This is an optimization exercise on Yosys and OpenROAD, whose aim is small area, not a production implementation.
At most, simulation tests tie the RTL to the original design; equivalence was not proved.
Not every run is shown, and edits may drop behaviour that the tests do not exercise.
Function not checked in runs 3 and 4: the RTL went through the layout flow alone.

<file path="run.sh">
#!/bin/bash
# synth_recipe.tcl (not shown) runs the flow's synth.tcl, then flattens the netlist and writes it again
# the make line also repeats each setting of config.mk as NAME=value (left out here)
make -C /OpenROAD-flow-scripts/flow DESIGN_CONFIG=/design/flow/config.mk WORK_HOME=/design/flow/orfs CLKGATE_MAP_FILE= SYNTH_SCRIPT=/design/flow/synth_recipe.tcl finish
</file>
<file path="design.v">
module UART_rcv(clk,rst_n,RX,clr_rdy,rdy,is_g,is_s);
  input clk,rst_n;
  input RX;
  input clr_rdy;
  output reg rdy;
  output reg is_g, is_s;
  localparam [11:0] B_HALF = 12'hCEE;    
  localparam [11:0] B_FULL = 12'h000;    
  localparam [11:0] B_ZERO = 12'h1B1;
  localparam [7:0] CH_G = 8'h67, CH_S = 8'h73;
  reg rx_ff1, rx_ff2;
  reg [3:0] bit_cnt;       
  reg [11:0] baud;
  wire idle  = bit_cnt[3] & bit_cnt[1] & bit_cnt[0];
  wire last  = bit_cnt[3] & bit_cnt[1] & ~bit_cnt[0];
  wire recv  = ~(bit_cnt[3] & bit_cnt[1]);
  wire start = idle & ~rx_ff2;
  wire shift = recv & (baud == B_ZERO);
  wire [3:0] bit_inc;
  rc_inc #(4) ibc(.a(bit_cnt), .ci(1'b1), .s(bit_inc), .co());
  always_ff @(posedge clk or negedge rst_n)
    if (!rst_n) begin
      rx_ff1 <= 1'b1;
      rx_ff2 <= 1'b1;
    end else begin
      rx_ff1 <= RX;
      rx_ff2 <= rx_ff1;
    end
  always_ff @(posedge clk or negedge rst_n)
    if (!rst_n)
      bit_cnt <= 4'd11;
    else if (start)
      bit_cnt <= 4'd0;
    else if (shift)
      bit_cnt <= bit_inc;
    else if (last)
      bit_cnt <= 4'd11;
  always_ff @(posedge clk)
    if (start)
      baud <= B_HALF;
    else if (shift)
      baud <= B_FULL;
    else
      baud <= {baud[10:0], ~(baud[11] ^ baud[5] ^ baud[3] ^ baud[0])};
  reg eg, es;
  always_comb
    case (bit_cnt)
      4'd1: begin eg = CH_G[0]; es = CH_S[0]; end
      4'd2: begin eg = CH_G[1]; es = CH_S[1]; end
      4'd3: begin eg = CH_G[2]; es = CH_S[2]; end
      4'd4: begin eg = CH_G[3]; es = CH_S[3]; end
      4'd5: begin eg = CH_G[4]; es = CH_S[4]; end
      4'd6: begin eg = CH_G[5]; es = CH_S[5]; end
      4'd7: begin eg = CH_G[6]; es = CH_S[6]; end
      4'd8: begin eg = CH_G[7]; es = CH_S[7]; end
      default: begin eg = rx_ff2; es = rx_ff2; end    
    endcase
  always_ff @(posedge clk)
    if (start) begin
      is_g <= 1'b1;
      is_s <= 1'b1;
    end else if (shift) begin
      is_g <= is_g & (rx_ff2 == eg);
      is_s <= is_s & (rx_ff2 == es);
    end
  always_ff @(posedge clk or negedge rst_n)
    if (!rst_n)
      rdy <= 1'b0;
    else if (start || clr_rdy)
      rdy <= 1'b0;
    else if (last)
      rdy <= 1'b1;
endmodule
module Auth_blk (clk,rst_n,RX,rider_off,pwr_up);
  input rider_off;
  input RX;
  input clk;
  input rst_n;
  output logic pwr_up;
  logic rx_rdy, is_g, is_s;
  logic clr_rx_rdy;
  UART_rcv receiver(.clk(clk), .rst_n(rst_n), .RX(RX), .clr_rdy(clr_rx_rdy), .rdy(rx_rdy),
                    .is_g(is_g), .is_s(is_s));
  typedef enum reg [1:0] {OFF, PWR1, PWR2} state_t;
  state_t state, nxt_state;
  wire got_g = is_g & rx_rdy;
  wire got_s = is_s & rx_rdy;
  always_ff @(posedge clk, negedge rst_n)
    if (!rst_n)
      state <= OFF;
    else
      state <= nxt_state;
  always_comb begin
    pwr_up = 0;
    clr_rx_rdy = 0;
    nxt_state = OFF;
    case (state)
      OFF: if (got_g) begin
             clr_rx_rdy = 1;
             nxt_state = PWR1;
           end
      PWR1: begin
        pwr_up = 1;
        if (rider_off) begin
          clr_rx_rdy = 1;
          nxt_state = OFF;
        end else if (got_s) begin
          clr_rx_rdy = 1;
          nxt_state = PWR2;
        end else
          nxt_state = PWR1;
      end
      PWR2: begin
        pwr_up = 1;
        if (!rider_off && got_g) begin
          clr_rx_rdy = 1;
          nxt_state = PWR1;
        end else if (rider_off) begin
          clr_rx_rdy = 1;
          nxt_state = OFF;
        end else
          nxt_state = PWR2;
      end
      default: nxt_state = OFF;
    endcase
  end
endmodule
module SPI_mstr16(clk,rst_n,wrt,SS_n,SCLK,p,sc,smpl,shft);
  input clk, rst_n, wrt;
  output logic SS_n;
  output SCLK;
  output [4:0] p, sc;
  output smpl, shft;
  logic [9:0] cnt;
  wire [9:0] cnt_inc;
  rc_inc #(10) inc(.a(cnt), .ci(1'b1), .s(cnt_inc), .co());
  assign SCLK = cnt[4];
  assign p = cnt[9:5];
  assign sc = cnt[4:0];
  wire run = ~SS_n & ~cnt[9];                   
  assign smpl = run & (cnt[4:0] == 5'd15);      
  assign shft = run & (&cnt[4:0]);              
  wire last = ~SS_n & (cnt == 10'h1FF);
  always_ff @(posedge clk)
    if (SS_n)
      cnt <= 10'h3F7;
    else
      cnt <= cnt_inc;
  always_ff @(posedge clk, negedge rst_n)
    if (!rst_n)
      SS_n <= 1'b1;
    else if (SS_n) begin
      if (wrt) SS_n <= 1'b0;
    end else if (last)
      SS_n <= 1'b1;
endmodule
module inertial_integrator(clk,rst_n,vld,ptch_rt,AZ,p,j,fus_go,ptch);
  input clk,rst_n,vld;
  input [15:0] ptch_rt, AZ;
  input [4:0] p, j;
  input fus_go;
  output [15:0] ptch;
  logic [26:0] ptch_int;
  assign ptch = ptch_int[26:11];
  logic [7:0] dl;           
  logic [2:0] cy;           
  logic cx;                 
  logic fus;
  wire init = p[4];                          
  wire az = AZ[j[3:0]];
  wire kb = (j == 5'd7) | (j == 5'd8);
  wire xj = j[4] ? dl[0] : (az ^ kb ^ cx);   
  wire cxn = (az & kb) | (cx & (az ^ kb));
  reg yb;                                    
  always_comb
    if (j < 5'd13)
      yb = 1'b0;
    else if (j > 5'd28)
      yb = ~ptch[15];
    else
      yb = ~ptch[j[3:0] + 4'd3];
  wire s1 = xj ^ dl[0] ^ dl[1];
  wire k1 = (xj & dl[0]) | (dl[1] & (xj ^ dl[0]));
  wire s2 = dl[5] ^ dl[7] ^ yb;
  wire k2 = (dl[5] & dl[7]) | (yb & (dl[5] ^ dl[7]));
  wire ob = s1 ^ s2 ^ cy[0];
  wire k3 = (s1 & s2) | (cy[0] & (s1 ^ s2));
  wire s4 = k1 ^ k2 ^ k3;
  wire k4 = (k1 & k2) | (k3 & (k1 ^ k2));
  wire h0 = s4 ^ cy[1];
  wire k5 = s4 & cy[1];
  wire f1 = k4 ^ k5 ^ cy[2];
  wire k6 = (k4 & k5) | (cy[2] & (k4 ^ k5));
  always_ff @(posedge clk)
    if (init) begin
      dl <= 8'h0;
      cy <= 3'h0;
      cx <= 1'b0;
    end else begin
      dl <= {dl[6:0], xj};
      cy <= {k6, f1, h0};
      cx <= cxn;
    end
  always_ff @(posedge clk)
    if (fus_go & (p == 5'd0) & (&j))
      fus <= ~ob;
  wire [15:0] c;
  rc_add #(16) a5(.a(ptch_rt), .b(16'hFC3E), .ci(1'b0), .s(c), .co());
  wire [16:0] e;
  rc_add #(17) a6(.a(~{c[15], c}), .b(fus ? 17'h00201 : 17'h1FE01), .ci(1'b0), .s(e), .co());
  wire [26:0] nxt;
  rc_add #(27) a7(.a(ptch_int), .b({{10{e[16]}}, e}), .ci(1'b0), .s(nxt), .co());
  always_ff @(posedge clk, negedge rst_n)
    if (!rst_n)
      ptch_int <= 27'h0;
    else if (vld)
      ptch_int <= nxt;
endmodule
module inert_intf(clk,rst_n,tmr,vld,ptch,SS_n,SCLK,MOSI,MISO,INT);
  input clk,rst_n;
  input [15:0] tmr;                
  input MISO,INT;
  output logic vld;
  output SS_n,SCLK,MOSI;
  output [15:0] ptch;
  logic [7:0] hold_pitchL, hold_pitchH, hold_AZH;
  logic INT_ff1, INT_ff2;
  logic wrt, done;
  logic rd_ptchL, rd_ptchH, rd_AZL, rd_AZH;
  logic MISO_smpl;
  logic [7:0] rx;                  
  logic [3:0] txi;                 
  logic smpl, shft;
  logic [15:0] cmd;
  typedef enum logic [3:0] {INIT1,INIT2,INIT3,INIT4,WAIT,READ1,READ2,READ3,READ4} state_t;
  state_t state, nextState;
  always_ff @(posedge clk) begin
    INT_ff1 <= INT;
    INT_ff2 <= INT_ff1;
  end
  logic [4:0] p, sc;
  SPI_mstr16 spi(.clk(clk), .rst_n(rst_n), .wrt(wrt), .SS_n(SS_n), .SCLK(SCLK), .p(p), .sc(sc),
                 .smpl(smpl), .shft(shft));
  assign done = SS_n;
  always_ff @(posedge clk)
    if (smpl) MISO_smpl <= MISO;
  wire [3:0] txi_inc;
  rc_inc #(4) itx(.a(txi), .ci(1'b1), .s(txi_inc), .co());
  always_ff @(posedge clk)
    if (wrt & ~SS_n)
      rx <= 8'h00;
    else if (shft)
      rx <= {rx[6:0], MISO_smpl};
  always_ff @(posedge clk)
    if (wrt)
      txi <= 4'h0;
    else if (shft)
      txi <= txi_inc;
  always_comb
    case (state)
      INIT2: cmd = 16'h0D02;
      INIT3: cmd = 16'h1053;
      INIT4: cmd = 16'h1150;
      WAIT:  cmd = 16'h1460;
      READ1: cmd = 16'hA200;
      READ2: cmd = 16'hA300;
      READ3: cmd = 16'hAC00;
      default: cmd = 16'hAD00;
    endcase
  assign MOSI = cmd[~txi];
  always_ff @(posedge clk) begin
    if (rd_ptchL) hold_pitchL <= rx;
    if (rd_ptchH) hold_pitchH <= rx;
  end
  always_ff @(posedge clk, negedge rst_n)
    if (!rst_n)
      hold_AZH <= 8'h00;
    else if (rd_AZH)
      hold_AZH <= rx;
  always_ff @(posedge clk, negedge rst_n)
    if (!rst_n)
      state <= INIT1;
    else
      state <= nextState;
  wire t10 = &tmr[9:0];
  always_comb begin
    wrt = 0;
    vld = 0;
    rd_ptchL = 0;
    rd_ptchH = 0;
    rd_AZL = 0;
    rd_AZH = 0;
    nextState = state;
    case (state)
      INIT1: if (&tmr[15:10] & t10) begin nextState = INIT2; wrt = 1; end
      INIT2: if (t10) begin nextState = INIT3; wrt = 1; end
      INIT3: if (t10) begin nextState = INIT4; wrt = 1; end
      INIT4: if (t10) begin nextState = WAIT; wrt = 1; end
      WAIT:  if (INT_ff2) begin nextState = READ1; wrt = 1; end
      READ1: if (done) begin rd_ptchL = 1; wrt = 1; nextState = READ2; end
      READ2: if (done) begin rd_ptchH = 1; wrt = 1; nextState = READ3; end
      READ3: if (done) begin rd_AZL = 1; wrt = 1; nextState = READ4; end
      READ4: if (done) begin rd_AZH = 1; vld = 1; nextState = WAIT; end
      default: nextState = INIT1;
    endcase
  end
  wire fus_go = (state == READ4) & ~SS_n;
  inertial_integrator integrator_DUT(.clk(clk), .rst_n(rst_n), .vld(vld),
      .ptch_rt({hold_pitchH,hold_pitchL}), .AZ({hold_AZH,rx}), .p(p), .j(sc), .fus_go(fus_go),
      .ptch(ptch));
endmodule
module balance_cntrl(clk,rst_n,vld,ptch,ld_cell_diff,lft_spd,lft_rev,
                     rght_spd,rght_rev,rider_off,en_steer,pwr_up);
  input clk,rst_n;
  input vld;
  input [15:0] ptch;
  input [8:0] ld_cell_diff;       
  input rider_off;
  input en_steer;
  input pwr_up;
  output [10:0] lft_spd;
  output lft_rev;
  output [10:0] rght_spd;
  output rght_rev;
  logic [17:0] integrator;
  logic [9:0] tempI, prev_ptch_err;
  wire [9:0] err = ptch[15] ? (&ptch[14:9] ? ptch[9:0] : 10'h200)
                            : (|ptch[14:9] ? 10'h1FF : ptch[9:0]);
  wire [17:0] isum;
  rc_add #(18) ai(.a(integrator), .b({{8{err[9]}}, err}), .ci(1'b0), .s(isum), .co());
  wire ov = (err[9] == integrator[17]) & (err[9] != isum[17]);
  always_ff @(posedge clk, negedge rst_n)
    if (!rst_n)
      integrator <= 18'h0;
    else if (rider_off | ~pwr_up)
      integrator <= 18'h0;
    else if (vld & ~ov)
      integrator <= isum;
  always_ff @(posedge clk, negedge rst_n)
    if (!rst_n) begin
      tempI <= 10'h0;
      prev_ptch_err <= 10'h0;
    end else if (vld) begin
      tempI <= err;
      prev_ptch_err <= tempI;
    end
  wire [9:0] dd;
  rc_add #(10) ad(.a(err), .b(~prev_ptch_err), .ci(1'b1), .s(dd), .co());
  wire [6:0] dsat = (dd[9] & ~&dd[8:6]) ? 7'h40 : (~dd[9] & |dd[8:6]) ? 7'h3F : dd[6:0];
  wire [15:0] ds = {{9{dsat[6]}}, dsat};
  wire [15:0] es = {{6{err[9]}}, err};
  wire [15:0] p14, d20, pd, pid;
  rc_add #(16) ap(.a(es << 4), .b(~(es << 1)), .ci(1'b1), .s(p14), .co());
  rc_add #(16) aq(.a(ds << 4), .b(ds << 2), .ci(1'b0), .s(d20), .co());
  rc_add #(16) ar(.a(p14), .b(d20), .ci(1'b0), .s(pd), .co());
  rc_add #(16) as(.a(pd), .b(integrator[17:2]), .ci(1'b0), .s(pid), .co());
  wire [15:0] st = en_steer ? {{7{ld_cell_diff[8]}}, ld_cell_diff} : 16'h0;
  wire [15:0] lt, rt;
  rc_add #(16) al(.a(pid), .b(~st), .ci(1'b1), .s(lt), .co());
  rc_add #(16) ab(.a(pid), .b(st), .ci(1'b0), .s(rt), .co());
  shape shl(.t(lt), .pwr_up(pwr_up), .spd(lft_spd), .rev(lft_rev));
  shape shr(.t(rt), .pwr_up(pwr_up), .spd(rght_spd), .rev(rght_rev));
endmodule
module shape(input [15:0] t, input pwr_up, output [10:0] spd, output rev);
  wire neg = t[15];
  wire [15:0] x = t ^ {16{neg}};
  wire [10:0] a;
  wire co;
  rc_inc #(11) ia(.a(x[10:0]), .ci(neg), .s(a), .co(co));
  wire big = (|x[15:11]) | co;                        
  wire ge70, ge1068, rv_n, rv_p;
  rc_ge #(7) c1(.a(a[6:0]), .b(7'd70), .ge(ge70));
  rc_ge #(11) c2(.a(a), .b(11'd1068), .ge(ge1068));
  rc_ge #(15) c3(.a(t[14:0]), .b(15'h03D4), .ge(rv_n));
  rc_ge #(15) c4(.a(t[14:0]), .b(15'h7C2C), .ge(rv_p));
  wire sml = ~big & ~|a[10:7] & ~ge70;
  wire sat = big | ge1068;
  wire [10:0] m15, m980;
  rc_add #(11) am(.a({a[6:0], 4'h0}), .b(~{4'h0, a[6:0]}), .ci(1'b1), .s(m15), .co());
  rc_add #(11) an(.a(a), .b(11'd980), .ci(1'b0), .s(m980), .co());
  wire [10:0] raw = sat ? 11'h7FF : sml ? m15 : m980;
  assign spd = pwr_up ? raw : 11'h0;
  assign rev = neg ? rv_n : rv_p;
endmodule
module steer_en(clk,rst_n,lft_ld,rght_ld,en_steer,rider_off,ld_cell_diff);
  input clk;
  input rst_n;
  input [11:0] lft_ld;
  input [11:0] rght_ld;
  output logic en_steer;
  output logic rider_off;
  output [8:0] ld_cell_diff;       
  wire [11:0] dif, sum;
  wire nb, sc;
  rc_add #(12) ad(.a(lft_ld), .b(~rght_ld), .ci(1'b1), .s(dif), .co(nb));    
  rc_add #(12) as(.a(lft_ld), .b(rght_ld), .ci(1'b0), .s(sum), .co(sc));
  assign ld_cell_diff = dif[11:3];
  wire sum_gt_min = |sum[11:9];
  wire s_le_32r;
  rc_ge #(13) g1(.a({rght_ld[7:0], 5'h0}), .b({sc, sum}), .ge(s_le_32r));
  wire diff_gt_15_16 = ~nb | (~|rght_ld[11:8] & ~s_le_32r);
  wire d_ge;
  rc_ge #(12) g2(.a(dif), .b({1'b0, sc, sum[11:2]}), .ge(d_ge));
  wire diff_lt_1_4 = nb & ~d_ge;
  localparam [15:0] T_FULL = 16'hD577;
  logic [15:0] timer;
  logic clr_tmr;
  wire tmr_full = (timer == T_FULL);
  always_ff @(posedge clk)
    if (clr_tmr)
      timer <= 16'h0;
    else
      timer <= {timer[14:0], ~(timer[15] ^ timer[14] ^ timer[12] ^ timer[3])};
  typedef enum logic [1:0] {IDLE, WAIT, STEER} state_t;
  state_t state, nextState;
  always_ff @(posedge clk, negedge rst_n)
    if (!rst_n)
      state <= IDLE;
    else
      state <= nextState;
  always_comb begin
    clr_tmr = 0;
    en_steer = 0;
    rider_off = 0;
    nextState = IDLE;
    case (state)
      IDLE:
        if (sum_gt_min) begin
          nextState = WAIT;
          clr_tmr = 1;
        end
      WAIT:
        if (!sum_gt_min) begin
          nextState = IDLE;
          rider_off = 1;
        end else if (diff_lt_1_4) begin
          nextState = WAIT;
          clr_tmr = 1;
        end else if (tmr_full)
          nextState = STEER;
        else
          nextState = WAIT;
      STEER: begin
        en_steer = 1;
        if (!sum_gt_min) begin
          nextState = IDLE;
          rider_off = 1;
        end else if (diff_gt_15_16) begin
          clr_tmr = 1;
          nextState = WAIT;
        end else
          nextState = STEER;
      end
      default:
        nextState = IDLE;
    endcase
  end
endmodule
module PWM11(PWM_sig, duty, cnt, clk, rst_n);
  input clk, rst_n;
  input [10:0] duty;
  input [10:0] cnt;
  output reg PWM_sig;
  reg Q;
  wire ge;
  rc_ge #(11) cmp(.a(cnt), .b(duty), .ge(ge));
  always @(posedge clk)
    Q <= ~ge;
  always @(posedge clk or negedge rst_n)
    if (!rst_n)
      PWM_sig <= 1'b0;
    else
      PWM_sig <= Q;
endmodule
module mtr_drv(input clk, rst_n, lft_rev, rght_rev, input [10:0] lft_spd, input [10:0] rght_spd,
               output [15:0] tmr,
               output logic PWM_rev_lft, PWM_frwrd_lft, PWM_rev_rght, PWM_frwrd_rght);
  logic [15:0] cnt;
  wire [15:0] cnt_inc;
  rc_inc #(16) inc(.a(cnt), .ci(1'b1), .s(cnt_inc), .co());
  always_ff @(posedge clk, negedge rst_n)
    if (!rst_n)
      cnt <= 16'h0;
    else
      cnt <= cnt_inc;
  assign tmr = cnt;
  logic PWM_sig_left, PWM_sig_right;
  PWM11 pwm_left(.clk(clk), .rst_n(rst_n), .duty(lft_spd), .cnt(cnt[10:0]), .PWM_sig(PWM_sig_left));
  PWM11 pwm_right(.clk(clk), .rst_n(rst_n), .duty(rght_spd), .cnt(cnt[10:0]), .PWM_sig(PWM_sig_right));
  assign PWM_rev_lft = lft_rev & PWM_sig_left;
  assign PWM_rev_rght = rght_rev & PWM_sig_right;
  assign PWM_frwrd_lft = ~lft_rev & PWM_sig_left;
  assign PWM_frwrd_rght = ~rght_rev & PWM_sig_right;
endmodule
module A2D_intf(clk, rst_n, nxt, lft_ld, rght_ld, SS_n, SCLK, MOSI, MISO);
  input clk, rst_n, nxt;
  input MISO;
  output logic [11:0] lft_ld, rght_ld;
  output SS_n, SCLK, MOSI;
  logic wrt, done, update;
  logic [1:0] counter;
  logic [11:0] rx;
  logic [4:0] p;
  logic smpl;
  typedef enum logic [1:0] {IDLE, TELL, READ} state_t;
  state_t state, nxt_state;
  SPI_mstr16 spi(.clk(clk), .rst_n(rst_n), .wrt(wrt), .SS_n(SS_n), .SCLK(SCLK), .p(p), .sc(),
                 .smpl(smpl), .shft());
  assign done = SS_n;
  always_ff @(posedge clk)
    if (smpl) rx <= {rx[10:0], MISO};
  assign MOSI = (p == 5'd2) & (counter != 2'd0) | (p == 5'd4) & (counter == 2'd2);
  always_ff @(posedge clk, negedge rst_n)
    if (!rst_n)
      state <= IDLE;
    else
      state <= nxt_state;
  always_comb begin
    wrt = 0;
    update = 0;
    nxt_state = state;
    case (state)
      IDLE: if (nxt) begin wrt = 1; nxt_state = TELL; end
      TELL: if (done) begin wrt = 1; nxt_state = READ; end
      READ: if (done) begin update = 1; nxt_state = IDLE; end
      default: nxt_state = IDLE;
    endcase
  end
  always_ff @(posedge clk, negedge rst_n)
    if (!rst_n) begin
      lft_ld <= 12'h0;
      rght_ld <= 12'h0;
    end else if (update) begin
      if (counter == 2'd0) lft_ld <= rx;
      if (counter == 2'd1) rght_ld <= rx;
    end
  always_ff @(posedge clk, negedge rst_n)
    if (!rst_n)
      counter <= 2'd0;
    else if (update)
      counter <= (counter == 2'd2) ? 2'd0 : {counter[0], ~counter[0] & ~counter[1]};
endmodule
module reset_synch(RST_n, clk, rst_n);
input RST_n, clk;
output reg rst_n;
reg int_rst;
always @(negedge clk or negedge RST_n) begin
	if(!RST_n)
		int_rst <= 1'b0;
	else
		int_rst <= 1'b1;
end
always @(negedge clk or negedge RST_n) begin
	if(!RST_n)
		rst_n <= 1'b0;
	else
		rst_n <= int_rst;
end
endmodule
module Segway(clk,RST_n,INERT_SS_n,INERT_MOSI,
              INERT_SCLK,INERT_MISO,A2D_SS_n,A2D_MOSI,A2D_SCLK,
              A2D_MISO,PWM_rev_rght,PWM_frwrd_rght,PWM_rev_lft,
              PWM_frwrd_lft,INT,RX);
  input clk,RST_n;
  input INERT_MISO;
  input A2D_MISO;
  input INT;
  input RX;
  output A2D_SS_n, INERT_SS_n;
  output A2D_MOSI, INERT_MOSI;
  output A2D_SCLK, INERT_SCLK;
  output PWM_rev_rght, PWM_frwrd_rght;
  output PWM_rev_lft, PWM_frwrd_lft;
  wire rst_n;
  wire [11:0] lft_ld, rght_ld;
  wire [10:0] lft_spd, rght_spd;
  wire lft_rev, rght_rev;
  wire rider_off, pwr_up, en_steer;
  wire vld;
  wire [15:0] ptch;
  wire [8:0] ld_cell_diff;
  wire [15:0] tmr;                       
  reset_synch iRST(.clk(clk),.RST_n(RST_n),.rst_n(rst_n));
  Auth_blk auth(.clk(clk), .rst_n(rst_n), .RX(RX), .rider_off(rider_off), .pwr_up(pwr_up));
  inert_intf inert(.clk(clk), .rst_n(rst_n), .tmr(tmr), .vld(vld), .ptch(ptch),
                   .SS_n(INERT_SS_n), .SCLK(INERT_SCLK), .MOSI(INERT_MOSI), .MISO(INERT_MISO), .INT(INT));
  balance_cntrl blctrl(.clk(clk), .rst_n(rst_n), .vld(vld), .ptch(ptch), .ld_cell_diff(ld_cell_diff),
                       .lft_spd(lft_spd), .lft_rev(lft_rev), .rght_spd(rght_spd), .rght_rev(rght_rev),
                       .rider_off(rider_off), .en_steer(en_steer), .pwr_up(pwr_up));
  steer_en steer(.clk(clk), .rst_n(rst_n), .lft_ld(lft_ld), .rght_ld(rght_ld),
                 .en_steer(en_steer), .rider_off(rider_off), .ld_cell_diff(ld_cell_diff));
  mtr_drv mtr(.clk(clk), .rst_n(rst_n), .tmr(tmr), .lft_spd(lft_spd), .lft_rev(lft_rev),
              .rght_spd(rght_spd), .rght_rev(rght_rev),
              .PWM_rev_lft(PWM_rev_lft), .PWM_frwrd_lft(PWM_frwrd_lft),
              .PWM_rev_rght(PWM_rev_rght), .PWM_frwrd_rght(PWM_frwrd_rght));
  A2D_intf A2D(.clk(clk), .rst_n(rst_n), .nxt(vld), .lft_ld(lft_ld), .rght_ld(rght_ld),
               .SS_n(A2D_SS_n), .SCLK(A2D_SCLK), .MOSI(A2D_MOSI), .MISO(A2D_MISO));
endmodule
module rc_add #(parameter N = 8) (input [N-1:0] a, input [N-1:0] b, input ci,
                                  output [N-1:0] s, output co);
  wire [N:0] c;
  assign c[0] = ci;
  genvar i;
  generate for (i = 0; i < N; i = i + 1) begin : g
    assign s[i] = a[i] ^ b[i] ^ c[i];
    assign c[i+1] = (a[i] & b[i]) | (c[i] & (a[i] ^ b[i]));
  end endgenerate
  assign co = c[N];
endmodule
module rc_inc #(parameter N = 8) (input [N-1:0] a, input ci, output [N-1:0] s, output co);
  wire [N:0] c;
  assign c[0] = ci;
  genvar i;
  generate for (i = 0; i < N; i = i + 1) begin : g
    assign s[i] = a[i] ^ c[i];
    assign c[i+1] = a[i] & c[i];
  end endgenerate
  assign co = c[N];
endmodule
module rc_ge #(parameter N = 8) (input [N-1:0] a, input [N-1:0] b, output ge);
  wire [N:0] c;
  assign c[0] = 1'b1;
  genvar i;
  generate for (i = 0; i < N; i = i + 1) begin : g
    assign c[i+1] = (a[i] & ~b[i]) | (c[i] & ~(a[i] ^ b[i]));
  end endgenerate
  assign ge = c[N];
endmodule
</file>
<file path="config.mk">
export PLATFORM = sky130hd
export DESIGN_NAME = Segway
export DESIGN_NICKNAME = Segway
export VERILOG_FILES = /design/flow/design.v
export SDC_FILE = /design/flow/constraint.sdc
export NUM_CORES = 4
export LEC_CHECK = 0
export CAP_MARGIN = 20
export CORE_MARGIN = 2
export CORE_UTILIZATION = 40
export PLACE_DENSITY = 0.6
export SLEW_MARGIN = 20
</file>
<file path="constraint.sdc">
create_clock -name core_clock -period 16.0 [get_ports {clk}]
set_input_delay 3.2000 -clock core_clock [delete_from_list [all_inputs] [get_ports {clk}]]
set_output_delay 3.2000 -clock core_clock [all_outputs]
set_load 0.01 [all_outputs]
</file>
Fig. 1: run 1, signal wires on met2
Scale: 2 px per um.
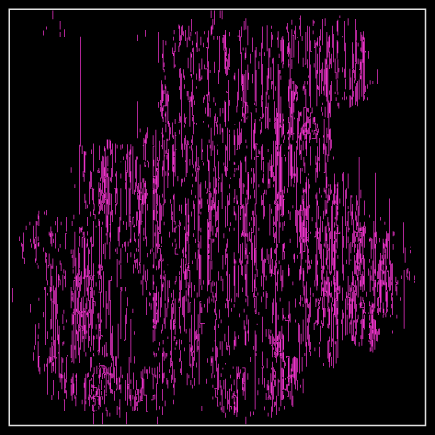
The layer holds 49% of the routed length. The longest straight run is 54.7 um.
final wirelength: 31600 um
routing usage on met2: 26.1%

Fig. 2: run 1, nets reached from selected ports
Scale: 2 px per um.
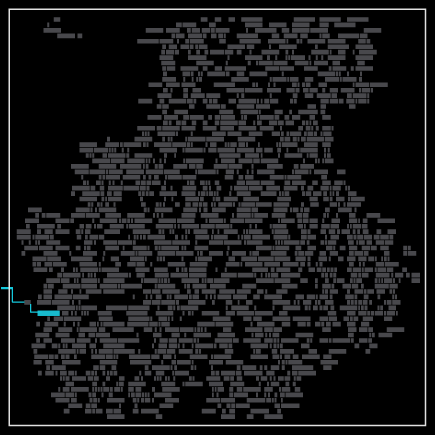
Cyan shows `INERT_MISO`, bits 1, direction input, edge west, end cells 1, buffers 1, wire 23.0 um.

Fig. 3: run 1, routed metal, one color a layer
Scale: 2 px per um. Two of the layers only.
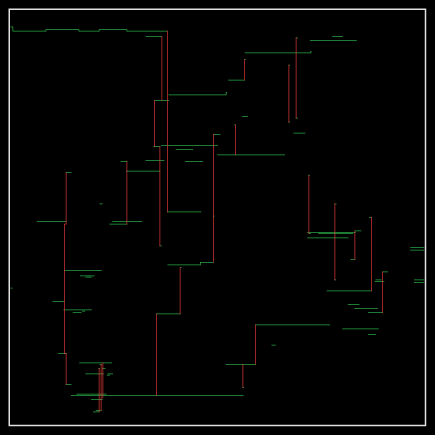
Green shows M3, wire length 846 um. Red shows M4, wire length 788 um.

==> summary.md, run 1 <==
| Metric | Value |
|---|---|
| Status | `complete, no violations` |
| RSZ-0062 raised after global routing | `no` |
| Yosys top cell area share | `roughly a fifth` |
| Initial core utilization | `between 40 and 50%` |
| Reg2Reg Launch Point | `inert.integrator_DUT.ptch_int[24]` |
| Routed WL per cell | `roughly 15 um` |
| WP buf/inv | `6` |
| Max Cap Viol | `0` |
| Clock sinks | `about 250` |
| WHS Endpoint | `iRST.rst_n` |
| Top delay family on crit path | `adder cells` |
| Synth area leaders | `dfrtp_1 20%, fa_1 19%, ha_1 13%, dfxtp_1 9.4%, edfxtp_1 5.4%` |
| Seq/Total Area, Yosys | `35.8%` |
| Post-Syn Area | `16500 um2` |
| Final ANT Viol Nets | `0` |
| Largest net degree at the start of global routing | `71` |
| CTS Buf Count | `29` |
| FILL cells | `3739` |
| Synth Warn # | `11` |
| Area of the multi-input gates | `a little under 10000 um2` |
| PortBufs | `15` |
| Largest registers | `inert.integrator_DUT.ptch_int: 27 flops, blctrl.integrator: 18 flops` |
| Placed Instances | `2056` |
| HP Start | `iRST.int_rst` |
| Primary FF master, synth | `dfrtp_1` |
| Worst hold path class | `flop to flop` |
| DRT Pass-1 Iters | `5` |
| Setup crit end kind | `output port` |
| Most common cell on crit path | `fa_1` |
| Commonest non-fill, non-tap cell in the layout | `inv_1` |
| Root Buffer | `clkbuf_16` |
| Worst setup endpoint | `PWM_frwrd_rght` |
| Total GRT Usage | `around 15%` |
| Final slew viol count | `0` |
| Crit-path slowest cell | `or4_4` |
| Max incr delay on CP | `around 0.57 ns` |
| Layout cells sized above 1 | `between 10 and 15%` |
| Crit Reg-Reg Endpoint | `mtr.pwm_right.Q` |
| CTS tree | `done` |
| Crit Path Max Fanout | `4` |
| DIE WIDTH | `207 um` |
| Endpoints failing hold | `0` |
| Post-synth EDFFs | `30` |
| Normalized max-slew margin | `about a third` |
| Maximum clock insertion buffer count | `3` |
| DIE HEIGHT | `roughly 210 um` |
| Synth top cells by count | `215 x inv_1, 169 x ha_1, 155 x fa_1` |
| Core Util, Final | `between 40% and 50%` |
| Die area | `roughly 43000 um2` |
==> run 1: layout make-up <==
class | instances | area share (%)
multi-input combinational | 1023 | 52.1
sequential | 246 | 31.7
clock buffer | 39 | 4.75
inverter | 216 | 4.33
tap | 532 | 3.56
timing repair buffer | 57 | 2.52
clock inverter | 15 | 1.12
==> run 1: cell families after synthesis <==
family / Yosys count / synth area share, %
other: 1 / 0.0227
buffers and inverters: 266 / 6.19
flip-flops: 246 / 35.8
adder cells (fa/ha/maj): 324 / 31.5
AO/OA/AOI/OAI: 242 / 9.16
multiplexers: 65 / 4.83
AND/OR/NAND/NOR: 347 / 9.96
XOR/XNOR: 44 / 2.50
==> run 1: per-layer routing <==
metal	GRT usage, %	wire (um)	vias to the layer above
met5	0	0	-
met1	20.5	14700	5268
met3	1.83	846	52
met2	26.1	15300	127
li1	-	-	5190
met4	4.31	788	0
==> run 1: what timing repair did <==
| action | 4_1_cts | 5_1_grt |
|---|---|---|
| buffers inserted | 10 | 8 |
| resized for setup | 17 | 32 |
| endpoints found under the setup margin | 4 | 6 |
| pin swaps | 10 | 6 |
Fig. 4: run 1, final layout
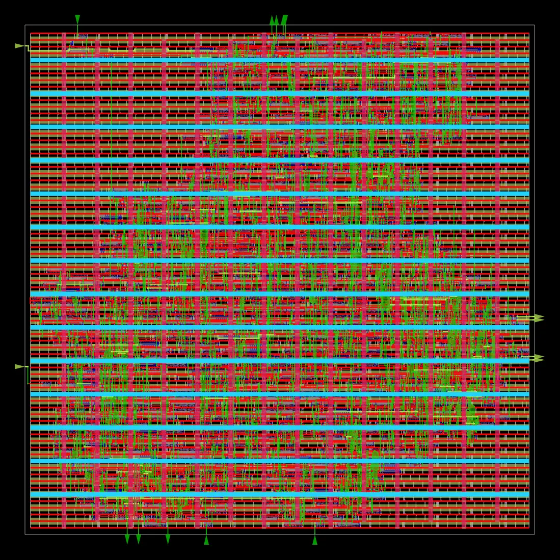

==> run 2: changes to the inputs <==
--- a/config.mk
+++ b/config.mk
@@ -7,6 +7,7 @@
 export LEC_CHECK = 0
 export CAP_MARGIN = 20
 export CORE_MARGIN = 2
-export CORE_UTILIZATION = 40
-export PLACE_DENSITY = 0.6
+export CORE_UTILIZATION = 60
+export CTS_BUF_LIST = sky130_fd_sc_hd__clkbuf_4
+export PLACE_DENSITY = 0.75
 export SLEW_MARGIN = 20
Fig. 5: run 2, final layout
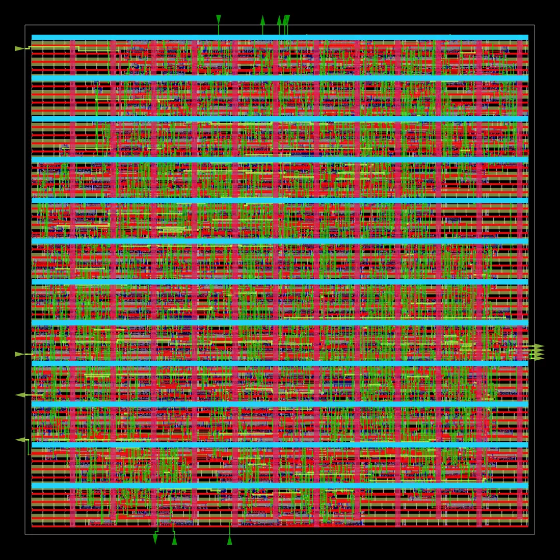
row cnt: 60
Post-Layout Inst Area: 18400 um2
Core Util, Final: 68.1%
I/O pins: 16
DIE WIDTH: 170 um

Fig. 6: run 2, signal wires on met2
Scale: 3 px per um.
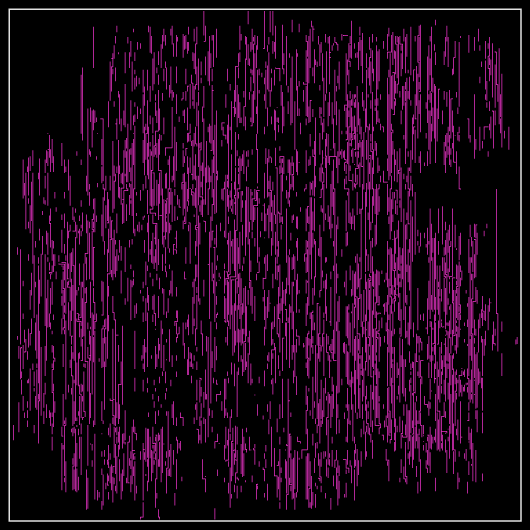
1632 nets have wire on it. The layer holds 51% of the routed length. The layer carries 16100 um of wire. The wires run mostly vertical.
routing usage on met2: 39.9%
final wirelength: 31600 um
vias: 10900

==> run 2 against run 1 <==
  * Critical path depth is the same
  * Flip-flop and latch count is the same
  * Synthesized cell count is the same
  * Maximum frequency shrank 1.3%
  * Design area shrank 1.7%
==> summary.md, run 2 <==
| Metric | Value |
|---|---|
| CTS tree | `done` |
| Final slew viol count | `0` |
| Bufs w/o clock | `roughly 60` |
| Status | `complete, no violations` |
| Synth top cells by count | `215 x inv_1, 169 x ha_1, 155 x fa_1` |
| Largest net degree at the start of global routing | `between 70 and 80` |
| Max incr delay on CP | `between 0.5 and 0.6 ns` |
| Max Cap Viol | `0` |
| Largest registers | `inert.integrator_DUT.ptch_int: 27 flops, blctrl.integrator: 18 flops` |
| Fraction of area in multi-input gates | `between 50% and 60%` |
| Final ANT Viol Nets | `0` |
| Normalized max-slew margin | `a little under two fifths` |
| Yosys top cell area share | `between 10% and 20%` |
| FILL cells | `approximately 2000` |
| Largest class | `multi-input gates` |
| Endpoints failing hold | `0` |
| Commonest non-fill, non-tap cell in the layout | `inv_1` |
| PortBufs | `15` |
| Crit Path Max Fanout | `3` |
| Synth Warn # | `11` |
| Root Buffer | `clkbuf_4` |
| Die area | `just under 30000 um2` |
| WP buf/inv | `6` |
| Placed Instances | `about 1900` |
| CTS resizes | `18` |
| Sequential cell area share | `approximately 32%` |
| Well Taps | `341` |
| Seq/Total Area, Yosys | `around 36%` |
| Post-Route M1 WL | `13700 um` |
| Count of multi-input gates | `between 1000 and 1500` |
| Clock sinks | `about 250` |
| Clock Network Area Fraction | `under 10%` |
| Most common cell on crit path | `fa_1` |
run 2: cell counts after synthesis:
Identical to the previous run, type by type.
run 2: path summary, 6_finish.rpt:
path	slack (ns)	from	end	cells after the start
max	0.45	inert.integrator_DUT.ptch_int[24]	PWM_frwrd_rght	39
min	0.32	iRST.int_rst	iRST.rst_n	0
min in group asynchronous	8.46	iRST.rst_n	A2D.state[1]	1
max in group asynchronous	5.18	RST_n	iRST.rst_n	1
max reg2reg	0.61	inert.integrator_DUT.ptch_int[24]	mtr.pwm_left.Q	66
min reg2reg	0.32	iRST.int_rst	iRST.rst_n	0
run 2: logic make-up (layout without fill, tap and decap cells):
kind of cell / after synthesis / count (layout) / share of synthesized area (%)
and+or+nand+nor: 347 / 347 / 9.96
adders and majority gates: 324 / 324 / 31.5
buffers and inverters: 266 / 400 / 6.19
DFF: 246 / 246 / 35.8
AOI/OAI and AO/OA: 242 / 242 / 9.16
muxes: 65 / 65 / 4.83
xor gates and xnor gates: 44 / 44 / 2.50
other: 1 / 2 / 0.0227
Fig. 7: run 2, nets reached from selected ports
Scale: 3 px per um.
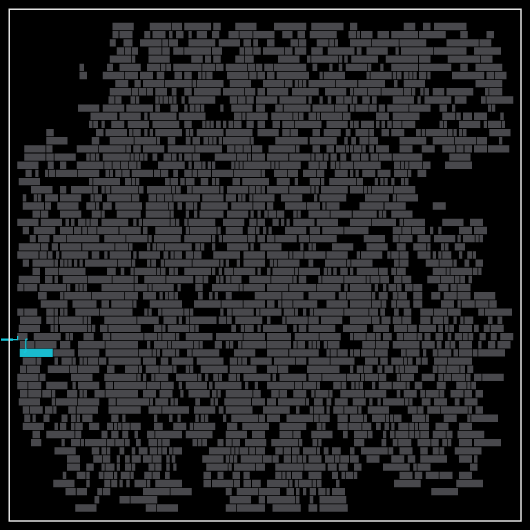

==> run 3: changes to the inputs <==
--- a/design.v
+++ b/design.v
@@ -154,20 +154,36 @@
     end else if (last)
       SS_n <= 1'b1;
 endmodule
-module inertial_integrator(clk,rst_n,vld,ptch_rt,AZ,p,j,fus_go,ptch);
-  input clk,rst_n,vld;
-  input [15:0] ptch_rt, AZ;
+module inertial_integrator(clk,rst_n,vld,rd_lo,n_rt_lo,n_rt_hi,n_AZ,p,j,fus_go,ptch);
+  input clk,rst_n,vld,rd_lo;
+  input [7:0] n_rt_lo, n_rt_hi;
+  input [15:0] n_AZ;
   input [4:0] p, j;
   input fus_go;
   output [15:0] ptch;
   logic [26:0] ptch_int;
   assign ptch = ptch_int[26:11];
+  logic k1, k2;
+  wire [7:0] lo, lsum;
+  wire lc, lk;
+  rc_add #(8) a0(.a(n_rt_lo), .b(8'hC2), .ci(1'b0), .s(lo), .co(lc));
+  rc_add #(8) a1(.a(ptch_int[7:0]), .b(lo), .ci(1'b1), .s(lsum), .co(lk));
+  always_ff @(posedge clk)
+    if (rd_lo) begin
+      k1 <= lc;
+      k2 <= lk;
+    end
+  always_ff @(posedge clk, negedge rst_n)
+    if (!rst_n)
+      ptch_int[7:0] <= 8'h0;
+    else if (rd_lo)
+      ptch_int[7:0] <= lsum;
   logic [7:0] dl;           
   logic [2:0] cy;           
   logic cx;                 
   logic fus;
   wire init = p[4];                          
-  wire az = AZ[j[3:0]];
+  wire az = ~n_AZ[j[3:0]];
   wire kb = (j == 5'd7) | (j == 5'd8);
   wire xj = j[4] ? dl[0] : (az ^ kb ^ cx);   
   wire cxn = (az & kb) | (cx & (az ^ kb));
@@ -180,13 +196,13 @@
     else
       yb = ~ptch[j[3:0] + 4'd3];
   wire s1 = xj ^ dl[0] ^ dl[1];
-  wire k1 = (xj & dl[0]) | (dl[1] & (xj ^ dl[0]));
+  wire k1s = (xj & dl[0]) | (dl[1] & (xj ^ dl[0]));
   wire s2 = dl[5] ^ dl[7] ^ yb;
-  wire k2 = (dl[5] & dl[7]) | (yb & (dl[5] ^ dl[7]));
+  wire k2s = (dl[5] & dl[7]) | (yb & (dl[5] ^ dl[7]));
   wire ob = s1 ^ s2 ^ cy[0];
   wire k3 = (s1 & s2) | (cy[0] & (s1 ^ s2));
-  wire s4 = k1 ^ k2 ^ k3;
-  wire k4 = (k1 & k2) | (k3 & (k1 ^ k2));
+  wire s4 = k1s ^ k2s ^ k3;
+  wire k4 = (k1s & k2s) | (k3 & (k1s ^ k2s));
   wire h0 = s4 ^ cy[1];
   wire k5 = s4 & cy[1];
   wire f1 = k4 ^ k5 ^ cy[2];
@@ -204,17 +220,17 @@
   always_ff @(posedge clk)
     if (fus_go & (p == 5'd0) & (&j))
       fus <= ~ob;
-  wire [15:0] c;
-  rc_add #(16) a5(.a(ptch_rt), .b(16'hFC3E), .ci(1'b0), .s(c), .co());
-  wire [16:0] e;
-  rc_add #(17) a6(.a(~{c[15], c}), .b(fus ? 17'h00201 : 17'h1FE01), .ci(1'b0), .s(e), .co());
-  wire [26:0] nxt;
-  rc_add #(27) a7(.a(ptch_int), .b({{10{e[16]}}, e}), .ci(1'b0), .s(nxt), .co());
+  wire [7:0] nh;
+  rc_add #(8) a5(.a(n_rt_hi), .b(8'h03), .ci(k1), .s(nh), .co());
+  wire [8:0] e;
+  rc_add #(9) a6(.a({nh[7], nh}), .b(fus ? 9'h002 : 9'h1FE), .ci(1'b0), .s(e), .co());
+  wire [18:0] nxt;
+  rc_add #(19) a7(.a(ptch_int[26:8]), .b({{10{e[8]}}, e}), .ci(k2), .s(nxt), .co());
   always_ff @(posedge clk, negedge rst_n)
     if (!rst_n)
-      ptch_int <= 27'h0;
+      ptch_int[26:8] <= 19'h0;
     else if (vld)
-      ptch_int <= nxt;
+      ptch_int[26:8] <= nxt;
 endmodule
 module inert_intf(clk,rst_n,tmr,vld,ptch,SS_n,SCLK,MOSI,MISO,INT);
   input clk,rst_n;
@@ -223,7 +239,7 @@
   output logic vld;
   output SS_n,SCLK,MOSI;
   output [15:0] ptch;
-  logic [7:0] hold_pitchL, hold_pitchH, hold_AZH;
+  logic [7:0] hold_pitchH, hold_AZH;      
   logic INT_ff1, INT_ff2;
   logic wrt, done;
   logic rd_ptchL, rd_ptchH, rd_AZL, rd_AZH;
@@ -248,9 +264,9 @@
   rc_inc #(4) itx(.a(txi), .ci(1'b1), .s(txi_inc), .co());
   always_ff @(posedge clk)
     if (wrt & ~SS_n)
-      rx <= 8'h00;
+      rx <= 8'hFF;
     else if (shft)
-      rx <= {rx[6:0], MISO_smpl};
+      rx <= {rx[6:0], ~MISO_smpl};
   always_ff @(posedge clk)
     if (wrt)
       txi <= 4'h0;
@@ -268,13 +284,11 @@
       default: cmd = 16'hAD00;
     endcase
   assign MOSI = cmd[~txi];
-  always_ff @(posedge clk) begin
-    if (rd_ptchL) hold_pitchL <= rx;
+  always_ff @(posedge clk)
     if (rd_ptchH) hold_pitchH <= rx;
-  end
   always_ff @(posedge clk, negedge rst_n)
     if (!rst_n)
-      hold_AZH <= 8'h00;
+      hold_AZH <= 8'hFF;
     else if (rd_AZH)
       hold_AZH <= rx;
   always_ff @(posedge clk, negedge rst_n)
@@ -305,8 +319,8 @@
     endcase
   end
   wire fus_go = (state == READ4) & ~SS_n;
-  inertial_integrator integrator_DUT(.clk(clk), .rst_n(rst_n), .vld(vld),
-      .ptch_rt({hold_pitchH,hold_pitchL}), .AZ({hold_AZH,rx}), .p(p), .j(sc), .fus_go(fus_go),
+  inertial_integrator integrator_DUT(.clk(clk), .rst_n(rst_n), .vld(vld), .rd_lo(rd_ptchL),
+      .n_rt_lo(rx), .n_rt_hi(hold_pitchH), .n_AZ({hold_AZH,rx}), .p(p), .j(sc), .fus_go(fus_go),
       .ptch(ptch));
 endmodule
 module balance_cntrl(clk,rst_n,vld,ptch,ld_cell_diff,lft_spd,lft_rev,
--- a/config.mk
+++ b/config.mk
@@ -8,6 +8,7 @@
 export CAP_MARGIN = 20
 export CORE_MARGIN = 2
 export CORE_UTILIZATION = 60
-export CTS_BUF_LIST = sky130_fd_sc_hd__clkbuf_4
+export CTS_BUF_LIST = sky130_fd_sc_hd__clkbuf_8
+export GPL_TIMING_DRIVEN = 0
 export PLACE_DENSITY = 0.75
 export SLEW_MARGIN = 20
Fig. 8: run 3, nets reached from selected ports
Scale: 3 px per um.
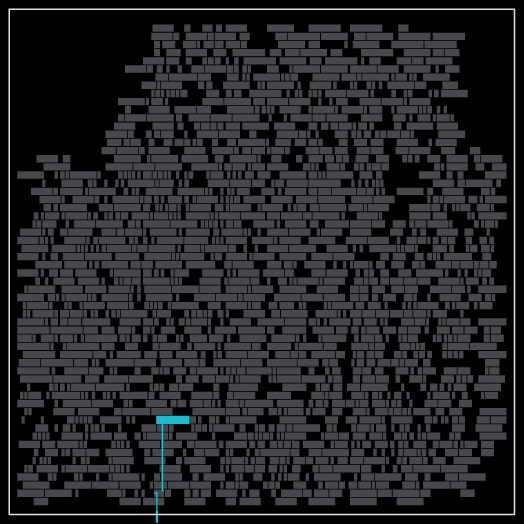
Cyan shows `INERT_MISO`, bits 1, direction input, edge south, end cells 1, buffers 1, wire 32.1 um.
PortBufs: 15

Fig. 9: run 3, final layout
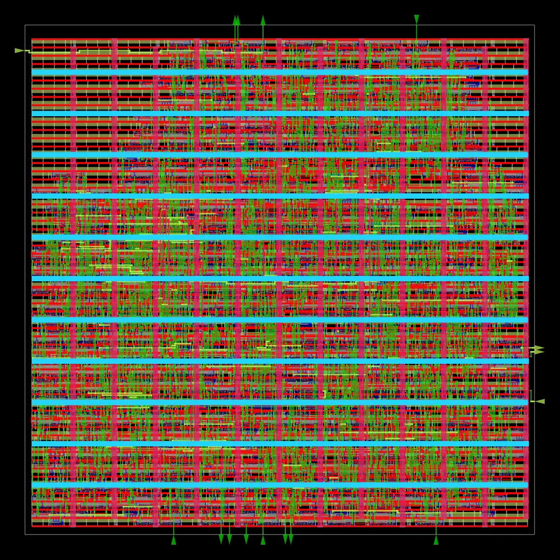
DIE HEIGHT: 168 um
Post-Layout Inst Area: 18100 um2
final wirelength: 32400 um

==> run 3 against run 2 <==
  * Still clean
  * Flip-flop and latch count decreased by 6
  * Sequential share of layout area decreased by 0.51 points
  * Critical path depth increased by 3
  * Die area decreased by 2.5%
  * Global-route usage increased by 0.44 points
  * Count of clock-buffer cells in the layout decreased by 56
  * Non-clock buffer count increased by 41
  * Routed wire length increased by 2.6%
  * Clock skew decreased by 0.046 ns
  * Critical path type unchanged
  * Largest cell class unchanged
==> summary.md, run 3 <==
| Metric | Value |
|---|---|
| Count of multi-input gates | `about 1000` |
| Clock sinks | `240` |
| Worst Reg-to-Reg Cells | `63` |
| Reg2Reg Launch Point | `inert.integrator_DUT.ptch_int[25]` |
| Synth Warn # | `11` |
| I/O pins | `16` |
| Fraction of area in multi-input gates | `a little over half` |
| Status | `complete, no violations` |
| Mux share of post-synthesis cell area | `about 3.5%` |
| Core Util, Final | `69.3%` |
| Max Cap Viol | `0` |
| Yosys top cell area share | `approximately 19%` |
| Setup crit end kind | `output port` |
| Total GRT Usage | `a little under a quarter` |
| Post-synthesis simple-gate area fraction | `between 10 and 15%` |
| Post-Route M1 WL | `about 14000 um` |
| Post-synth EDFFs | `24` |
| Routed WL per cell | `16.5 um` |
| FFs & Latches | `between 200 and 250` |
| Inverter count | `between 200 and 250` |
| Well Taps | `about 340` |
| Max incr delay on CP | `about 0.57 ns` |
| Initial core utilization | `61.5%` |
| Metal3 WL | `around 1100 um` |
| Worst hold path class | `flop to flop` |
| Vias | `between 10000 and 15000` |
| Post-Syn Area | `16100 um2` |
| # clk buffers | `51` |
| Worst setup endpoint | `PWM_rev_lft` |
| Non-clock buffers, area share | `4.16%` |
| Synth Area in Compound Gates | `under 10%` |
| Row cnt | `about 60` |
| Worst setup path startpoint | `inert.integrator_DUT.ptch_int[25]` |
| DIE WIDTH | `around 170 um` |
| Endpoints failing hold | `0` |
| HP Start | `iRST.int_rst` |
| Crit Path Max Fanout | `4` |
-- run 3: cell types whose count changed in the layout (fill, tap and decap cells not counted), sizes merged, moves of 15 or more --
cell / previous run / this run
a22o: 1 / 16
nor2: 72 / 54
clkbuf: 108 / 85
mux2i: 36 / 13
a21boi: 19 / 2
nand2: 151 / 166
and2: 7 / 25
-- run 3: worst max-delay path: cells and delay by family, from the launching register on --
family	cells	cell delay (ns)
fa+ha+maj	24	8.47
compound gates	6	0.99
buf+inv	7	0.96
simple gates	3	0.49
xor+xnor	2	0.43
flops	1	0.40
-- run 3: timing repair --
item,in CTS,in global routing
resized for setup,20,40
cloned,0,1
hold endpoints to repair,0,0
buffers inserted,12,17
pin swaps,3,20
endpoints found under the setup margin,6,6
-- run 3: per-layer routing --
metal,GRT usage [%],up-vias
li1,-,5197
met1,31.4,5458
met2,40.9,195
met3,3.36,54
met4,6.84,0
met5,0,-
Fig. 10: run 3, routed metal, one color a layer
Scale: 3 px per um. Two of the layers only.
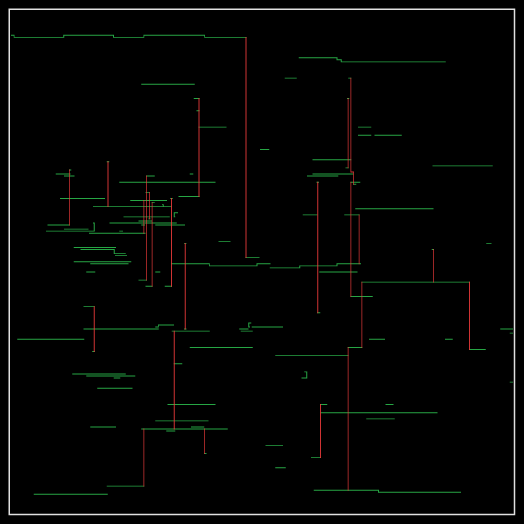

==> run 4: changes to the inputs <==
--- a/config.mk
+++ b/config.mk
@@ -8,7 +8,8 @@
 export CAP_MARGIN = 20
 export CORE_MARGIN = 2
 export CORE_UTILIZATION = 60
-export CTS_BUF_LIST = sky130_fd_sc_hd__clkbuf_8
+export CTS_CLUSTER_DIAMETER = 60
+export CTS_CLUSTER_SIZE = 24
 export GPL_TIMING_DRIVEN = 0
 export PLACE_DENSITY = 0.75
 export SLEW_MARGIN = 20
Fig. 11: run 4, routed metal, one color a layer
Scale: 3 px per um. Two of the layers only.
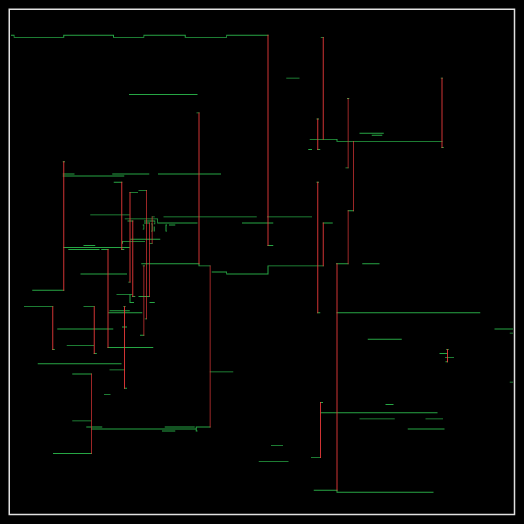
Green shows M3, wire length 934 um. Red shows M4, wire length 797 um.

==> run 4 against run 3 <==
  * First-iteration DRC count grew 17%
  * Critical path type unchanged
  * Via count decreased by 0.36%
  * Critical path depth unchanged
  * Highest routed layer unchanged
==> summary.md, run 4 <==
| Metric | Value |
|---|---|
| DIE HEIGHT | `between 150 and 200 um` |
| Top delay family on crit path | `adder cells` |
| Clock sinks | `240` |
| Synth area leaders | `fa_1 19%, dfrtp_1 19%, ha_1 12%, dfxtp_1 9.7%, inv_1 4.7%` |
| Most common cell on crit path | `fa_1` |
| WP buf/inv | `7` |
| Worst setup endpoint | `PWM_frwrd_lft` |
| Max Cap Viol | `0` |
| Metal3 WL | `about 930 um` |
| Normalized max-slew margin | `a little under half` |
| PortBufs | `15` |
| Worst hold path class | `flop to flop` |
| Endpoints failing hold | `0` |
| Synth Warn # | `11` |
| Sequential cell area share | `roughly a third` |
| Maximum clock insertion buffer count | `3` |
| Well Taps | `roughly 340` |
| Most crowded layer after global routing | `met2` |
| Post-Route M1 WL | `between 10000 and 15000 um` |
| Setup crit end kind | `output port` |
| Root Buffer | `clkbuf_16` |
| Largest net degree at the start of global routing | `25` |
| Final wirelength | `about 33000 um` |
| Row cnt | `59` |
| Reg2reg setup slack | `0.62 ns` |
| I/O pins | `16` |
| Final slew viol count | `0` |
| Worst setup path startpoint | `inert.integrator_DUT.ptch_int[22]` |
| Worst Reg-to-Reg Cells | `63` |
| Commonest non-fill, non-tap cell in the layout | `inv_1` |
| Area of the multi-input gates | `roughly 9600 um2` |
| CTS tree | `done` |
| Total GRT Usage | `23.6%` |
| Hold Path Cell Cnt | `0` |
| Yosys top cell area share | `approximately a fifth` |
| Largest class | `multi-input gates` |
| Number of cells on the critical path | `42` |
| Max incr delay on CP | `a little under 0.6 ns` |
| Count of multi-input gates | `1011` |
| Die area | `28200 um2` |
| Status | `complete, no violations` |
| Reg2Reg Launch Point | `inert.integrator_DUT.ptch_int[22]` |
| HP Start | `iRST.int_rst` |
| DRT Pass-1 Iters | `5` |
| Post-Syn Area | `around 16000 um2` |
| GR Layer Usage met3 | `~2.7%` |
Fig. 12: run 4, sequential cells colored by netlist name
Scale: 3 px per um. Other sequential cells in the stronger gray, the rest of the logic in the fainter gray.
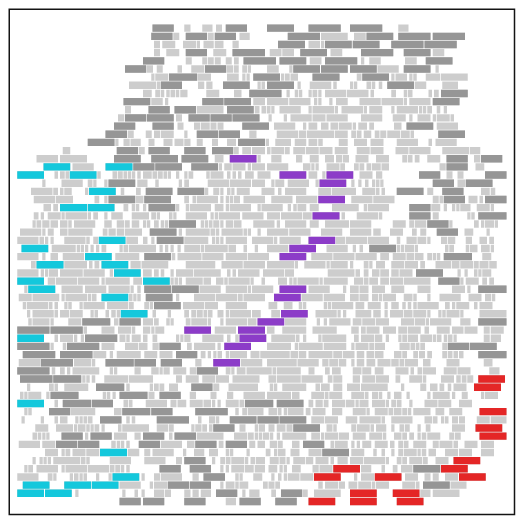
Cyan shows `inert.integrator_DUT.ptch_int`, placed flops 27. Red shows `mtr.cnt`, placed flops 16, where south-east. Purple shows `blctrl.integrator`, placed flops 18, where center.
register area: 5750 um2

run 4: changes by cell type in the layout (fill, tap and decap cells not counted), moves of 8 or more:
cell,previous run,this run
inv_1,217,199
clkbuf_16,0,22
clkbuf_8,51,1
buf_4,31,39
run 4: cells by family (layout without fill, tap and decap cells):
logic type	after synthesis	count (layout)	share of synthesized area, %
and+or+nand+nor	376	376	11.5
xor gates and xnor gates	46	46	2.69
muxes	43	43	3.53
adders and majority gates	315	315	31.7
DFF	240	240	35.7
other	1	1	0.0233
AOI/OAI and AO/OA	230	230	8.88
buffers and inverters	251	353	5.95
run 4: what timing repair did:
| item | CTS | global route |
|---|---|---|
| endpoints found under the setup margin | 6 | 6 |
| pin swaps | 4 | 18 |
| cloned | 0 | 2 |
| resized for setup | 19 | 49 |
| buffers inserted | 13 | 24 |
run 4: worst reg2reg max path, delay by kind of cell (launching register included):
| family | cells | cell delay [ns] |
|---|---|---|
| AOI/OAI and AO/OA | 9 | 1.18 |
| xor gates and xnor gates | 4 | 0.73 |
| adders and majority gates | 36 | 10.98 |
| buffers and inverters | 9 | 0.90 |
| DFF | 1 | 0.41 |
| muxes | 1 | 0.34 |
| and+or+nand+nor | 4 | 0.69 |
Fig. 13: run 4, final layout
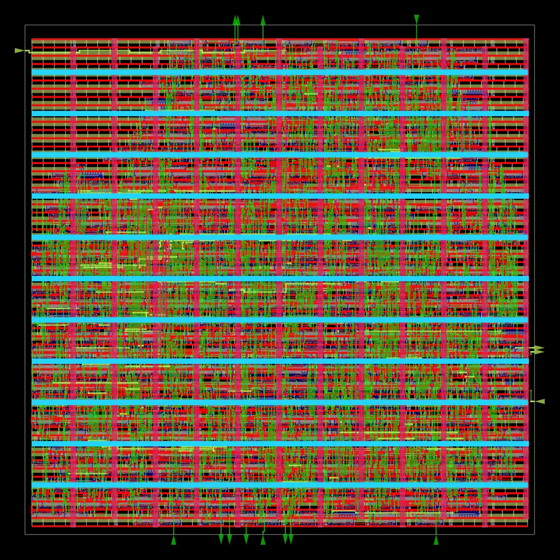

==> run 5: changes to the inputs <==
--- a/design.v
+++ b/design.v
@@ -636,7 +636,7 @@
   assign c[0] = 1'b1;
   genvar i;
   generate for (i = 0; i < N; i = i + 1) begin : g
-    assign c[i+1] = (a[i] & ~b[i]) | (c[i] & ~(a[i] ^ b[i]));
+    assign c[i+1] = (a[i] & ~b[i]) | (c[i] & (a[i] | ~b[i]));
   end endgenerate
   assign ge = c[N];
 endmodule
--- a/config.mk
+++ b/config.mk
@@ -8,8 +8,7 @@
 export CAP_MARGIN = 20
 export CORE_MARGIN = 2
 export CORE_UTILIZATION = 60
-export CTS_CLUSTER_DIAMETER = 60
-export CTS_CLUSTER_SIZE = 24
+export CTS_BUF_LIST = sky130_fd_sc_hd__clkbuf_8
 export GPL_TIMING_DRIVEN = 0
 export PLACE_DENSITY = 0.75
 export SLEW_MARGIN = 20
Fig. 14: run 5, final layout
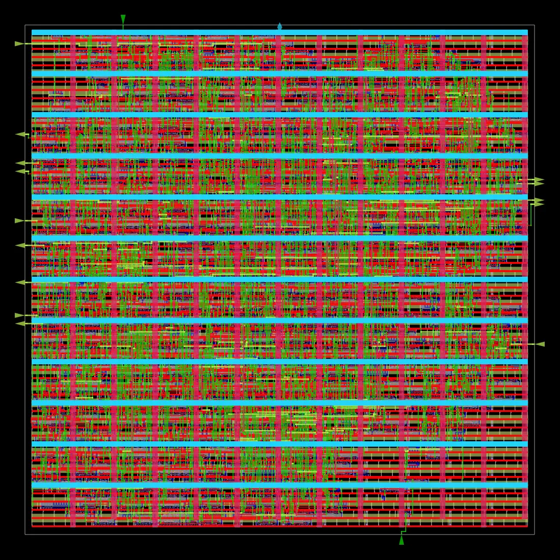
die area: 28400 um2
final wirelength: 33900 um
Post-Layout Inst Area: 18500 um2
DIE HEIGHT: 168 um

==> run 5 against run 4 <==
  * Still clean on timing, DRC and antenna
  * Die area up 0.57%
  * Non-clock buffer count decreased by 10
  * Design area up 1.8%
  * Critical path type unchanged
  * Highest routed layer unchanged
==> summary.md, run 5 <==
| Metric | Value |
|---|---|
| Status | `complete, no violations` |
| Final slew viol count | `0` |
| Clock sinks | `between 200 and 250` |
| Initial core utilization | `about three fifths` |
| CTS tree | `done` |
| Worst Reg-to-Reg Cells | `57` |
| Final ANT Viol Nets | `0` |
| Crit-path slowest cell | `fa_2` |
| Synth Area in Compound Gates | `under 10%` |
| Largest net degree at the start of global routing | `19` |
| Mux share of post-synthesis cell area | `approximately 4.8%` |
| DRT Pass-1 Iters | `5` |
| Reg2reg setup slack | `slightly above 0.5 ns` |
| Largest registers | `inert.integrator_DUT.ptch_int: 27 flops, blctrl.integrator: 18 flops` |
| Post-Synth XOR/XNOR Area | `between 2 and 3%` |
| Vias | `around 11000` |
| Primary FF master, synth | `dfrtp_1` |
| Endpoints failing hold | `0` |
| Post-synth EDFFs | `24` |
| Normalized max-slew margin | `24.1%` |
| PortBufs | `15` |
| Core Util, Final | `between 60% and 70%` |
| Row cnt | `60` |
| Post-synthesis simple-gate area fraction | `about an eighth` |
| Hold Path Cell Cnt | `0` |
| Worst hold path class | `flop to flop` |
| Synth top cells by count | `211 x inv_1, 164 x nand2_1, 155 x fa_1` |
| Layout cells sized above 1 | `about 15%` |
| Placed Instances | `1919` |
| Synth Warn # | `11` |
| Routed WL per cell | `around 17 um` |
| Yosys top cell area share | `between 10% and 20%` |
| Root Buffer | `clkbuf_8` |
| Worst setup path startpoint | `inert.integrator_DUT.ptch_int[23]` |
| Max Cap Viol | `0` |
| Worst setup endpoint | `PWM_rev_rght` |
| WHS Endpoint | `iRST.rst_n` |
Fig. 15: run 5, nets reached from selected ports
Scale: 3 px per um.
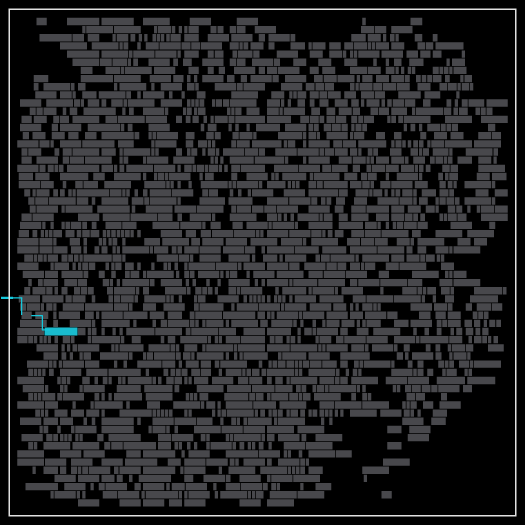
Cyan shows `INERT_MISO`, bits 1, direction input, edge west, end cells 1, buffers 1, wire 20.0 um.

[run 5: routing by layer]
layer | track usage [%] | vias up | share of wire [%]
met3 | 3.78 | 78 | 4.2
li1 | - | 5387 | -
met4 | 7.61 | 0 | 2.4
met2 | 42.5 | 234 | 50
met1 | 33.3 | 5713 | 44
met5 | 0 | - | 0
[run 5: worst max-delay path: cells and delay by family (launching register included)]
| family | cells | cell delay [ns] |
|---|---|---|
| AOI/OAI and AO/OA | 5 | 1.03 |
| xor gates and xnor gates | 2 | 0.37 |
| adders and majority gates | 23 | 8.36 |
| buffers and inverters | 6 | 0.62 |
| DFF | 1 | 0.37 |
| and+or+nand+nor | 3 | 1.01 |
[run 5: layout make-up]
| cell class | instances | area (um2) |
|---|---|---|
| inverters | 211 | 792 |
| repair buffers | 55 | 538 |
| clock inverters | 25 | 206 |
| plain buffers | 44 | 193 |
| fillers | 1957 | 8250 |
| flip-flops and latches | 240 | 5750 |
| multi-input cells | 1058 | 9850 |
| clock buffers | 52 | 716 |
| well taps | 341 | 427 |
[run 5: what timing repair did]
action	CTS	global route
endpoints found under the setup margin	6	6
setup buffers	20	11
resized for setup	34	53
pin swaps	9	22
hold endpoints to repair	0	0
Fig. 16: run 5, routed metal, one color a layer
Scale: 3 px per um. Two of the layers only.
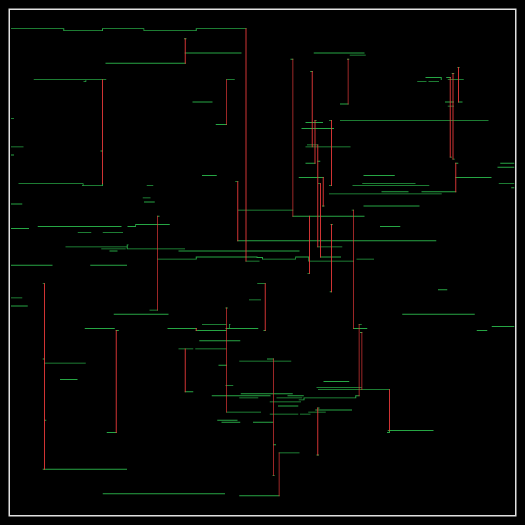

==> run 6: changes to the inputs <==
==> flow/run.sh (new file) <==
#!/bin/bash
# Standard layout flow; only the clock tree options differ: no dummy loads
# are added to balance the clock tree, and leaf buffers are clkbuf_8.
set -e
export CTS_ARGS="-sink_clustering_enable -repair_clock_nets -dont_use_dummy_load -buf_list sky130_fd_sc_hd__clkbuf_8"
bash standard.sh > standard.log 2>&1
==> standard.sh (new file) <==
#!/bin/bash
# synth_recipe.tcl (not shown) runs the flow's synth.tcl, then flattens the netlist and writes it again
# the make line also repeats each setting of config.mk as NAME=value (left out here)
make -C /OpenROAD-flow-scripts/flow DESIGN_CONFIG=/design/flow/config.mk WORK_HOME=/design/flow/orfs CLKGATE_MAP_FILE= SYNTH_SCRIPT=/design/flow/synth_recipe.tcl "${@:-finish}"
removed: run.sh
Fig. 17: run 6, routed metal, one color a layer
Scale: 3 px per um. Two of the layers only.
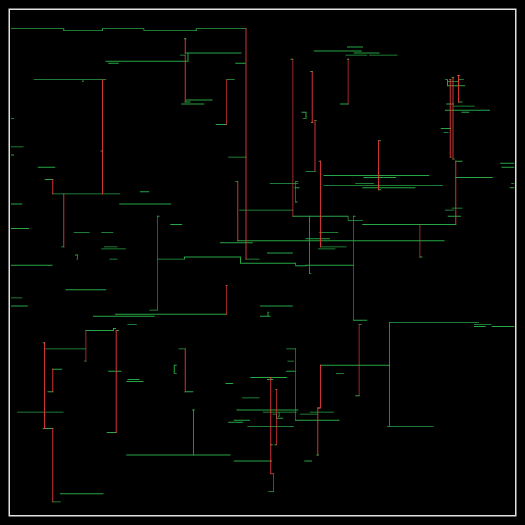
Red shows M4, wire length 838 um. Green shows M3, wire length 1280 um.

Fig. 18: run 6, nets reached from selected ports
Scale: 3 px per um.
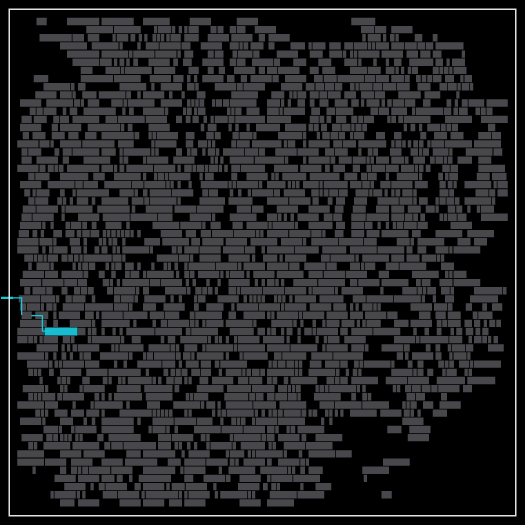
Cyan shows `INERT_MISO`, bits 1, direction input, edge west, end cells 1, buffers 1, wire 20.3 um.

==> run 6 against run 5 <==
  * Design area fell by 2.0%
  * Register-to-register slack improved by 0.12 ns
  * Via count fell by 1.0%
  * Global-route usage fell by 0.43 points
  * Core utilization fell by 1.4 points
  * Maximum frequency rose by 0.25%
  * Still clean
  * Critical endpoint is now PWM_frwrd_lft
  * Flip-flop and latch count did not move
  * Critical path depth rose by 1
  * Count of clock-buffer cells in the layout fell by 10
  * Cell count fell by 1.9%
  * Die area did not move
==> summary.md, run 6 <==
| Metric | Value |
|---|---|
| Primary FF master, synth | `dfrtp_1` |
| Seq/Total Area, Yosys | `between 30% and 40%` |
| CTS tree | `done` |
| Post-Route M1 WL | `approximately 15000 um` |
| Placed Instances | `roughly 1900` |
| Yosys top cell area share | `between 10% and 20%` |
| Most crowded layer after global routing | `met2` |
| Post-Layout Inst Area | `18100 um2` |
| Clock Network Area Fraction | `roughly 3.2%` |
| Clock sinks | `240` |
| Area of the multi-input gates | `9850 um2` |
| Final ANT Viol Nets | `0` |
| Row cnt | `60` |
| I/O pins | `16` |
| Well Taps | `approximately 340` |
| Status | `complete, no violations` |
| CTS Buf Count | `42` |
| Inverter count | `~210` |
| FFs & Latches | `240` |
| Layout cells sized above 1 | `a little over an eighth` |
| Setup crit end kind | `output port` |
| Post-synth EDFFs | `24` |
| Bufs w/o clock | `96` |
| Root Buffer | `clkbuf_8` |
| Routing usage on met2 | `a little over two fifths` |
| Normalized max-slew margin | `33.4%` |
| Uppermost layer routed | `met4` |
| DIE WIDTH | `roughly 170 um` |
| DRT Pass-1 Iters | `5` |
| Endpoints failing hold | `0` |
| Met2 wire length | `~16000 um` |
| Largest class | `multi-input gates` |
| Commonest non-fill, non-tap cell in the layout | `inv_1` |
| Largest registers | `inert.integrator_DUT.ptch_int: 27 flops, blctrl.integrator: 18 flops` |
| Metal3 WL | `1280 um` |
| # clk buffers | `42` |
| Largest net degree at the start of global routing | `19` |
| Synth area leaders | `fa_1 19%, dfrtp_1 19%, dfxtp_1 9.6%, ha_1 9.4%, inv_1 4.9%` |
## run 6: path summary, 6_finish.rpt
check	from	endpoint	slack (ns)	cells past startpoint
max	inert.integrator_DUT.ptch_int[23]	PWM_frwrd_lft	0.47	40
min	iRST.int_rst	iRST.rst_n	0.29	0
max reg2reg	inert.integrator_DUT.ptch_int[23]	mtr.pwm_right.Q	0.63	57
min reg2reg	iRST.int_rst	iRST.rst_n	0.29	0
max in group asynchronous	RST_n	iRST.rst_n	5.08	1
min in group asynchronous	iRST.rst_n	inert.integrator_DUT.ptch_int[17]	8.28	0
## run 6: what timing repair did
action	in CTS	in global routing
setup buffers	17	11
gates resized for setup	33	49
hold endpoints to repair	0	0
setup endpoints to repair	6	6
pin swaps	8	19
## run 6: cells by family (layout without fill, tap and decap cells)
kind of cell / count (synthesis) / in the layout / synth area share (%)
other: 1 / 1 / 0.0231
adders and majority gates: 280 / 280 / 28.7
buffers and inverters: 256 / 349 / 5.99
muxes: 63 / 63 / 4.83
and+or+nand+nor: 429 / 429 / 12.8
DFF: 240 / 240 / 35.5
AOI/OAI and AO/OA: 238 / 238 / 9.39
xor gates and xnor gates: 47 / 47 / 2.75
Fig. 19: run 6, final layout
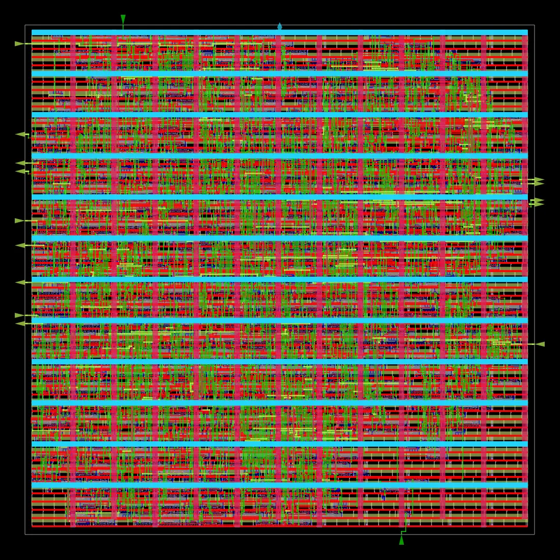

==> run 7: changes to the inputs <==
==> flow/run.sh (replaced) <==
#!/bin/bash
# Standard layout flow; only the clock tree options differ: no dummy loads
# are added to balance the clock tree, and leaf buffers are clkbuf_8.
set -e
export CTS_ARGS="-sink_clustering_enable -repair_clock_nets -dont_use_dummy_load -buf_list sky130_fd_sc_hd__clkbuf_8 -sink_clustering_size 16 -sink_clustering_max_diameter 60"
bash standard.sh > standard.log 2>&1
Fig. 20: run 7, final layout
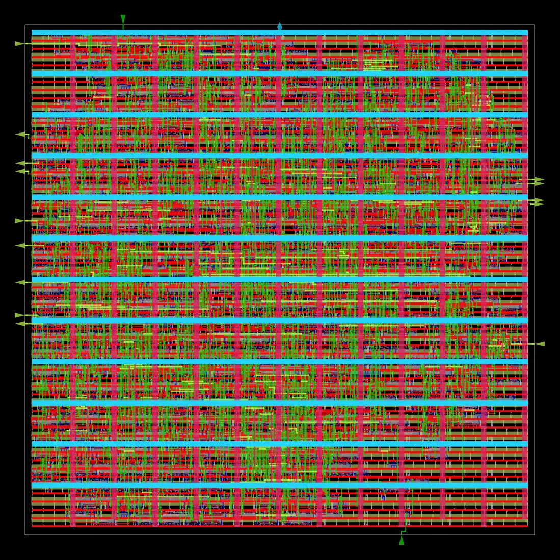
final wirelength: 33200 um
Post-Layout Inst Area: 17900 um2
Core Util, Final: 66.8%
Final Non-Filler Cells: 1973
DIE WIDTH: 168 um

==> run 7 against run 6 <==
  * Cell count shrank 0.75%
  * Critical path depth shrank 1
  * Via count shrank 0.30%
  * Critical endpoint is now PWM_rev_rght
  * Highest routed layer unchanged
==> summary.md, run 7 <==
| Metric | Value |
|---|---|
| Status | `complete, no violations` |
| CTS Buf Count | `25` |
| Post-synthesis simple-gate area fraction | `12.8%` |
| Row cnt | `60` |
| Fraction of area in multi-input gates | `55.0%` |
| Non-clock buffers, area share | `3.97%` |
| Vias | `roughly 11000` |
| CTS tree | `done` |
| FILL cells | `2052` |
| Reg2Reg Launch Point | `inert.integrator_DUT.ptch_int[23]` |
| Final ANT Viol Nets | `0` |
| Most common cell on crit path | `fa_1` |
| Top delay family on crit path | `adder cells` |
| Combinational family with the most area after synthesis | `adder cells` |
| DRT Pass-1 Iters | `5` |
| Die area | `28400 um2` |
| GR Layer Usage met3 | `roughly 3.6%` |
| WHS Endpoint | `iRST.rst_n` |
| Layout cells sized above 1 | `approximately an eighth` |
| Area of the multi-input gates | `9820 um2` |
| Total GRT Usage | `between 20% and 30%` |
| Synth top cells by count | `211 x inv_1, 164 x nand2_1, 155 x fa_1` |
| Bufs w/o clock | `97` |
| Clock Network Area Fraction | `about 1.9%` |
| Commonest non-fill, non-tap cell in the layout | `inv_1` |
| Synth area leaders | `fa_1 19%, dfrtp_1 19%, dfxtp_1 9.6%, ha_1 9.4%, inv_1 4.9%` |
| WP buf/inv | `7` |
| Routing usage on met2 | `between 40% and 50%` |
| Setup crit end kind | `output port` |
| Final slew viol count | `0` |
| Max incr delay on CP | `a little under 0.6 ns` |
| Maximum clock insertion buffer count | `3` |
| Count of multi-input gates | `~1100` |
| Largest class | `multi-input gates` |
| Reg2reg setup slack | `~0.47 ns` |
| Seq/Total Area, Yosys | `35.5%` |
| PortBufs | `15` |
| Worst setup endpoint | `PWM_rev_rght` |
| Crit Path Max Fanout | `4` |
| # clk buffers | `25` |
Fig. 21: run 7, nets reached from selected ports
Scale: 3 px per um.
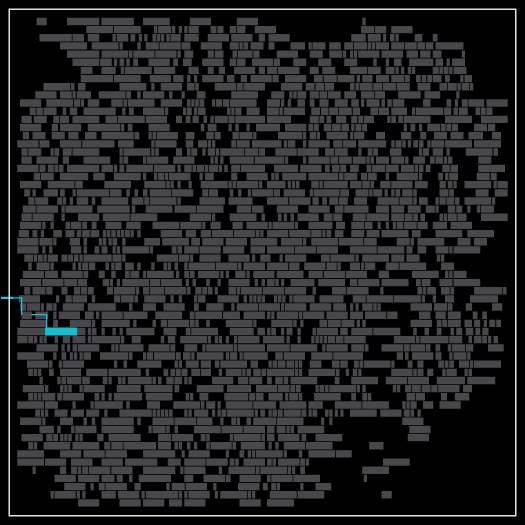
Cyan shows `INERT_MISO`, bits 1, direction input, edge west, end cells 1, buffers 1, wire 20.4 um.

[run 7: cell counts after synthesis]
No cell type changed its count.
[run 7: per-stage QoR]
stage               cells  util (%)  cell area (um2)  worst slack [ns]
finish               1973      66.8            17900             0.365
global route         1972      66.8            17800           -0.0570
CTS                  1962      65.9            17600          -0.00612
detailed placement   1919      63.5            17000             -1.32
global placement     1910      62.9            16800             -1.03
floorplan            1554         -            16200            0.0958
[run 7: routing by layer]
metal	part of all wire, %	up-vias
met5	0	-
li1	-	5318
met3	4.4	74
met4	2.6	0
met1	43	5620
met2	50	248
[run 7: cells by family after synthesis]
group           count (synthesis)
fa+ha+maj                     280
mux                            63
compound gates                238
other cells                     1
xor+xnor                       47
flops                         240
buf+inv                       256
simple gates                  429
[run 7: timing repair]
action | in CTS | in global routing
setup buffers | 19 | 10
endpoints found under the setup margin | 6 | 6
pin swaps | 9 | 15
endpoints found under the hold margin | 0 | 0
gates cloned | 0 | 0
gates resized for setup | 38 | 39
Fig. 22: run 7, signal wires on met2
Scale: 3 px per um.
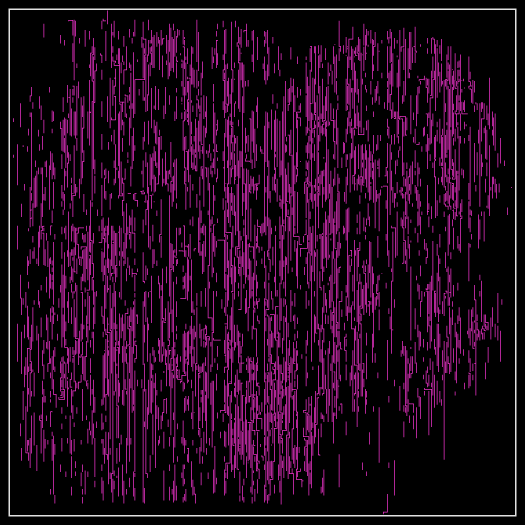

==> run 8: changes to the inputs <==
==> flow/run.sh (replaced) <==
#!/bin/bash
# Standard layout flow; only the clock tree options differ: no dummy loads
# are added to balance the clock tree, and leaf buffers are clkbuf_8.
set -e
export CTS_ARGS="-sink_clustering_enable -repair_clock_nets -dont_use_dummy_load -buf_list sky130_fd_sc_hd__clkbuf_8 -sink_clustering_size 12 -sink_clustering_max_diameter 60"
bash standard.sh > standard.log 2>&1
Fig. 23: run 8, signal wires on met2
Scale: 3 px per um.
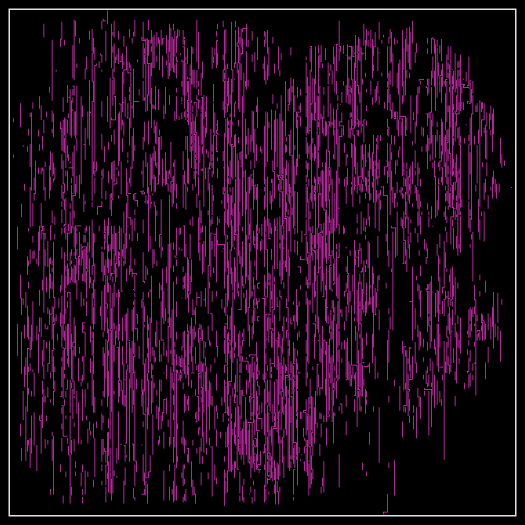
The layer carries 16200 um of wire. The longest straight run is 66.6 um. The layer holds 49% of the routed length. 1648 nets have wire on it.
final wirelength: 33000 um
vias: 11200
routing usage on met2: 41.4%

==> run 8 against run 7 <==
  * Via count fell by 0.47%
  * Setup slack better by 0.023 ns
  * Core utilization is 0.065 points higher
  * Register-to-register slack improved by 0.03 ns
  * Flip-flop and latch count is the same
  * Critical path depth grew 1
  * Routed wire length down 0.35%
  * Non-clock buffer count is 1 lower
  * Largest cell class unchanged
==> summary.md, run 8 <==
| Metric | Value |
|---|---|
| Status | `complete, no violations` |
| Layout cells sized above 1 | `around 12%` |
| Commonest non-fill, non-tap cell in the layout | `inv_1` |
| Post-synthesis simple-gate area fraction | `12.8%` |
| GR Layer Usage met3 | `between 3 and 4%` |
| Max Cap Viol | `0` |
| Most common cell on crit path | `fa_1` |
| Register area | `around 5800 um2` |
| Uppermost layer routed | `met4` |
| PortBufs | `15` |
| Synth Warn # | `11` |
| Area post-placement | `~17000 um2` |
| Well Taps | `341` |
| Post-Route M1 WL | `approximately 15000 um` |
| Clock sinks | `240` |
| Setup crit end kind | `output port` |
| Initial core utilization | `about three fifths` |
| CTS tree | `done` |
| Worst Reg-to-Reg Cells | `58` |
| Post-Synth XOR/XNOR Area | `2.75%` |
| RSZ-0062 raised after global routing | `yes` |
| Met1 usage | `32.7%` |
| Mux share of post-synthesis cell area | `about 4.8%` |
| Largest class | `multi-input gates` |
| Count of multi-input gates | `1058` |
| DIE HEIGHT | `168 um` |
| Yosys top cell area share | `a little under a fifth` |
| CTS Buf Count | `27` |
| Largest net degree at the start of global routing | `19` |
| Root Buffer | `clkbuf_8` |
| FILL cells | `approximately 2000` |
| Routed WL per cell | `~17 um` |
| Adder-Cell Fraction of Synth Area | `28.7%` |
| Synth top cells by count | `211 x inv_1, 164 x nand2_1, 155 x fa_1` |
| DRT Pass-1 Iters | `5` |
| Final ANT Viol Nets | `0` |
Fig. 24: run 8, final layout
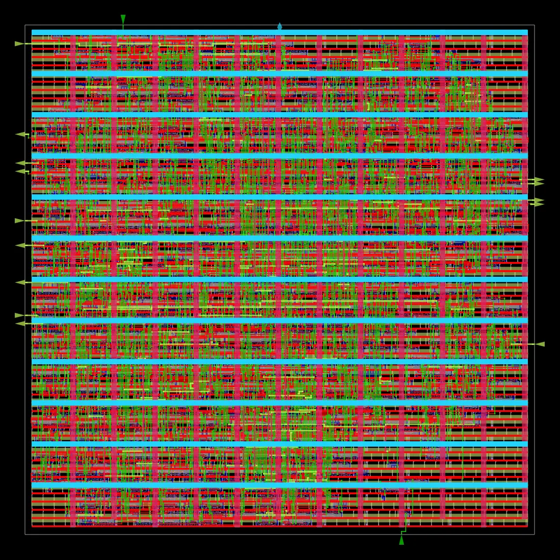
Core Util, Final: 66.9%
Post-Layout Inst Area: 17900 um2
Final Non-Filler Cells: 1974

-- run 8: changes by cell type in the layout (fill, tap and decap cells not counted), moves of 2 or more --
cell,change
fa_1,+3
fa_2,-3
clkbuf_8,+2
inv_1,-2
inv_2,+2
-- run 8: worst min-delay path by stage --
stage | start | depth (start not counted) | end | slack, ns
6_report | iRST.int_rst | 0 | iRST.rst_n | 0.29
4_1_cts | iRST.int_rst | 0 | iRST.rst_n | 0.30
3_3_place_gp | iRST.int_rst | 0 | iRST.rst_n | 0.30
5_1_grt | iRST.int_rst | 0 | iRST.rst_n | 0.30
2_1_floorplan | iRST.int_rst | 0 | iRST.rst_n | 0.29
3_5_place_dp | iRST.int_rst | 0 | iRST.rst_n | 0.30
-- run 8: worst max-delay path, delay by kind of cell (launching register included) --
kind                       cells  cell delay [ns]
xor gates and xnor gates       2             0.33
AOI/OAI and AO/OA              5             1.04
and+or+nand+nor                2             0.66
buffers and inverters          8             1.01
adders and majority gates     23             8.37
DFF                            1             0.42
-- run 8: timing repair --
| item | 4_1_cts | 5_1_grt |
|---|---|---|
| resized for setup | 36 | 43 |
| buffers inserted | 19 | 9 |
| hold buffers | 0 | 0 |
| pin swaps | 8 | 14 |
| setup endpoints to repair | 6 | 6 |
Fig. 25: run 8, routed metal, one color a layer
Scale: 3 px per um. Two of the layers only.
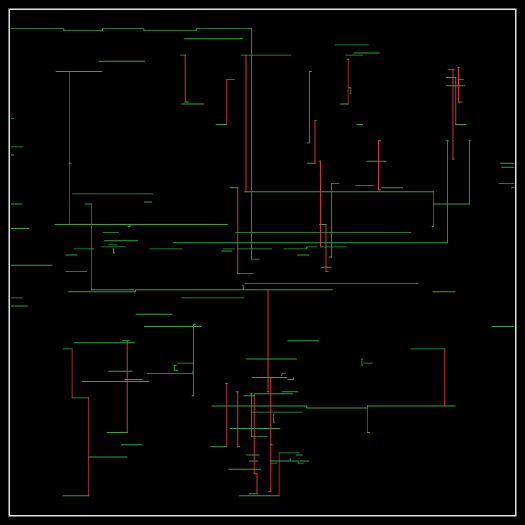

==> run 9: changes to the inputs <==
--- a/design.v
+++ b/design.v
@@ -377,24 +377,22 @@
 endmodule
 module shape(input [15:0] t, input pwr_up, output [10:0] spd, output rev);
   wire neg = t[15];
-  wire [15:0] x = t ^ {16{neg}};
-  wire [10:0] a;
-  wire co;
-  rc_inc #(11) ia(.a(x[10:0]), .ci(neg), .s(a), .co(co));
-  wire big = (|x[15:11]) | co;                        
-  wire ge70, ge1068, rv_n, rv_p;
-  rc_ge #(7) c1(.a(a[6:0]), .b(7'd70), .ge(ge70));
-  rc_ge #(11) c2(.a(a), .b(11'd1068), .ge(ge1068));
-  rc_ge #(15) c3(.a(t[14:0]), .b(15'h03D4), .ge(rv_n));
-  rc_ge #(15) c4(.a(t[14:0]), .b(15'h7C2C), .ge(rv_p));
-  wire sml = ~big & ~|a[10:7] & ~ge70;
-  wire sat = big | ge1068;
-  wire [10:0] m15, m980;
-  rc_add #(11) am(.a({a[6:0], 4'h0}), .b(~{4'h0, a[6:0]}), .ci(1'b1), .s(m15), .co());
-  rc_add #(11) an(.a(a), .b(11'd980), .ci(1'b0), .s(m980), .co());
-  wire [10:0] raw = sat ? 11'h7FF : sml ? m15 : m980;
-  assign spd = pwr_up ? raw : 11'h0;
-  assign rev = neg ? rv_n : rv_p;
+  wire [15:0] x = t ^ {16{neg}};                      
+  wire big = |x[15:11];
+  wire ge_sat, ge_lo, rv_x;
+  rc_ge #(11) c1(.a(x[10:0]), .b(neg ? 11'd1067 : 11'd1068), .ge(ge_sat));
+  rc_ge #(7) c2(.a(x[6:0]), .b(neg ? 7'd69 : 7'd70), .ge(ge_lo));
+  rc_ge #(15) c3(.a(x[14:0]), .b(15'd31788), .ge(rv_x));     
+  wire sat = big | ge_sat;                            
+  wire sml = ~big & ~|x[10:7] & ~ge_lo;               
+  wire [6:0] a7;
+  rc_inc #(7) ia(.a(x[6:0]), .ci(neg), .s(a7), .co());
+  wire [10:0] opa = sml ? {a7, 4'h0} : x[10:0];
+  wire [10:0] opb = sml ? ~{4'h0, a7} : 11'd980;
+  wire [10:0] sum;
+  rc_add #(11) am(.a(opa), .b(opb), .ci(sml | neg), .s(sum), .co());
+  assign spd = pwr_up ? (sum | {11{sat}}) : 11'h0;
+  assign rev = neg ^ rv_x;
 endmodule
 module steer_en(clk,rst_n,lft_ld,rght_ld,en_steer,rider_off,ld_cell_diff);
   input clk;
==> flow/run.sh (replaced) <==
#!/bin/bash
# Standard layout flow; only the clock tree options differ: no dummy loads
# are added to balance the clock tree, and leaf buffers are clkbuf_8.
set -e
export CTS_ARGS="-sink_clustering_enable -repair_clock_nets -dont_use_dummy_load -buf_list sky130_fd_sc_hd__clkbuf_8 -sink_clustering_size 16 -sink_clustering_max_diameter 60"
bash standard.sh > standard.log 2>&1
--- a/config.mk
+++ b/config.mk
@@ -7,8 +7,8 @@
 export LEC_CHECK = 0
 export CAP_MARGIN = 20
 export CORE_MARGIN = 2
-export CORE_UTILIZATION = 60
+export CORE_UTILIZATION = 75
 export CTS_BUF_LIST = sky130_fd_sc_hd__clkbuf_8
 export GPL_TIMING_DRIVEN = 0
-export PLACE_DENSITY = 0.75
+export PLACE_DENSITY = 0.88
 export SLEW_MARGIN = 20
Fig. 26: run 9, routed metal, one color a layer
Scale: 3 px per um. Two of the layers only.
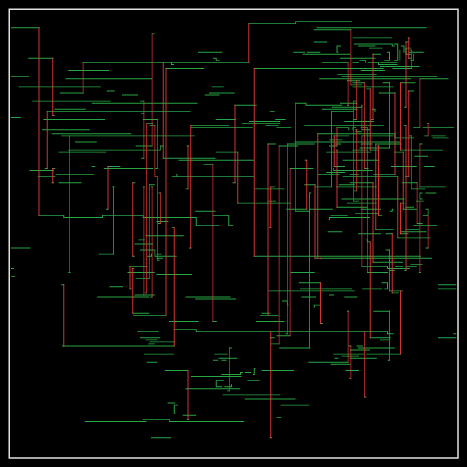
Red shows M4, wire length 2330 um. Green shows M3, wire length 2810 um.

Fig. 27: run 9, final layout
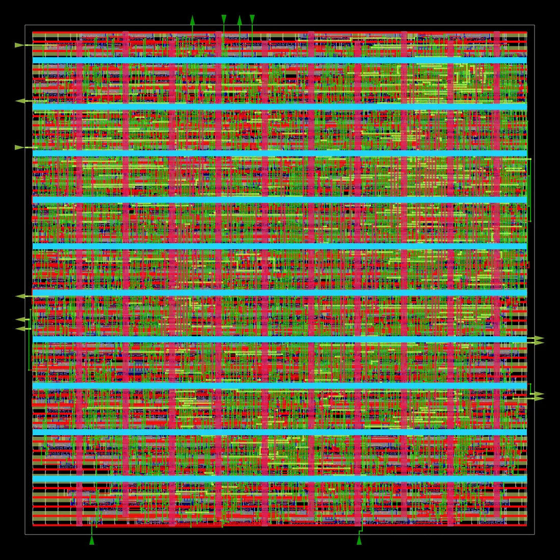
DIE HEIGHT: 149 um
final wirelength: 39400 um
Core Util, Final: 86.0%

==> run 9 against run 8 <==
  * Now fails the layout checks on negative setup slack
  * First-iteration DRC count rose by 38%
  * Cell count fell by 5.1%
  * Die area fell by 22%
  * Flip-flop and latch count did not move
  * Non-clock buffer count rose by 29
  * Global-route usage rose by 11 points
  * Via count rose by 5.0%
  * Synthesized cell count fell by 3.5%
  * Critical endpoint is now PWM_rev_lft
  * Critical path type unchanged
  * Clock skew rose by 0.0074 ns
==> summary.md, run 9 <==
| Metric | Value |
|---|---|
| PortBufs | `15` |
| Final ANT Viol Nets | `0` |
| Largest class | `multi-input gates` |
| Crit-path slowest cell | `fa_2` |
| Final worst-path setup slack | `-0.373 ns` |
| Post-Layout Inst Area | `approximately 18000 um2` |
| Row cnt | `between 50 and 60` |
| Final Non-Filler Cells | `approximately 1900` |
| # clk buffers | `21` |
| Non-clock buffers, area share | `under 10%` |
| Clock Network Area Fraction | `between 1.5 and 2%` |
| Area post-placement | `16600 um2` |
| DRT Pass-1 Iters | `6` |
| GR Layer Usage met3 | `~5.6%` |
| Hold_buf cts | `0` |
| Clock sinks | `240` |
| Well Taps | `around 280` |
| Synth top cells by count | `197 x inv_1, 157 x fa_1, 143 x nand2_1` |
| Max Cap Viol | `0` |
| Status | `failed layout checks` |
| Final Setup Violations | `5` |
| Failing Checks | `negative setup slack` |
| CTS tree | `done` |
| Maximum clock insertion buffer count | `3` |
| Endpoints failing hold | `0` |
| CTS resizes | `between 100 and 150` |
| Metal3 WL | `~2800 um` |
[run 9: cells by family (layout without fill, tap and decap cells)]
group,after synthesis,count (layout),share of synthesized area (%)
AO/OA/AOI/OAI,231,231,8.97
XOR/XNOR,50,50,2.91
adder cells (fa/ha/maj),268,268,28.6
buffers and inverters,247,347,5.92
flip-flops,240,240,36.5
multiplexers,59,59,4.63
other,1,1,0.0238
AND/OR/NAND/NOR,403,403,12.5
[run 9: path summary, 6_finish.rpt]
check                                                   from             end  slack, ns  cells after the start
setup / recovery           inert.integrator_DUT.ptch_int[23]     PWM_rev_lft      -0.37                     48
hold / removal                                  iRST.int_rst      iRST.rst_n       0.30                      0
setup reg to reg           inert.integrator_DUT.ptch_int[23]  mtr.pwm_left.Q      -0.25                     68
hold reg to reg                                 iRST.int_rst      iRST.rst_n       0.30                      0
max in group asynchronous                              RST_n      iRST.rst_n       5.11                      1
min in group asynchronous                         iRST.rst_n  A2D.rght_ld[4]       8.19                      0
Fig. 28: run 9, signal wires on met2
Scale: 3 px per um.
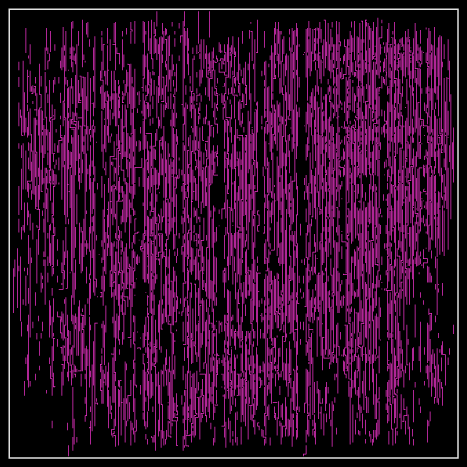

==> run 10: changes to the inputs <==
--- a/config.mk
+++ b/config.mk
@@ -7,8 +7,8 @@
 export LEC_CHECK = 0
 export CAP_MARGIN = 20
 export CORE_MARGIN = 2
-export CORE_UTILIZATION = 75
+export CORE_UTILIZATION = 60
 export CTS_BUF_LIST = sky130_fd_sc_hd__clkbuf_8
 export GPL_TIMING_DRIVEN = 0
-export PLACE_DENSITY = 0.88
+export PLACE_DENSITY = 0.75
 export SLEW_MARGIN = 20
Fig. 29: run 10, signal wires on met2
Scale: 3 px per um.
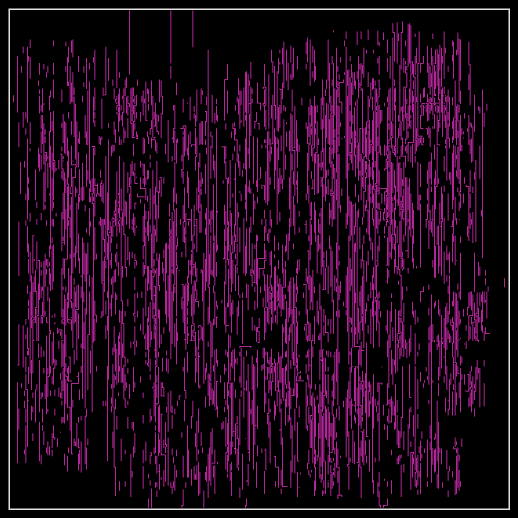
The longest straight run is 83.6 um. The layer holds 52% of the routed length. 1602 nets have wire on it. The wires run mostly vertical.
vias: 10800
routing usage on met2: 42.2%
final wirelength: 32100 um

==> run 10 against run 9 <==
  * The layout still fails its checks (negative setup slack)
  * Core utilization shrank 18 points
  * Area after synthesis unchanged
  * Maximum frequency grew 1.3%
  * Sequential share of layout area increased by 0.28 points
  * Hold slack improved by 0.011 ns
==> summary.md, run 10 <==
| Metric | Value |
|---|---|
| Register area | `roughly 5800 um2` |
| RSZ-0062 raised after global routing | `yes` |
| Hold_buf cts | `0` |
| Primary FF master, synth | `dfrtp_1` |
| Root Buffer | `clkbuf_8` |
| Synth top cells by count | `197 x inv_1, 157 x fa_1, 143 x nand2_1` |
| Synth Area in Compound Gates | `~9%` |
| Area post-placement | `16600 um2` |
| Max incr delay on CP | `approximately 0.5 ns` |
| CTS tree | `done` |
| Largest net degree at the start of global routing | `19` |
| Post-Syn Area | `approximately 16000 um2` |
| Max Cap Viol | `0` |
| Final ANT Viol Nets | `0` |
| Post-synth EDFFs | `24` |
| Post-Route M1 WL | `13400 um` |
| Failing Checks | `negative setup slack` |
| Met1 usage | `a little under a third` |
| Status | `failed layout checks` |
| Final worst-path setup slack | `-0.164 ns` |
| Post-synthesis simple-gate area fraction | `between 10% and 20%` |
| Final Setup Violations | `4` |
| Most common cell on crit path | `fa_2` |
| Die area | `between 20000 and 30000 um2` |
| Combinational family with the most area after synthesis | `adder cells` |
| Setup crit end kind | `output port` |
| DP Worst Slack | `-1.27 ns` |
| Most crowded layer after global routing | `met2` |
Fig. 30: run 10, final layout
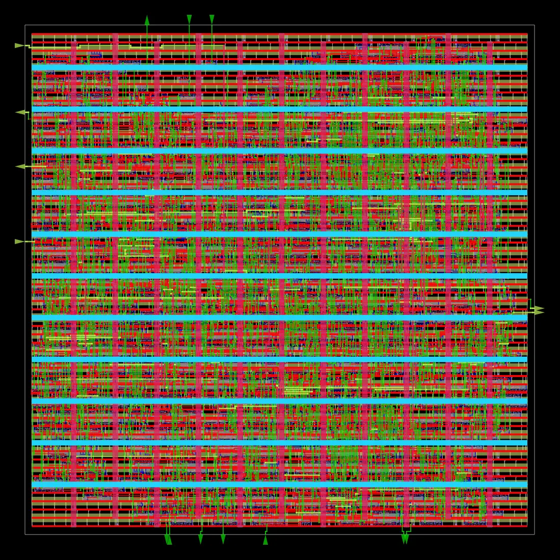
Core Util, Final: 68.5%
DIE HEIGHT: 166 um
Final Non-Filler Cells: 1921

[run 10: cell types whose count changed in the layout (fill, tap and decap cells not counted), moves of 5 or more]
cell,change
buf_4,-14
fa_1,+7
fa_2,-7
clkbuf_1,+5
ha_4,-5
[run 10: final timing paths]
check	start	endpoint	depth (start not counted)
setup / recovery	inert.integrator_DUT.ptch_int[20]	PWM_frwrd_rght	47
hold / removal	mtr.pwm_left.Q	mtr.pwm_left.PWM_sig	0
setup reg to reg	inert.integrator_DUT.ptch_int[20]	mtr.pwm_left.Q	65
hold reg to reg	mtr.pwm_left.Q	mtr.pwm_left.PWM_sig	0
max in group asynchronous	RST_n	iRST.rst_n	1
min in group asynchronous	iRST.rst_n	A2D.rght_ld[1]	0
[run 10: cell type report]
type | instances | area share (%)
inverters | 201 | 4.28
plain buffers | 43 | 1.04
well taps | 335 | 2.36
multi-input cells | 1012 | 54.6
clock buffers | 22 | 1.71
flip-flops and latches | 240 | 32.4
repair buffers | 68 | 3.53
[run 10: timing repair]
| item | in CTS | in global routing |
|---|---|---|
| resized for setup | 73 | 78 |
| setup endpoints to repair | 6 | 6 |
| pin swaps | 39 | 68 |
| buffers inserted | 33 | 11 |
Fig. 31: run 10, sequential cells colored by netlist name
Scale: 3 px per um. Other sequential cells in the stronger gray, the rest of the logic in the fainter gray.
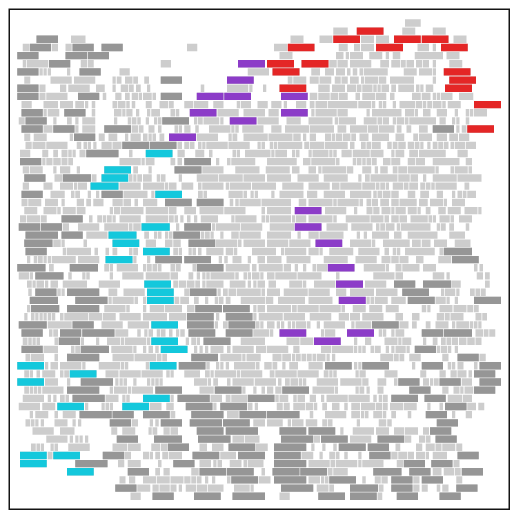

==> run 11: changes to the inputs <==
--- a/design.v
+++ b/design.v
@@ -363,11 +363,13 @@
   wire [6:0] dsat = (dd[9] & ~&dd[8:6]) ? 7'h40 : (~dd[9] & |dd[8:6]) ? 7'h3F : dd[6:0];
   wire [15:0] ds = {{9{dsat[6]}}, dsat};
   wire [15:0] es = {{6{err[9]}}, err};
-  wire [15:0] p14, d20, pd, pid;
+  wire [15:0] p14, pi, cs_s, cs_c, pid;
   rc_add #(16) ap(.a(es << 4), .b(~(es << 1)), .ci(1'b1), .s(p14), .co());
-  rc_add #(16) aq(.a(ds << 4), .b(ds << 2), .ci(1'b0), .s(d20), .co());
-  rc_add #(16) ar(.a(p14), .b(d20), .ci(1'b0), .s(pd), .co());
-  rc_add #(16) as(.a(pd), .b(integrator[17:2]), .ci(1'b0), .s(pid), .co());
+  rc_add #(16) aq(.a(p14), .b(integrator[17:2]), .ci(1'b0), .s(pi), .co());
+  wire [15:0] d4 = ds << 2, d16 = ds << 4;
+  assign cs_s = pi ^ d4 ^ d16;
+  assign cs_c = (pi & d4) | (d16 & (pi ^ d4));
+  rc_add #(16) ar(.a(cs_s), .b({cs_c[14:0], 1'b0}), .ci(1'b0), .s(pid), .co());
   wire [15:0] st = en_steer ? {{7{ld_cell_diff[8]}}, ld_cell_diff} : 16'h0;
   wire [15:0] lt, rt;
   rc_add #(16) al(.a(pid), .b(~st), .ci(1'b1), .s(lt), .co());
Fig. 32: run 11, sequential cells colored by netlist name
Scale: 3 px per um. Other sequential cells in the stronger gray, the rest of the logic in the fainter gray.
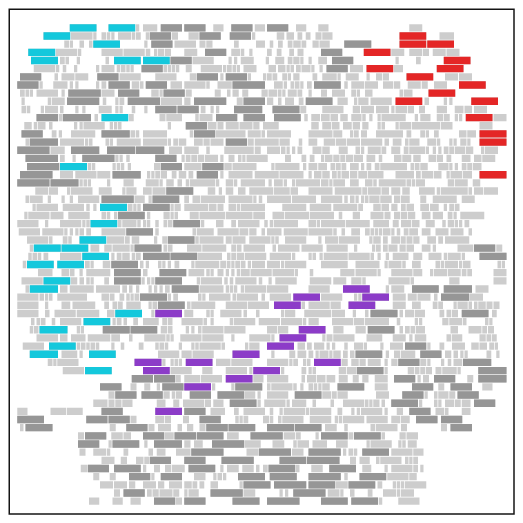
Cyan shows `inert.integrator_DUT.ptch_int`, placed flops 27. Purple shows `blctrl.integrator`, placed flops 18. Red shows `mtr.cnt`, placed flops 16, where north-east.

==> run 11 against run 10 <==
  * Clock skew is 0.013 ns higher
  * Critical path type is now flop to flop
  * Cell count grew 2.8%
  * Now clean on timing, DRC and antenna
  * Critical endpoint is now mtr.pwm_left.Q
  * Global-route usage increased by 0.90 points
  * Core utilization shrank 0.33 points
  * Count of clock-buffer cells in the layout grew 1
==> summary.md, run 11 <==
| Metric | Value |
|---|---|
| Uppermost layer routed | `met4` |
| Worst hold path class | `flop to flop` |
| Die area | `roughly 28000 um2` |
| DRT Pass-1 Iters | `5` |
| Status | `complete, no violations` |
| Post-Syn Area | `about 16000 um2` |
| Number of cells on the critical path | `between 70 and 80` |
| Commonest non-fill, non-tap cell in the layout | `inv_1` |
| Met2 wire length | `approximately 16000 um` |
| Yosys top cell area share | `about 19%` |
| RSZ-0062 raised after global routing | `yes` |
| Seq/Total Area, Yosys | `35.7%` |
| Crit Path Max Fanout | `7` |
| PortBufs | `15` |
| Hold Path Cell Cnt | `0` |
| Row cnt | `just under 60` |
| Initial core utilization | `about three fifths` |
| Primary FF master, synth | `dfrtp_1` |
| Largest net degree at the start of global routing | `18` |
| Layout cells sized above 1 | `14.8%` |
| Synth Warn # | `11` |
| Root Buffer | `clkbuf_8` |
| Core Util, Final | `between 60% and 70%` |
| Final ANT Viol Nets | `0` |
| Max incr delay on CP | `between 0.5 and 0.6 ns` |
| Total GRT Usage | `approximately a quarter` |
| DIE HEIGHT | `~170 um` |
| Worst Reg-to-Reg Cells | `between 70 and 80` |
| Area post-placement | `16900 um2` |
Fig. 33: run 11, routed metal, one color a layer
Scale: 3 px per um. Two of the layers only.
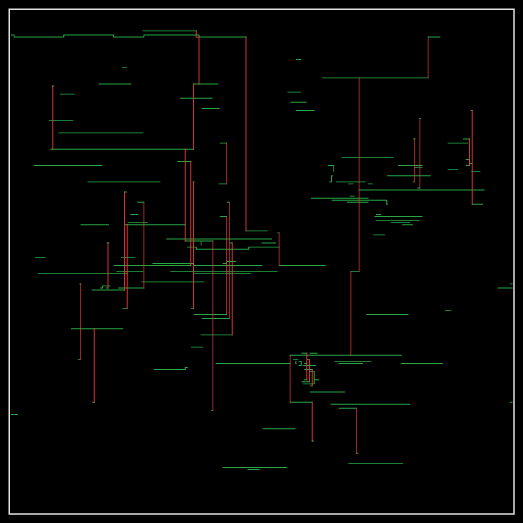
Green shows M3, wire length 1240 um. Red shows M4, wire length 819 um.

[run 11: layout make-up]
cell class	count	area, um2
Buffer	60	292
Clock buffer	23	317
Fill cell	1951	8350
Inverter	198	743
Multi-Input combinational cell	1056	9730
Sequential cell	240	5760
Tap cell	335	419
Timing Repair Buffer	63	601
[run 11: metal layers]
layer | global-route usage (%) | up-vias
met4 | 5.78 | 0
met2 | 42.2 | 218
met5 | 0 | -
met1 | 33.9 | 5521
met3 | 2.91 | 71
li1 | - | 5318
[run 11: cells by family (layout without fill, tap and decap cells)]
family	count (synthesis)	count (layout)	synth area share (%)
AO/OA/AOI/OAI	254	254	9.64
XOR/XNOR	52	52	3.22
adder cells (fa/ha/maj)	266	266	27.9
buffers and inverters	259	344	6.09
flip-flops	240	240	35.7
multiplexers	57	57	4.48
other	1	1	0.0233
AND/OR/NAND/NOR	426	426	12.9
[run 11: timing repair]
action | 4_1_cts | 5_1_grt
buffers inserted | 17 | 20
setup endpoints to repair | 6 | 6
pin swaps | 14 | 42
hold buffers | 0 | 0
cloned | 0 | 1
gates resized for setup | 34 | 62
Fig. 34: run 11, signal wires on met2
Scale: 3 px per um.
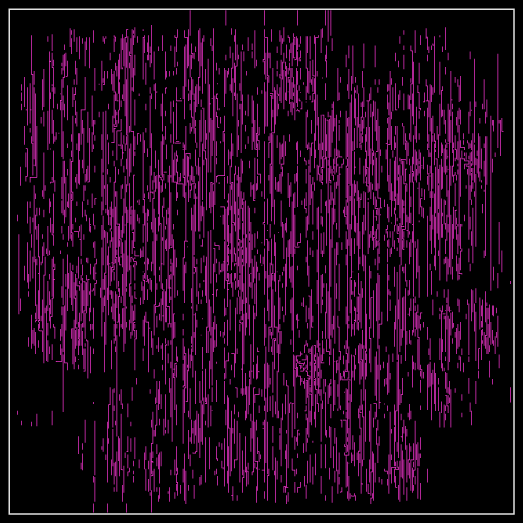

==> run 12: changes to the inputs <==
--- a/design.v
+++ b/design.v
@@ -323,8 +323,8 @@
       .n_rt_lo(rx), .n_rt_hi(hold_pitchH), .n_AZ({hold_AZH,rx}), .p(p), .j(sc), .fus_go(fus_go),
       .ptch(ptch));
 endmodule
-module balance_cntrl(clk,rst_n,vld,ptch,ld_cell_diff,lft_spd,lft_rev,
-                     rght_spd,rght_rev,rider_off,en_steer,pwr_up);
+module balance_cntrl(clk,rst_n,vld,ptch,ld_cell_diff,cnt,lft_pwm,lft_rev,
+                     rght_pwm,rght_rev,rider_off,en_steer,pwr_up);
   input clk,rst_n;
   input vld;
   input [15:0] ptch;
@@ -332,9 +332,10 @@
   input rider_off;
   input en_steer;
   input pwr_up;
-  output [10:0] lft_spd;
+  input [10:0] cnt;               
+  output lft_pwm;                  
   output lft_rev;
-  output [10:0] rght_spd;
+  output rght_pwm;                 
   output rght_rev;
   logic [17:0] integrator;
   logic [9:0] tempI, prev_ptch_err;
@@ -374,10 +375,10 @@
   wire [15:0] lt, rt;
   rc_add #(16) al(.a(pid), .b(~st), .ci(1'b1), .s(lt), .co());
   rc_add #(16) ab(.a(pid), .b(st), .ci(1'b0), .s(rt), .co());
-  shape shl(.t(lt), .pwr_up(pwr_up), .spd(lft_spd), .rev(lft_rev));
-  shape shr(.t(rt), .pwr_up(pwr_up), .spd(rght_spd), .rev(rght_rev));
+  shape shl(.t(lt), .pwr_up(pwr_up), .cnt(cnt), .pwm(lft_pwm), .rev(lft_rev));
+  shape shr(.t(rt), .pwr_up(pwr_up), .cnt(cnt), .pwm(rght_pwm), .rev(rght_rev));
 endmodule
-module shape(input [15:0] t, input pwr_up, output [10:0] spd, output rev);
+module shape(input [15:0] t, input pwr_up, input [10:0] cnt, output pwm, output rev);
   wire neg = t[15];
   wire [15:0] x = t ^ {16{neg}};                      
   wire big = |x[15:11];
@@ -391,9 +392,19 @@
   rc_inc #(7) ia(.a(x[6:0]), .ci(neg), .s(a7), .co());
   wire [10:0] opa = sml ? {a7, 4'h0} : x[10:0];
   wire [10:0] opb = sml ? ~{4'h0, a7} : 11'd980;
-  wire [10:0] sum;
-  rc_add #(11) am(.a(opa), .b(opb), .ci(sml | neg), .s(sum), .co());
-  assign spd = pwr_up ? (sum | {11{sat}}) : 11'h0;
+  wire ci = sml | neg;
+  wire [10:0] nc = ~cnt;
+  wire [10:0] cs_s = opa ^ opb ^ nc;
+  wire [10:0] cs_c = (opa & opb) | (nc & (opa ^ opb));
+  wire [10:0] cb = {cs_c[9:0], ci};
+  wire [11:0] cc;
+  assign cc[0] = 1'b0;
+  genvar i;
+  generate for (i = 0; i < 11; i = i + 1) begin : g
+    assign cc[i+1] = (cs_s[i] & cb[i]) | (cc[i] & (cs_s[i] | cb[i]));
+  end endgenerate
+  wire hi = cc[11];
+  assign pwm = pwr_up & (sat ? ~&cnt : sml ? (hi & cs_c[10]) : (hi | cs_c[10]));
   assign rev = neg ^ rv_x;
 endmodule
 module steer_en(clk,rst_n,lft_ld,rght_ld,en_steer,rider_off,ld_cell_diff);
@@ -470,23 +481,20 @@
     endcase
   end
 endmodule
-module PWM11(PWM_sig, duty, cnt, clk, rst_n);
+module PWM11(PWM_sig, on, clk, rst_n);
   input clk, rst_n;
-  input [10:0] duty;
-  input [10:0] cnt;
+  input on;                        
   output reg PWM_sig;
   reg Q;
-  wire ge;
-  rc_ge #(11) cmp(.a(cnt), .b(duty), .ge(ge));
   always @(posedge clk)
-    Q <= ~ge;
+    Q <= on;
   always @(posedge clk or negedge rst_n)
     if (!rst_n)
       PWM_sig <= 1'b0;
     else
       PWM_sig <= Q;
 endmodule
-module mtr_drv(input clk, rst_n, lft_rev, rght_rev, input [10:0] lft_spd, input [10:0] rght_spd,
+module mtr_drv(input clk, rst_n, lft_rev, rght_rev, input lft_on, input rght_on,
                output [15:0] tmr,
                output logic PWM_rev_lft, PWM_frwrd_lft, PWM_rev_rght, PWM_frwrd_rght);
   logic [15:0] cnt;
@@ -499,8 +507,8 @@
       cnt <= cnt_inc;
   assign tmr = cnt;
   logic PWM_sig_left, PWM_sig_right;
-  PWM11 pwm_left(.clk(clk), .rst_n(rst_n), .duty(lft_spd), .cnt(cnt[10:0]), .PWM_sig(PWM_sig_left));
-  PWM11 pwm_right(.clk(clk), .rst_n(rst_n), .duty(rght_spd), .cnt(cnt[10:0]), .PWM_sig(PWM_sig_right));
+  PWM11 pwm_left(.clk(clk), .rst_n(rst_n), .on(lft_on), .PWM_sig(PWM_sig_left));
+  PWM11 pwm_right(.clk(clk), .rst_n(rst_n), .on(rght_on), .PWM_sig(PWM_sig_right));
   assign PWM_rev_lft = lft_rev & PWM_sig_left;
   assign PWM_rev_rght = rght_rev & PWM_sig_right;
   assign PWM_frwrd_lft = ~lft_rev & PWM_sig_left;
@@ -587,7 +595,7 @@
   output PWM_rev_lft, PWM_frwrd_lft;
   wire rst_n;
   wire [11:0] lft_ld, rght_ld;
-  wire [10:0] lft_spd, rght_spd;
+  wire lft_on, rght_on;
   wire lft_rev, rght_rev;
   wire rider_off, pwr_up, en_steer;
   wire vld;
@@ -599,12 +607,12 @@
   inert_intf inert(.clk(clk), .rst_n(rst_n), .tmr(tmr), .vld(vld), .ptch(ptch),
                    .SS_n(INERT_SS_n), .SCLK(INERT_SCLK), .MOSI(INERT_MOSI), .MISO(INERT_MISO), .INT(INT));
   balance_cntrl blctrl(.clk(clk), .rst_n(rst_n), .vld(vld), .ptch(ptch), .ld_cell_diff(ld_cell_diff),
-                       .lft_spd(lft_spd), .lft_rev(lft_rev), .rght_spd(rght_spd), .rght_rev(rght_rev),
+                       .cnt(tmr[10:0]), .lft_pwm(lft_on), .lft_rev(lft_rev), .rght_pwm(rght_on), .rght_rev(rght_rev),
                        .rider_off(rider_off), .en_steer(en_steer), .pwr_up(pwr_up));
   steer_en steer(.clk(clk), .rst_n(rst_n), .lft_ld(lft_ld), .rght_ld(rght_ld),
                  .en_steer(en_steer), .rider_off(rider_off), .ld_cell_diff(ld_cell_diff));
-  mtr_drv mtr(.clk(clk), .rst_n(rst_n), .tmr(tmr), .lft_spd(lft_spd), .lft_rev(lft_rev),
-              .rght_spd(rght_spd), .rght_rev(rght_rev),
+  mtr_drv mtr(.clk(clk), .rst_n(rst_n), .tmr(tmr), .lft_on(lft_on), .lft_rev(lft_rev),
+              .rght_on(rght_on), .rght_rev(rght_rev),
               .PWM_rev_lft(PWM_rev_lft), .PWM_frwrd_lft(PWM_frwrd_lft),
               .PWM_rev_rght(PWM_rev_rght), .PWM_frwrd_rght(PWM_frwrd_rght));
   A2D_intf A2D(.clk(clk), .rst_n(rst_n), .nxt(vld), .lft_ld(lft_ld), .rght_ld(rght_ld),
Fig. 35: run 12, signal wires on met2
Scale: 3 px per um.
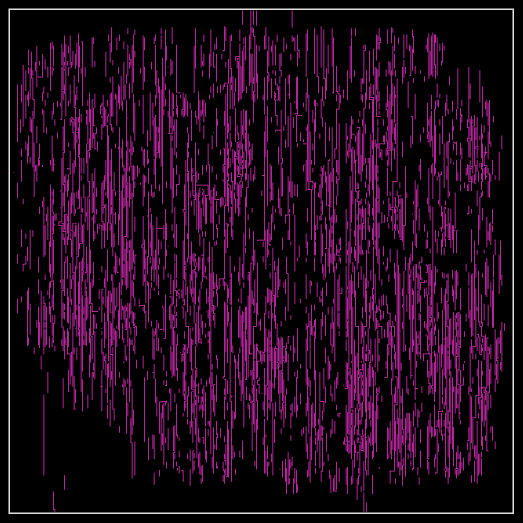
The longest straight run is 60.2 um. 1604 nets have wire on it. The wires run mostly vertical. The layer holds 51% of the routed length.
final wirelength: 32000 um
vias: 10900

Fig. 36: run 12, final layout
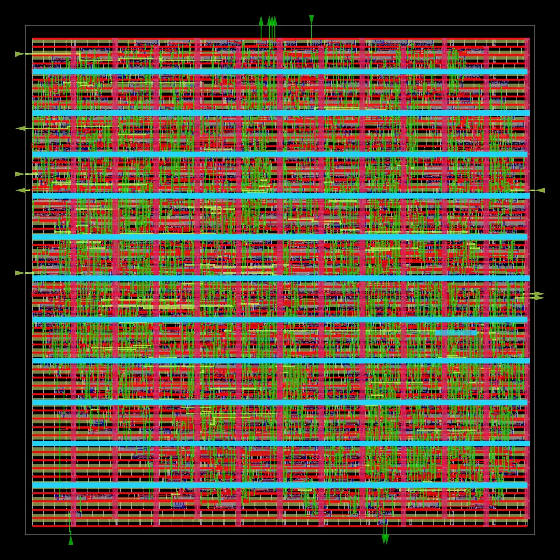
Post-Layout Inst Area: 17400 um2
row cnt: 59
Final Non-Filler Cells: 1939

==> run 12 against run 11 <==
  * Still clean on timing, DRC and antenna
  * Non-clock buffer count decreased by 40
  * Global-route usage decreased by 0.81 points
  * Clock skew decreased by 0.011 ns
  * Area after synthesis decreased by 0.33%
  * First-iteration DRC count decreased by 18%
  * Flip-flop and latch count unchanged
  * Cell count decreased by 1.8%
  * Synthesized cell count decreased by 0.90%
==> summary.md, run 12 <==
| Metric | Value |
|---|---|
| Status | `complete, no violations` |
| Primary FF master, synth | `dfrtp_1` |
| RSZ-0062 raised after global routing | `no` |
| Endpoints failing hold | `0` |
| Normalized max-slew margin | `44.6%` |
| Placed Instances | `1900` |
| Routed WL per cell | `about 16 um` |
| Final ANT Viol Nets | `0` |
| Root Buffer | `clkbuf_8` |
| DIE HEIGHT | `168 um` |
| Initial core utilization | `between 60% and 70%` |
| Adder-Cell Fraction of Synth Area | `28.1%` |
| Final slew viol count | `0` |
| Routing usage on met2 | `between 40% and 50%` |
| Yosys top cell area share | `between 10% and 20%` |
| CTS resizes | `30` |
| Post-synth EDFFs | `24` |
| CTS tree | `done` |
| Clock sinks | `240` |
| Max incr delay on CP | `roughly 0.46 ns` |
| Largest net degree at the start of global routing | `20` |
| Setup bufs post-CTS | `13` |
| DIE WIDTH | `168 um` |
| Area post-placement | `roughly 17000 um2` |
| Total GRT Usage | `a little under a quarter` |
| Post-Route M1 WL | `between 10000 and 15000 um` |
| Post-Syn Area | `16000 um2` |
| Mux share of post-synthesis cell area | `under 10%` |
| Worst hold path class | `flop to flop` |
| DP Worst Slack | `-1.46 ns` |
| I/O pins | `16` |
| Setup crit end kind | `output port` |
| Most crowded layer after global routing | `met2` |
| FILL cells | `slightly above 2000` |
| Final Setup Violations | `0` |
| WP buf/inv | `11` |
| Layout cells sized above 1 | `about 10%` |
| Maximum clock insertion buffer count | `3` |
| Metal3 WL | `a little over 1000 um` |
| Crit Path Max Fanout | `8` |
| Most common cell on crit path | `fa_2` |
| GR Layer Usage met3 | `slightly above 3%` |
| Uppermost layer routed | `met5` |
| Synth Warn # | `11` |
| Crit-path slowest cell | `fa_1` |
| Met1 usage | `about a third` |
## run 12: cell count changes after synthesis, sizes merged, moves of 5 or more
cell / change
o21ai: -19
nand4b: -5
nand3b: -6
nor2: +18
nand2: -7
or2: -7
inv: +11
and3: -7
a21oi: +7
nor2b: +5
xnor2: -10
mux2: +6
clkbuf: -12
## run 12: cell type report
class | instances | area [um2] | area share (%)
plain buffers | 44 | 193 | 1.11
clock buffers | 25 | 344 | 1.98
inverters | 209 | 785 | 4.51
multi-input cells | 1047 | 9500 | 54.6
flip-flops and latches | 240 | 5750 | 33.1
well taps | 335 | 419 | 2.41
repair buffers | 39 | 409 | 2.35
## run 12: path summary, 6_finish.rpt
check,startpoint,endpoint,slack (ns),depth (start not counted)
worst min-delay path,iRST.int_rst,iRST.rst_n,0.27,0
min in group asynchronous,iRST.rst_n,blctrl.integrator[8],8.31,0
worst max-delay path,inert.integrator_DUT.ptch_int[24],PWM_rev_lft,0.49,48
worst max register to register,inert.integrator_DUT.ptch_int[24],mtr.pwm_right.Q,0.91,59
worst min register to register,iRST.int_rst,iRST.rst_n,0.27,0
max in group asynchronous,RST_n,iRST.int_rst,5.12,1
Fig. 37: run 12, nets reached from selected ports
Scale: 3 px per um.
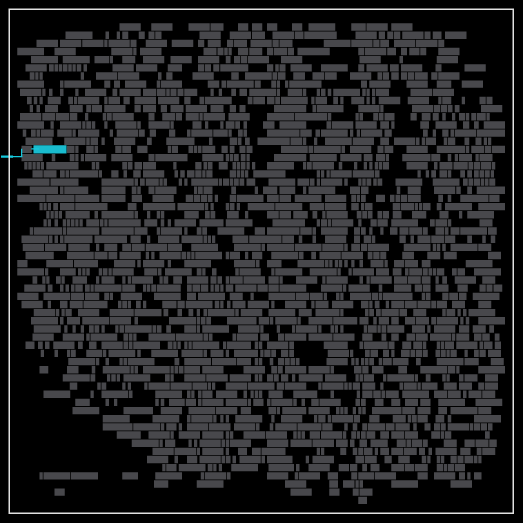

==> run 13: changes to the inputs <==
--- a/design.v
+++ b/design.v
@@ -154,13 +154,14 @@
     end else if (last)
       SS_n <= 1'b1;
 endmodule
-module inertial_integrator(clk,rst_n,vld,rd_lo,n_rt_lo,n_rt_hi,n_AZ,p,j,fus_go,ptch);
+module inertial_integrator(clk,rst_n,vld,rd_lo,n_rt_lo,n_rt_hi,n_AZ,p,j,fus_go,ptch,ptch_nxt);
   input clk,rst_n,vld,rd_lo;
   input [7:0] n_rt_lo, n_rt_hi;
   input [15:0] n_AZ;
   input [4:0] p, j;
   input fus_go;
   output [15:0] ptch;
+  output [15:0] ptch_nxt;         
   logic [26:0] ptch_int;
   assign ptch = ptch_int[26:11];
   logic k1, k2;
@@ -226,19 +227,21 @@
   rc_add #(9) a6(.a({nh[7], nh}), .b(fus ? 9'h002 : 9'h1FE), .ci(1'b0), .s(e), .co());
   wire [18:0] nxt;
   rc_add #(19) a7(.a(ptch_int[26:8]), .b({{10{e[8]}}, e}), .ci(k2), .s(nxt), .co());
+  assign ptch_nxt = nxt[18:3];
   always_ff @(posedge clk, negedge rst_n)
     if (!rst_n)
       ptch_int[26:8] <= 19'h0;
     else if (vld)
       ptch_int[26:8] <= nxt;
 endmodule
-module inert_intf(clk,rst_n,tmr,vld,ptch,SS_n,SCLK,MOSI,MISO,INT);
+module inert_intf(clk,rst_n,tmr,vld,ptch,ptch_nxt,SS_n,SCLK,MOSI,MISO,INT);
   input clk,rst_n;
   input [15:0] tmr;                
   input MISO,INT;
   output logic vld;
   output SS_n,SCLK,MOSI;
   output [15:0] ptch;
+  output [15:0] ptch_nxt;
   logic [7:0] hold_pitchH, hold_AZH;      
   logic INT_ff1, INT_ff2;
   logic wrt, done;
@@ -321,13 +324,14 @@
   wire fus_go = (state == READ4) & ~SS_n;
   inertial_integrator integrator_DUT(.clk(clk), .rst_n(rst_n), .vld(vld), .rd_lo(rd_ptchL),
       .n_rt_lo(rx), .n_rt_hi(hold_pitchH), .n_AZ({hold_AZH,rx}), .p(p), .j(sc), .fus_go(fus_go),
-      .ptch(ptch));
+      .ptch(ptch), .ptch_nxt(ptch_nxt));
 endmodule
-module balance_cntrl(clk,rst_n,vld,ptch,ld_cell_diff,cnt,lft_pwm,lft_rev,
+module balance_cntrl(clk,rst_n,vld,ptch,ptch_nxt,ld_cell_diff,cnt,lft_pwm,lft_rev,
                      rght_pwm,rght_rev,rider_off,en_steer,pwr_up);
   input clk,rst_n;
   input vld;
   input [15:0] ptch;
+  input [15:0] ptch_nxt;           
   input [8:0] ld_cell_diff;       
   input rider_off;
   input en_steer;
@@ -338,9 +342,12 @@
   output rght_pwm;                 
   output rght_rev;
   logic [17:0] integrator;
-  logic [9:0] tempI, prev_ptch_err;
+  logic [9:0] tempI;
+  logic [6:0] dsat;                
   wire [9:0] err = ptch[15] ? (&ptch[14:9] ? ptch[9:0] : 10'h200)
                             : (|ptch[14:9] ? 10'h1FF : ptch[9:0]);
+  wire [9:0] err_nxt = ptch_nxt[15] ? (&ptch_nxt[14:9] ? ptch_nxt[9:0] : 10'h200)
+                                    : (|ptch_nxt[14:9] ? 10'h1FF : ptch_nxt[9:0]);
   wire [17:0] isum;
   rc_add #(18) ai(.a(integrator), .b({{8{err[9]}}, err}), .ci(1'b0), .s(isum), .co());
   wire ov = (err[9] == integrator[17]) & (err[9] != isum[17]);
@@ -351,17 +358,17 @@
       integrator <= 18'h0;
     else if (vld & ~ov)
       integrator <= isum;
+  wire [9:0] dd;
+  rc_add #(10) ad(.a(err_nxt), .b(~tempI), .ci(1'b1), .s(dd), .co());
+  wire [6:0] dsat_nxt = (dd[9] & ~&dd[8:6]) ? 7'h40 : (~dd[9] & |dd[8:6]) ? 7'h3F : dd[6:0];
   always_ff @(posedge clk, negedge rst_n)
     if (!rst_n) begin
       tempI <= 10'h0;
-      prev_ptch_err <= 10'h0;
+      dsat <= 7'h0;
     end else if (vld) begin
       tempI <= err;
-      prev_ptch_err <= tempI;
+      dsat <= dsat_nxt;
     end
-  wire [9:0] dd;
-  rc_add #(10) ad(.a(err), .b(~prev_ptch_err), .ci(1'b1), .s(dd), .co());
-  wire [6:0] dsat = (dd[9] & ~&dd[8:6]) ? 7'h40 : (~dd[9] & |dd[8:6]) ? 7'h3F : dd[6:0];
   wire [15:0] ds = {{9{dsat[6]}}, dsat};
   wire [15:0] es = {{6{err[9]}}, err};
   wire [15:0] p14, pi, cs_s, cs_c, pid;
@@ -599,14 +606,14 @@
   wire lft_rev, rght_rev;
   wire rider_off, pwr_up, en_steer;
   wire vld;
-  wire [15:0] ptch;
+  wire [15:0] ptch, ptch_nxt;
   wire [8:0] ld_cell_diff;
   wire [15:0] tmr;                       
   reset_synch iRST(.clk(clk),.RST_n(RST_n),.rst_n(rst_n));
   Auth_blk auth(.clk(clk), .rst_n(rst_n), .RX(RX), .rider_off(rider_off), .pwr_up(pwr_up));
-  inert_intf inert(.clk(clk), .rst_n(rst_n), .tmr(tmr), .vld(vld), .ptch(ptch),
+  inert_intf inert(.clk(clk), .rst_n(rst_n), .tmr(tmr), .vld(vld), .ptch(ptch), .ptch_nxt(ptch_nxt),
                    .SS_n(INERT_SS_n), .SCLK(INERT_SCLK), .MOSI(INERT_MOSI), .MISO(INERT_MISO), .INT(INT));
-  balance_cntrl blctrl(.clk(clk), .rst_n(rst_n), .vld(vld), .ptch(ptch), .ld_cell_diff(ld_cell_diff),
+  balance_cntrl blctrl(.clk(clk), .rst_n(rst_n), .vld(vld), .ptch(ptch), .ptch_nxt(ptch_nxt), .ld_cell_diff(ld_cell_diff),
                        .cnt(tmr[10:0]), .lft_pwm(lft_on), .lft_rev(lft_rev), .rght_pwm(rght_on), .rght_rev(rght_rev),
                        .rider_off(rider_off), .en_steer(en_steer), .pwr_up(pwr_up));
   steer_en steer(.clk(clk), .rst_n(rst_n), .lft_ld(lft_ld), .rght_ld(rght_ld),
--- a/config.mk
+++ b/config.mk
@@ -7,8 +7,8 @@
 export LEC_CHECK = 0
 export CAP_MARGIN = 20
 export CORE_MARGIN = 2
-export CORE_UTILIZATION = 60
+export CORE_UTILIZATION = 70
 export CTS_BUF_LIST = sky130_fd_sc_hd__clkbuf_8
 export GPL_TIMING_DRIVEN = 0
-export PLACE_DENSITY = 0.75
+export PLACE_DENSITY = 0.85
 export SLEW_MARGIN = 20
Fig. 38: run 13, nets reached from selected ports
Scale: 3 px per um.
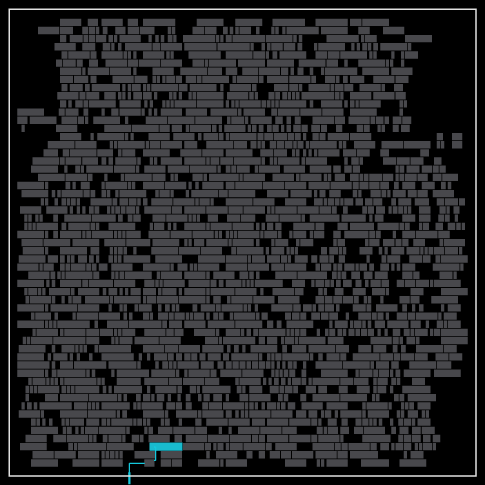
Cyan shows `INERT_MISO`, bits 1, direction input, edge south, end cells 1, buffers 1, wire 14.2 um.

Fig. 39: run 13, routed metal, one color a layer
Scale: 3 px per um. Two of the layers only.
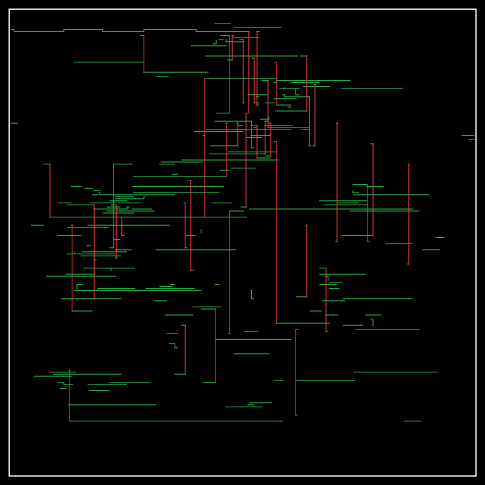
Red shows M4, wire length 893 um. Green shows M3, wire length 1880 um.
vias: 11200
Total GRT Usage: 29.8%

==> run 13 against run 12 <==
  * Design area fell by 2.6%
  * Sequential share of layout area is 0.45 points higher
  * Core utilization rose by 8.7 points
  * Die area down 14%
  * Synthesized cell count up 0.32%
  * Register-to-register slack better by 0.60 ns
  * Flip-flop and latch count down 3
  * Critical path depth is 14 lower
==> summary.md, run 13 <==
| Metric | Value |
|---|---|
| Row cnt | `55` |
| Clock sinks | `between 200 and 250` |
| Seq/Total Area, Yosys | `35.6%` |
| Normalized max-slew margin | `approximately 45%` |
| Max Cap Viol | `0` |
| DIE HEIGHT | `between 150 and 200 um` |
| Crit Path Max Fanout | `11` |
| Final wirelength | `between 30000 and 40000 um` |
| Inverter count | `~180` |
| Well Taps | `about 290` |
| Final Setup Violations | `0` |
| I/O pins | `16` |
| Combinational family with the most area after synthesis | `adder cells` |
| DIE WIDTH | `about 160 um` |
| Die area | `24000 um2` |
| Endpoints failing hold | `0` |
| Status | `complete, no violations` |
| Crit Reg-Reg Endpoint | `blctrl.dsat[0]` |
| CTS tree | `done` |
| Largest net degree at the start of global routing | `19` |
| Layout cells sized above 1 | `~7.3%` |
| Worst Reg-to-Reg Cells | `43` |
| CTS resizes | `0` |
| Routing usage on met2 | `between 50% and 60%` |
| Initial core utilization | `71.0%` |
| Routed WL per cell | `18.1 um` |
| Met2 wire length | `~17000 um` |
| Crit-path slowest cell | `clkdlybuf4s50_1` |
run 13: changes by cell type after synthesis, sizes merged, moves of 9 or more:
cell   delta
nand2    +52
a21oi    -14
ha       +11
and3      +9
nor2     +10
and2     -12
inv      -28
run 13: metrics by stage:
step,instances,hold WS (ns)
floorplan,1546,0.292
finish,1878,0.301
CTS,1878,0.302
global route,1878,0.304
global placement,1846,0.297
detailed placement,1855,0.301
run 13: how the worst min path moves through the flow:
stage	from	end	slack, ns	cells past startpoint
after floorplan	iRST.int_rst	iRST.rst_n	0.29	0
after global placement	iRST.int_rst	iRST.rst_n	0.30	0
after detailed placement	iRST.int_rst	iRST.rst_n	0.30	0
after CTS	iRST.int_rst	iRST.rst_n	0.30	0
after global routing	iRST.int_rst	iRST.rst_n	0.30	0
final	iRST.int_rst	iRST.rst_n	0.30	0
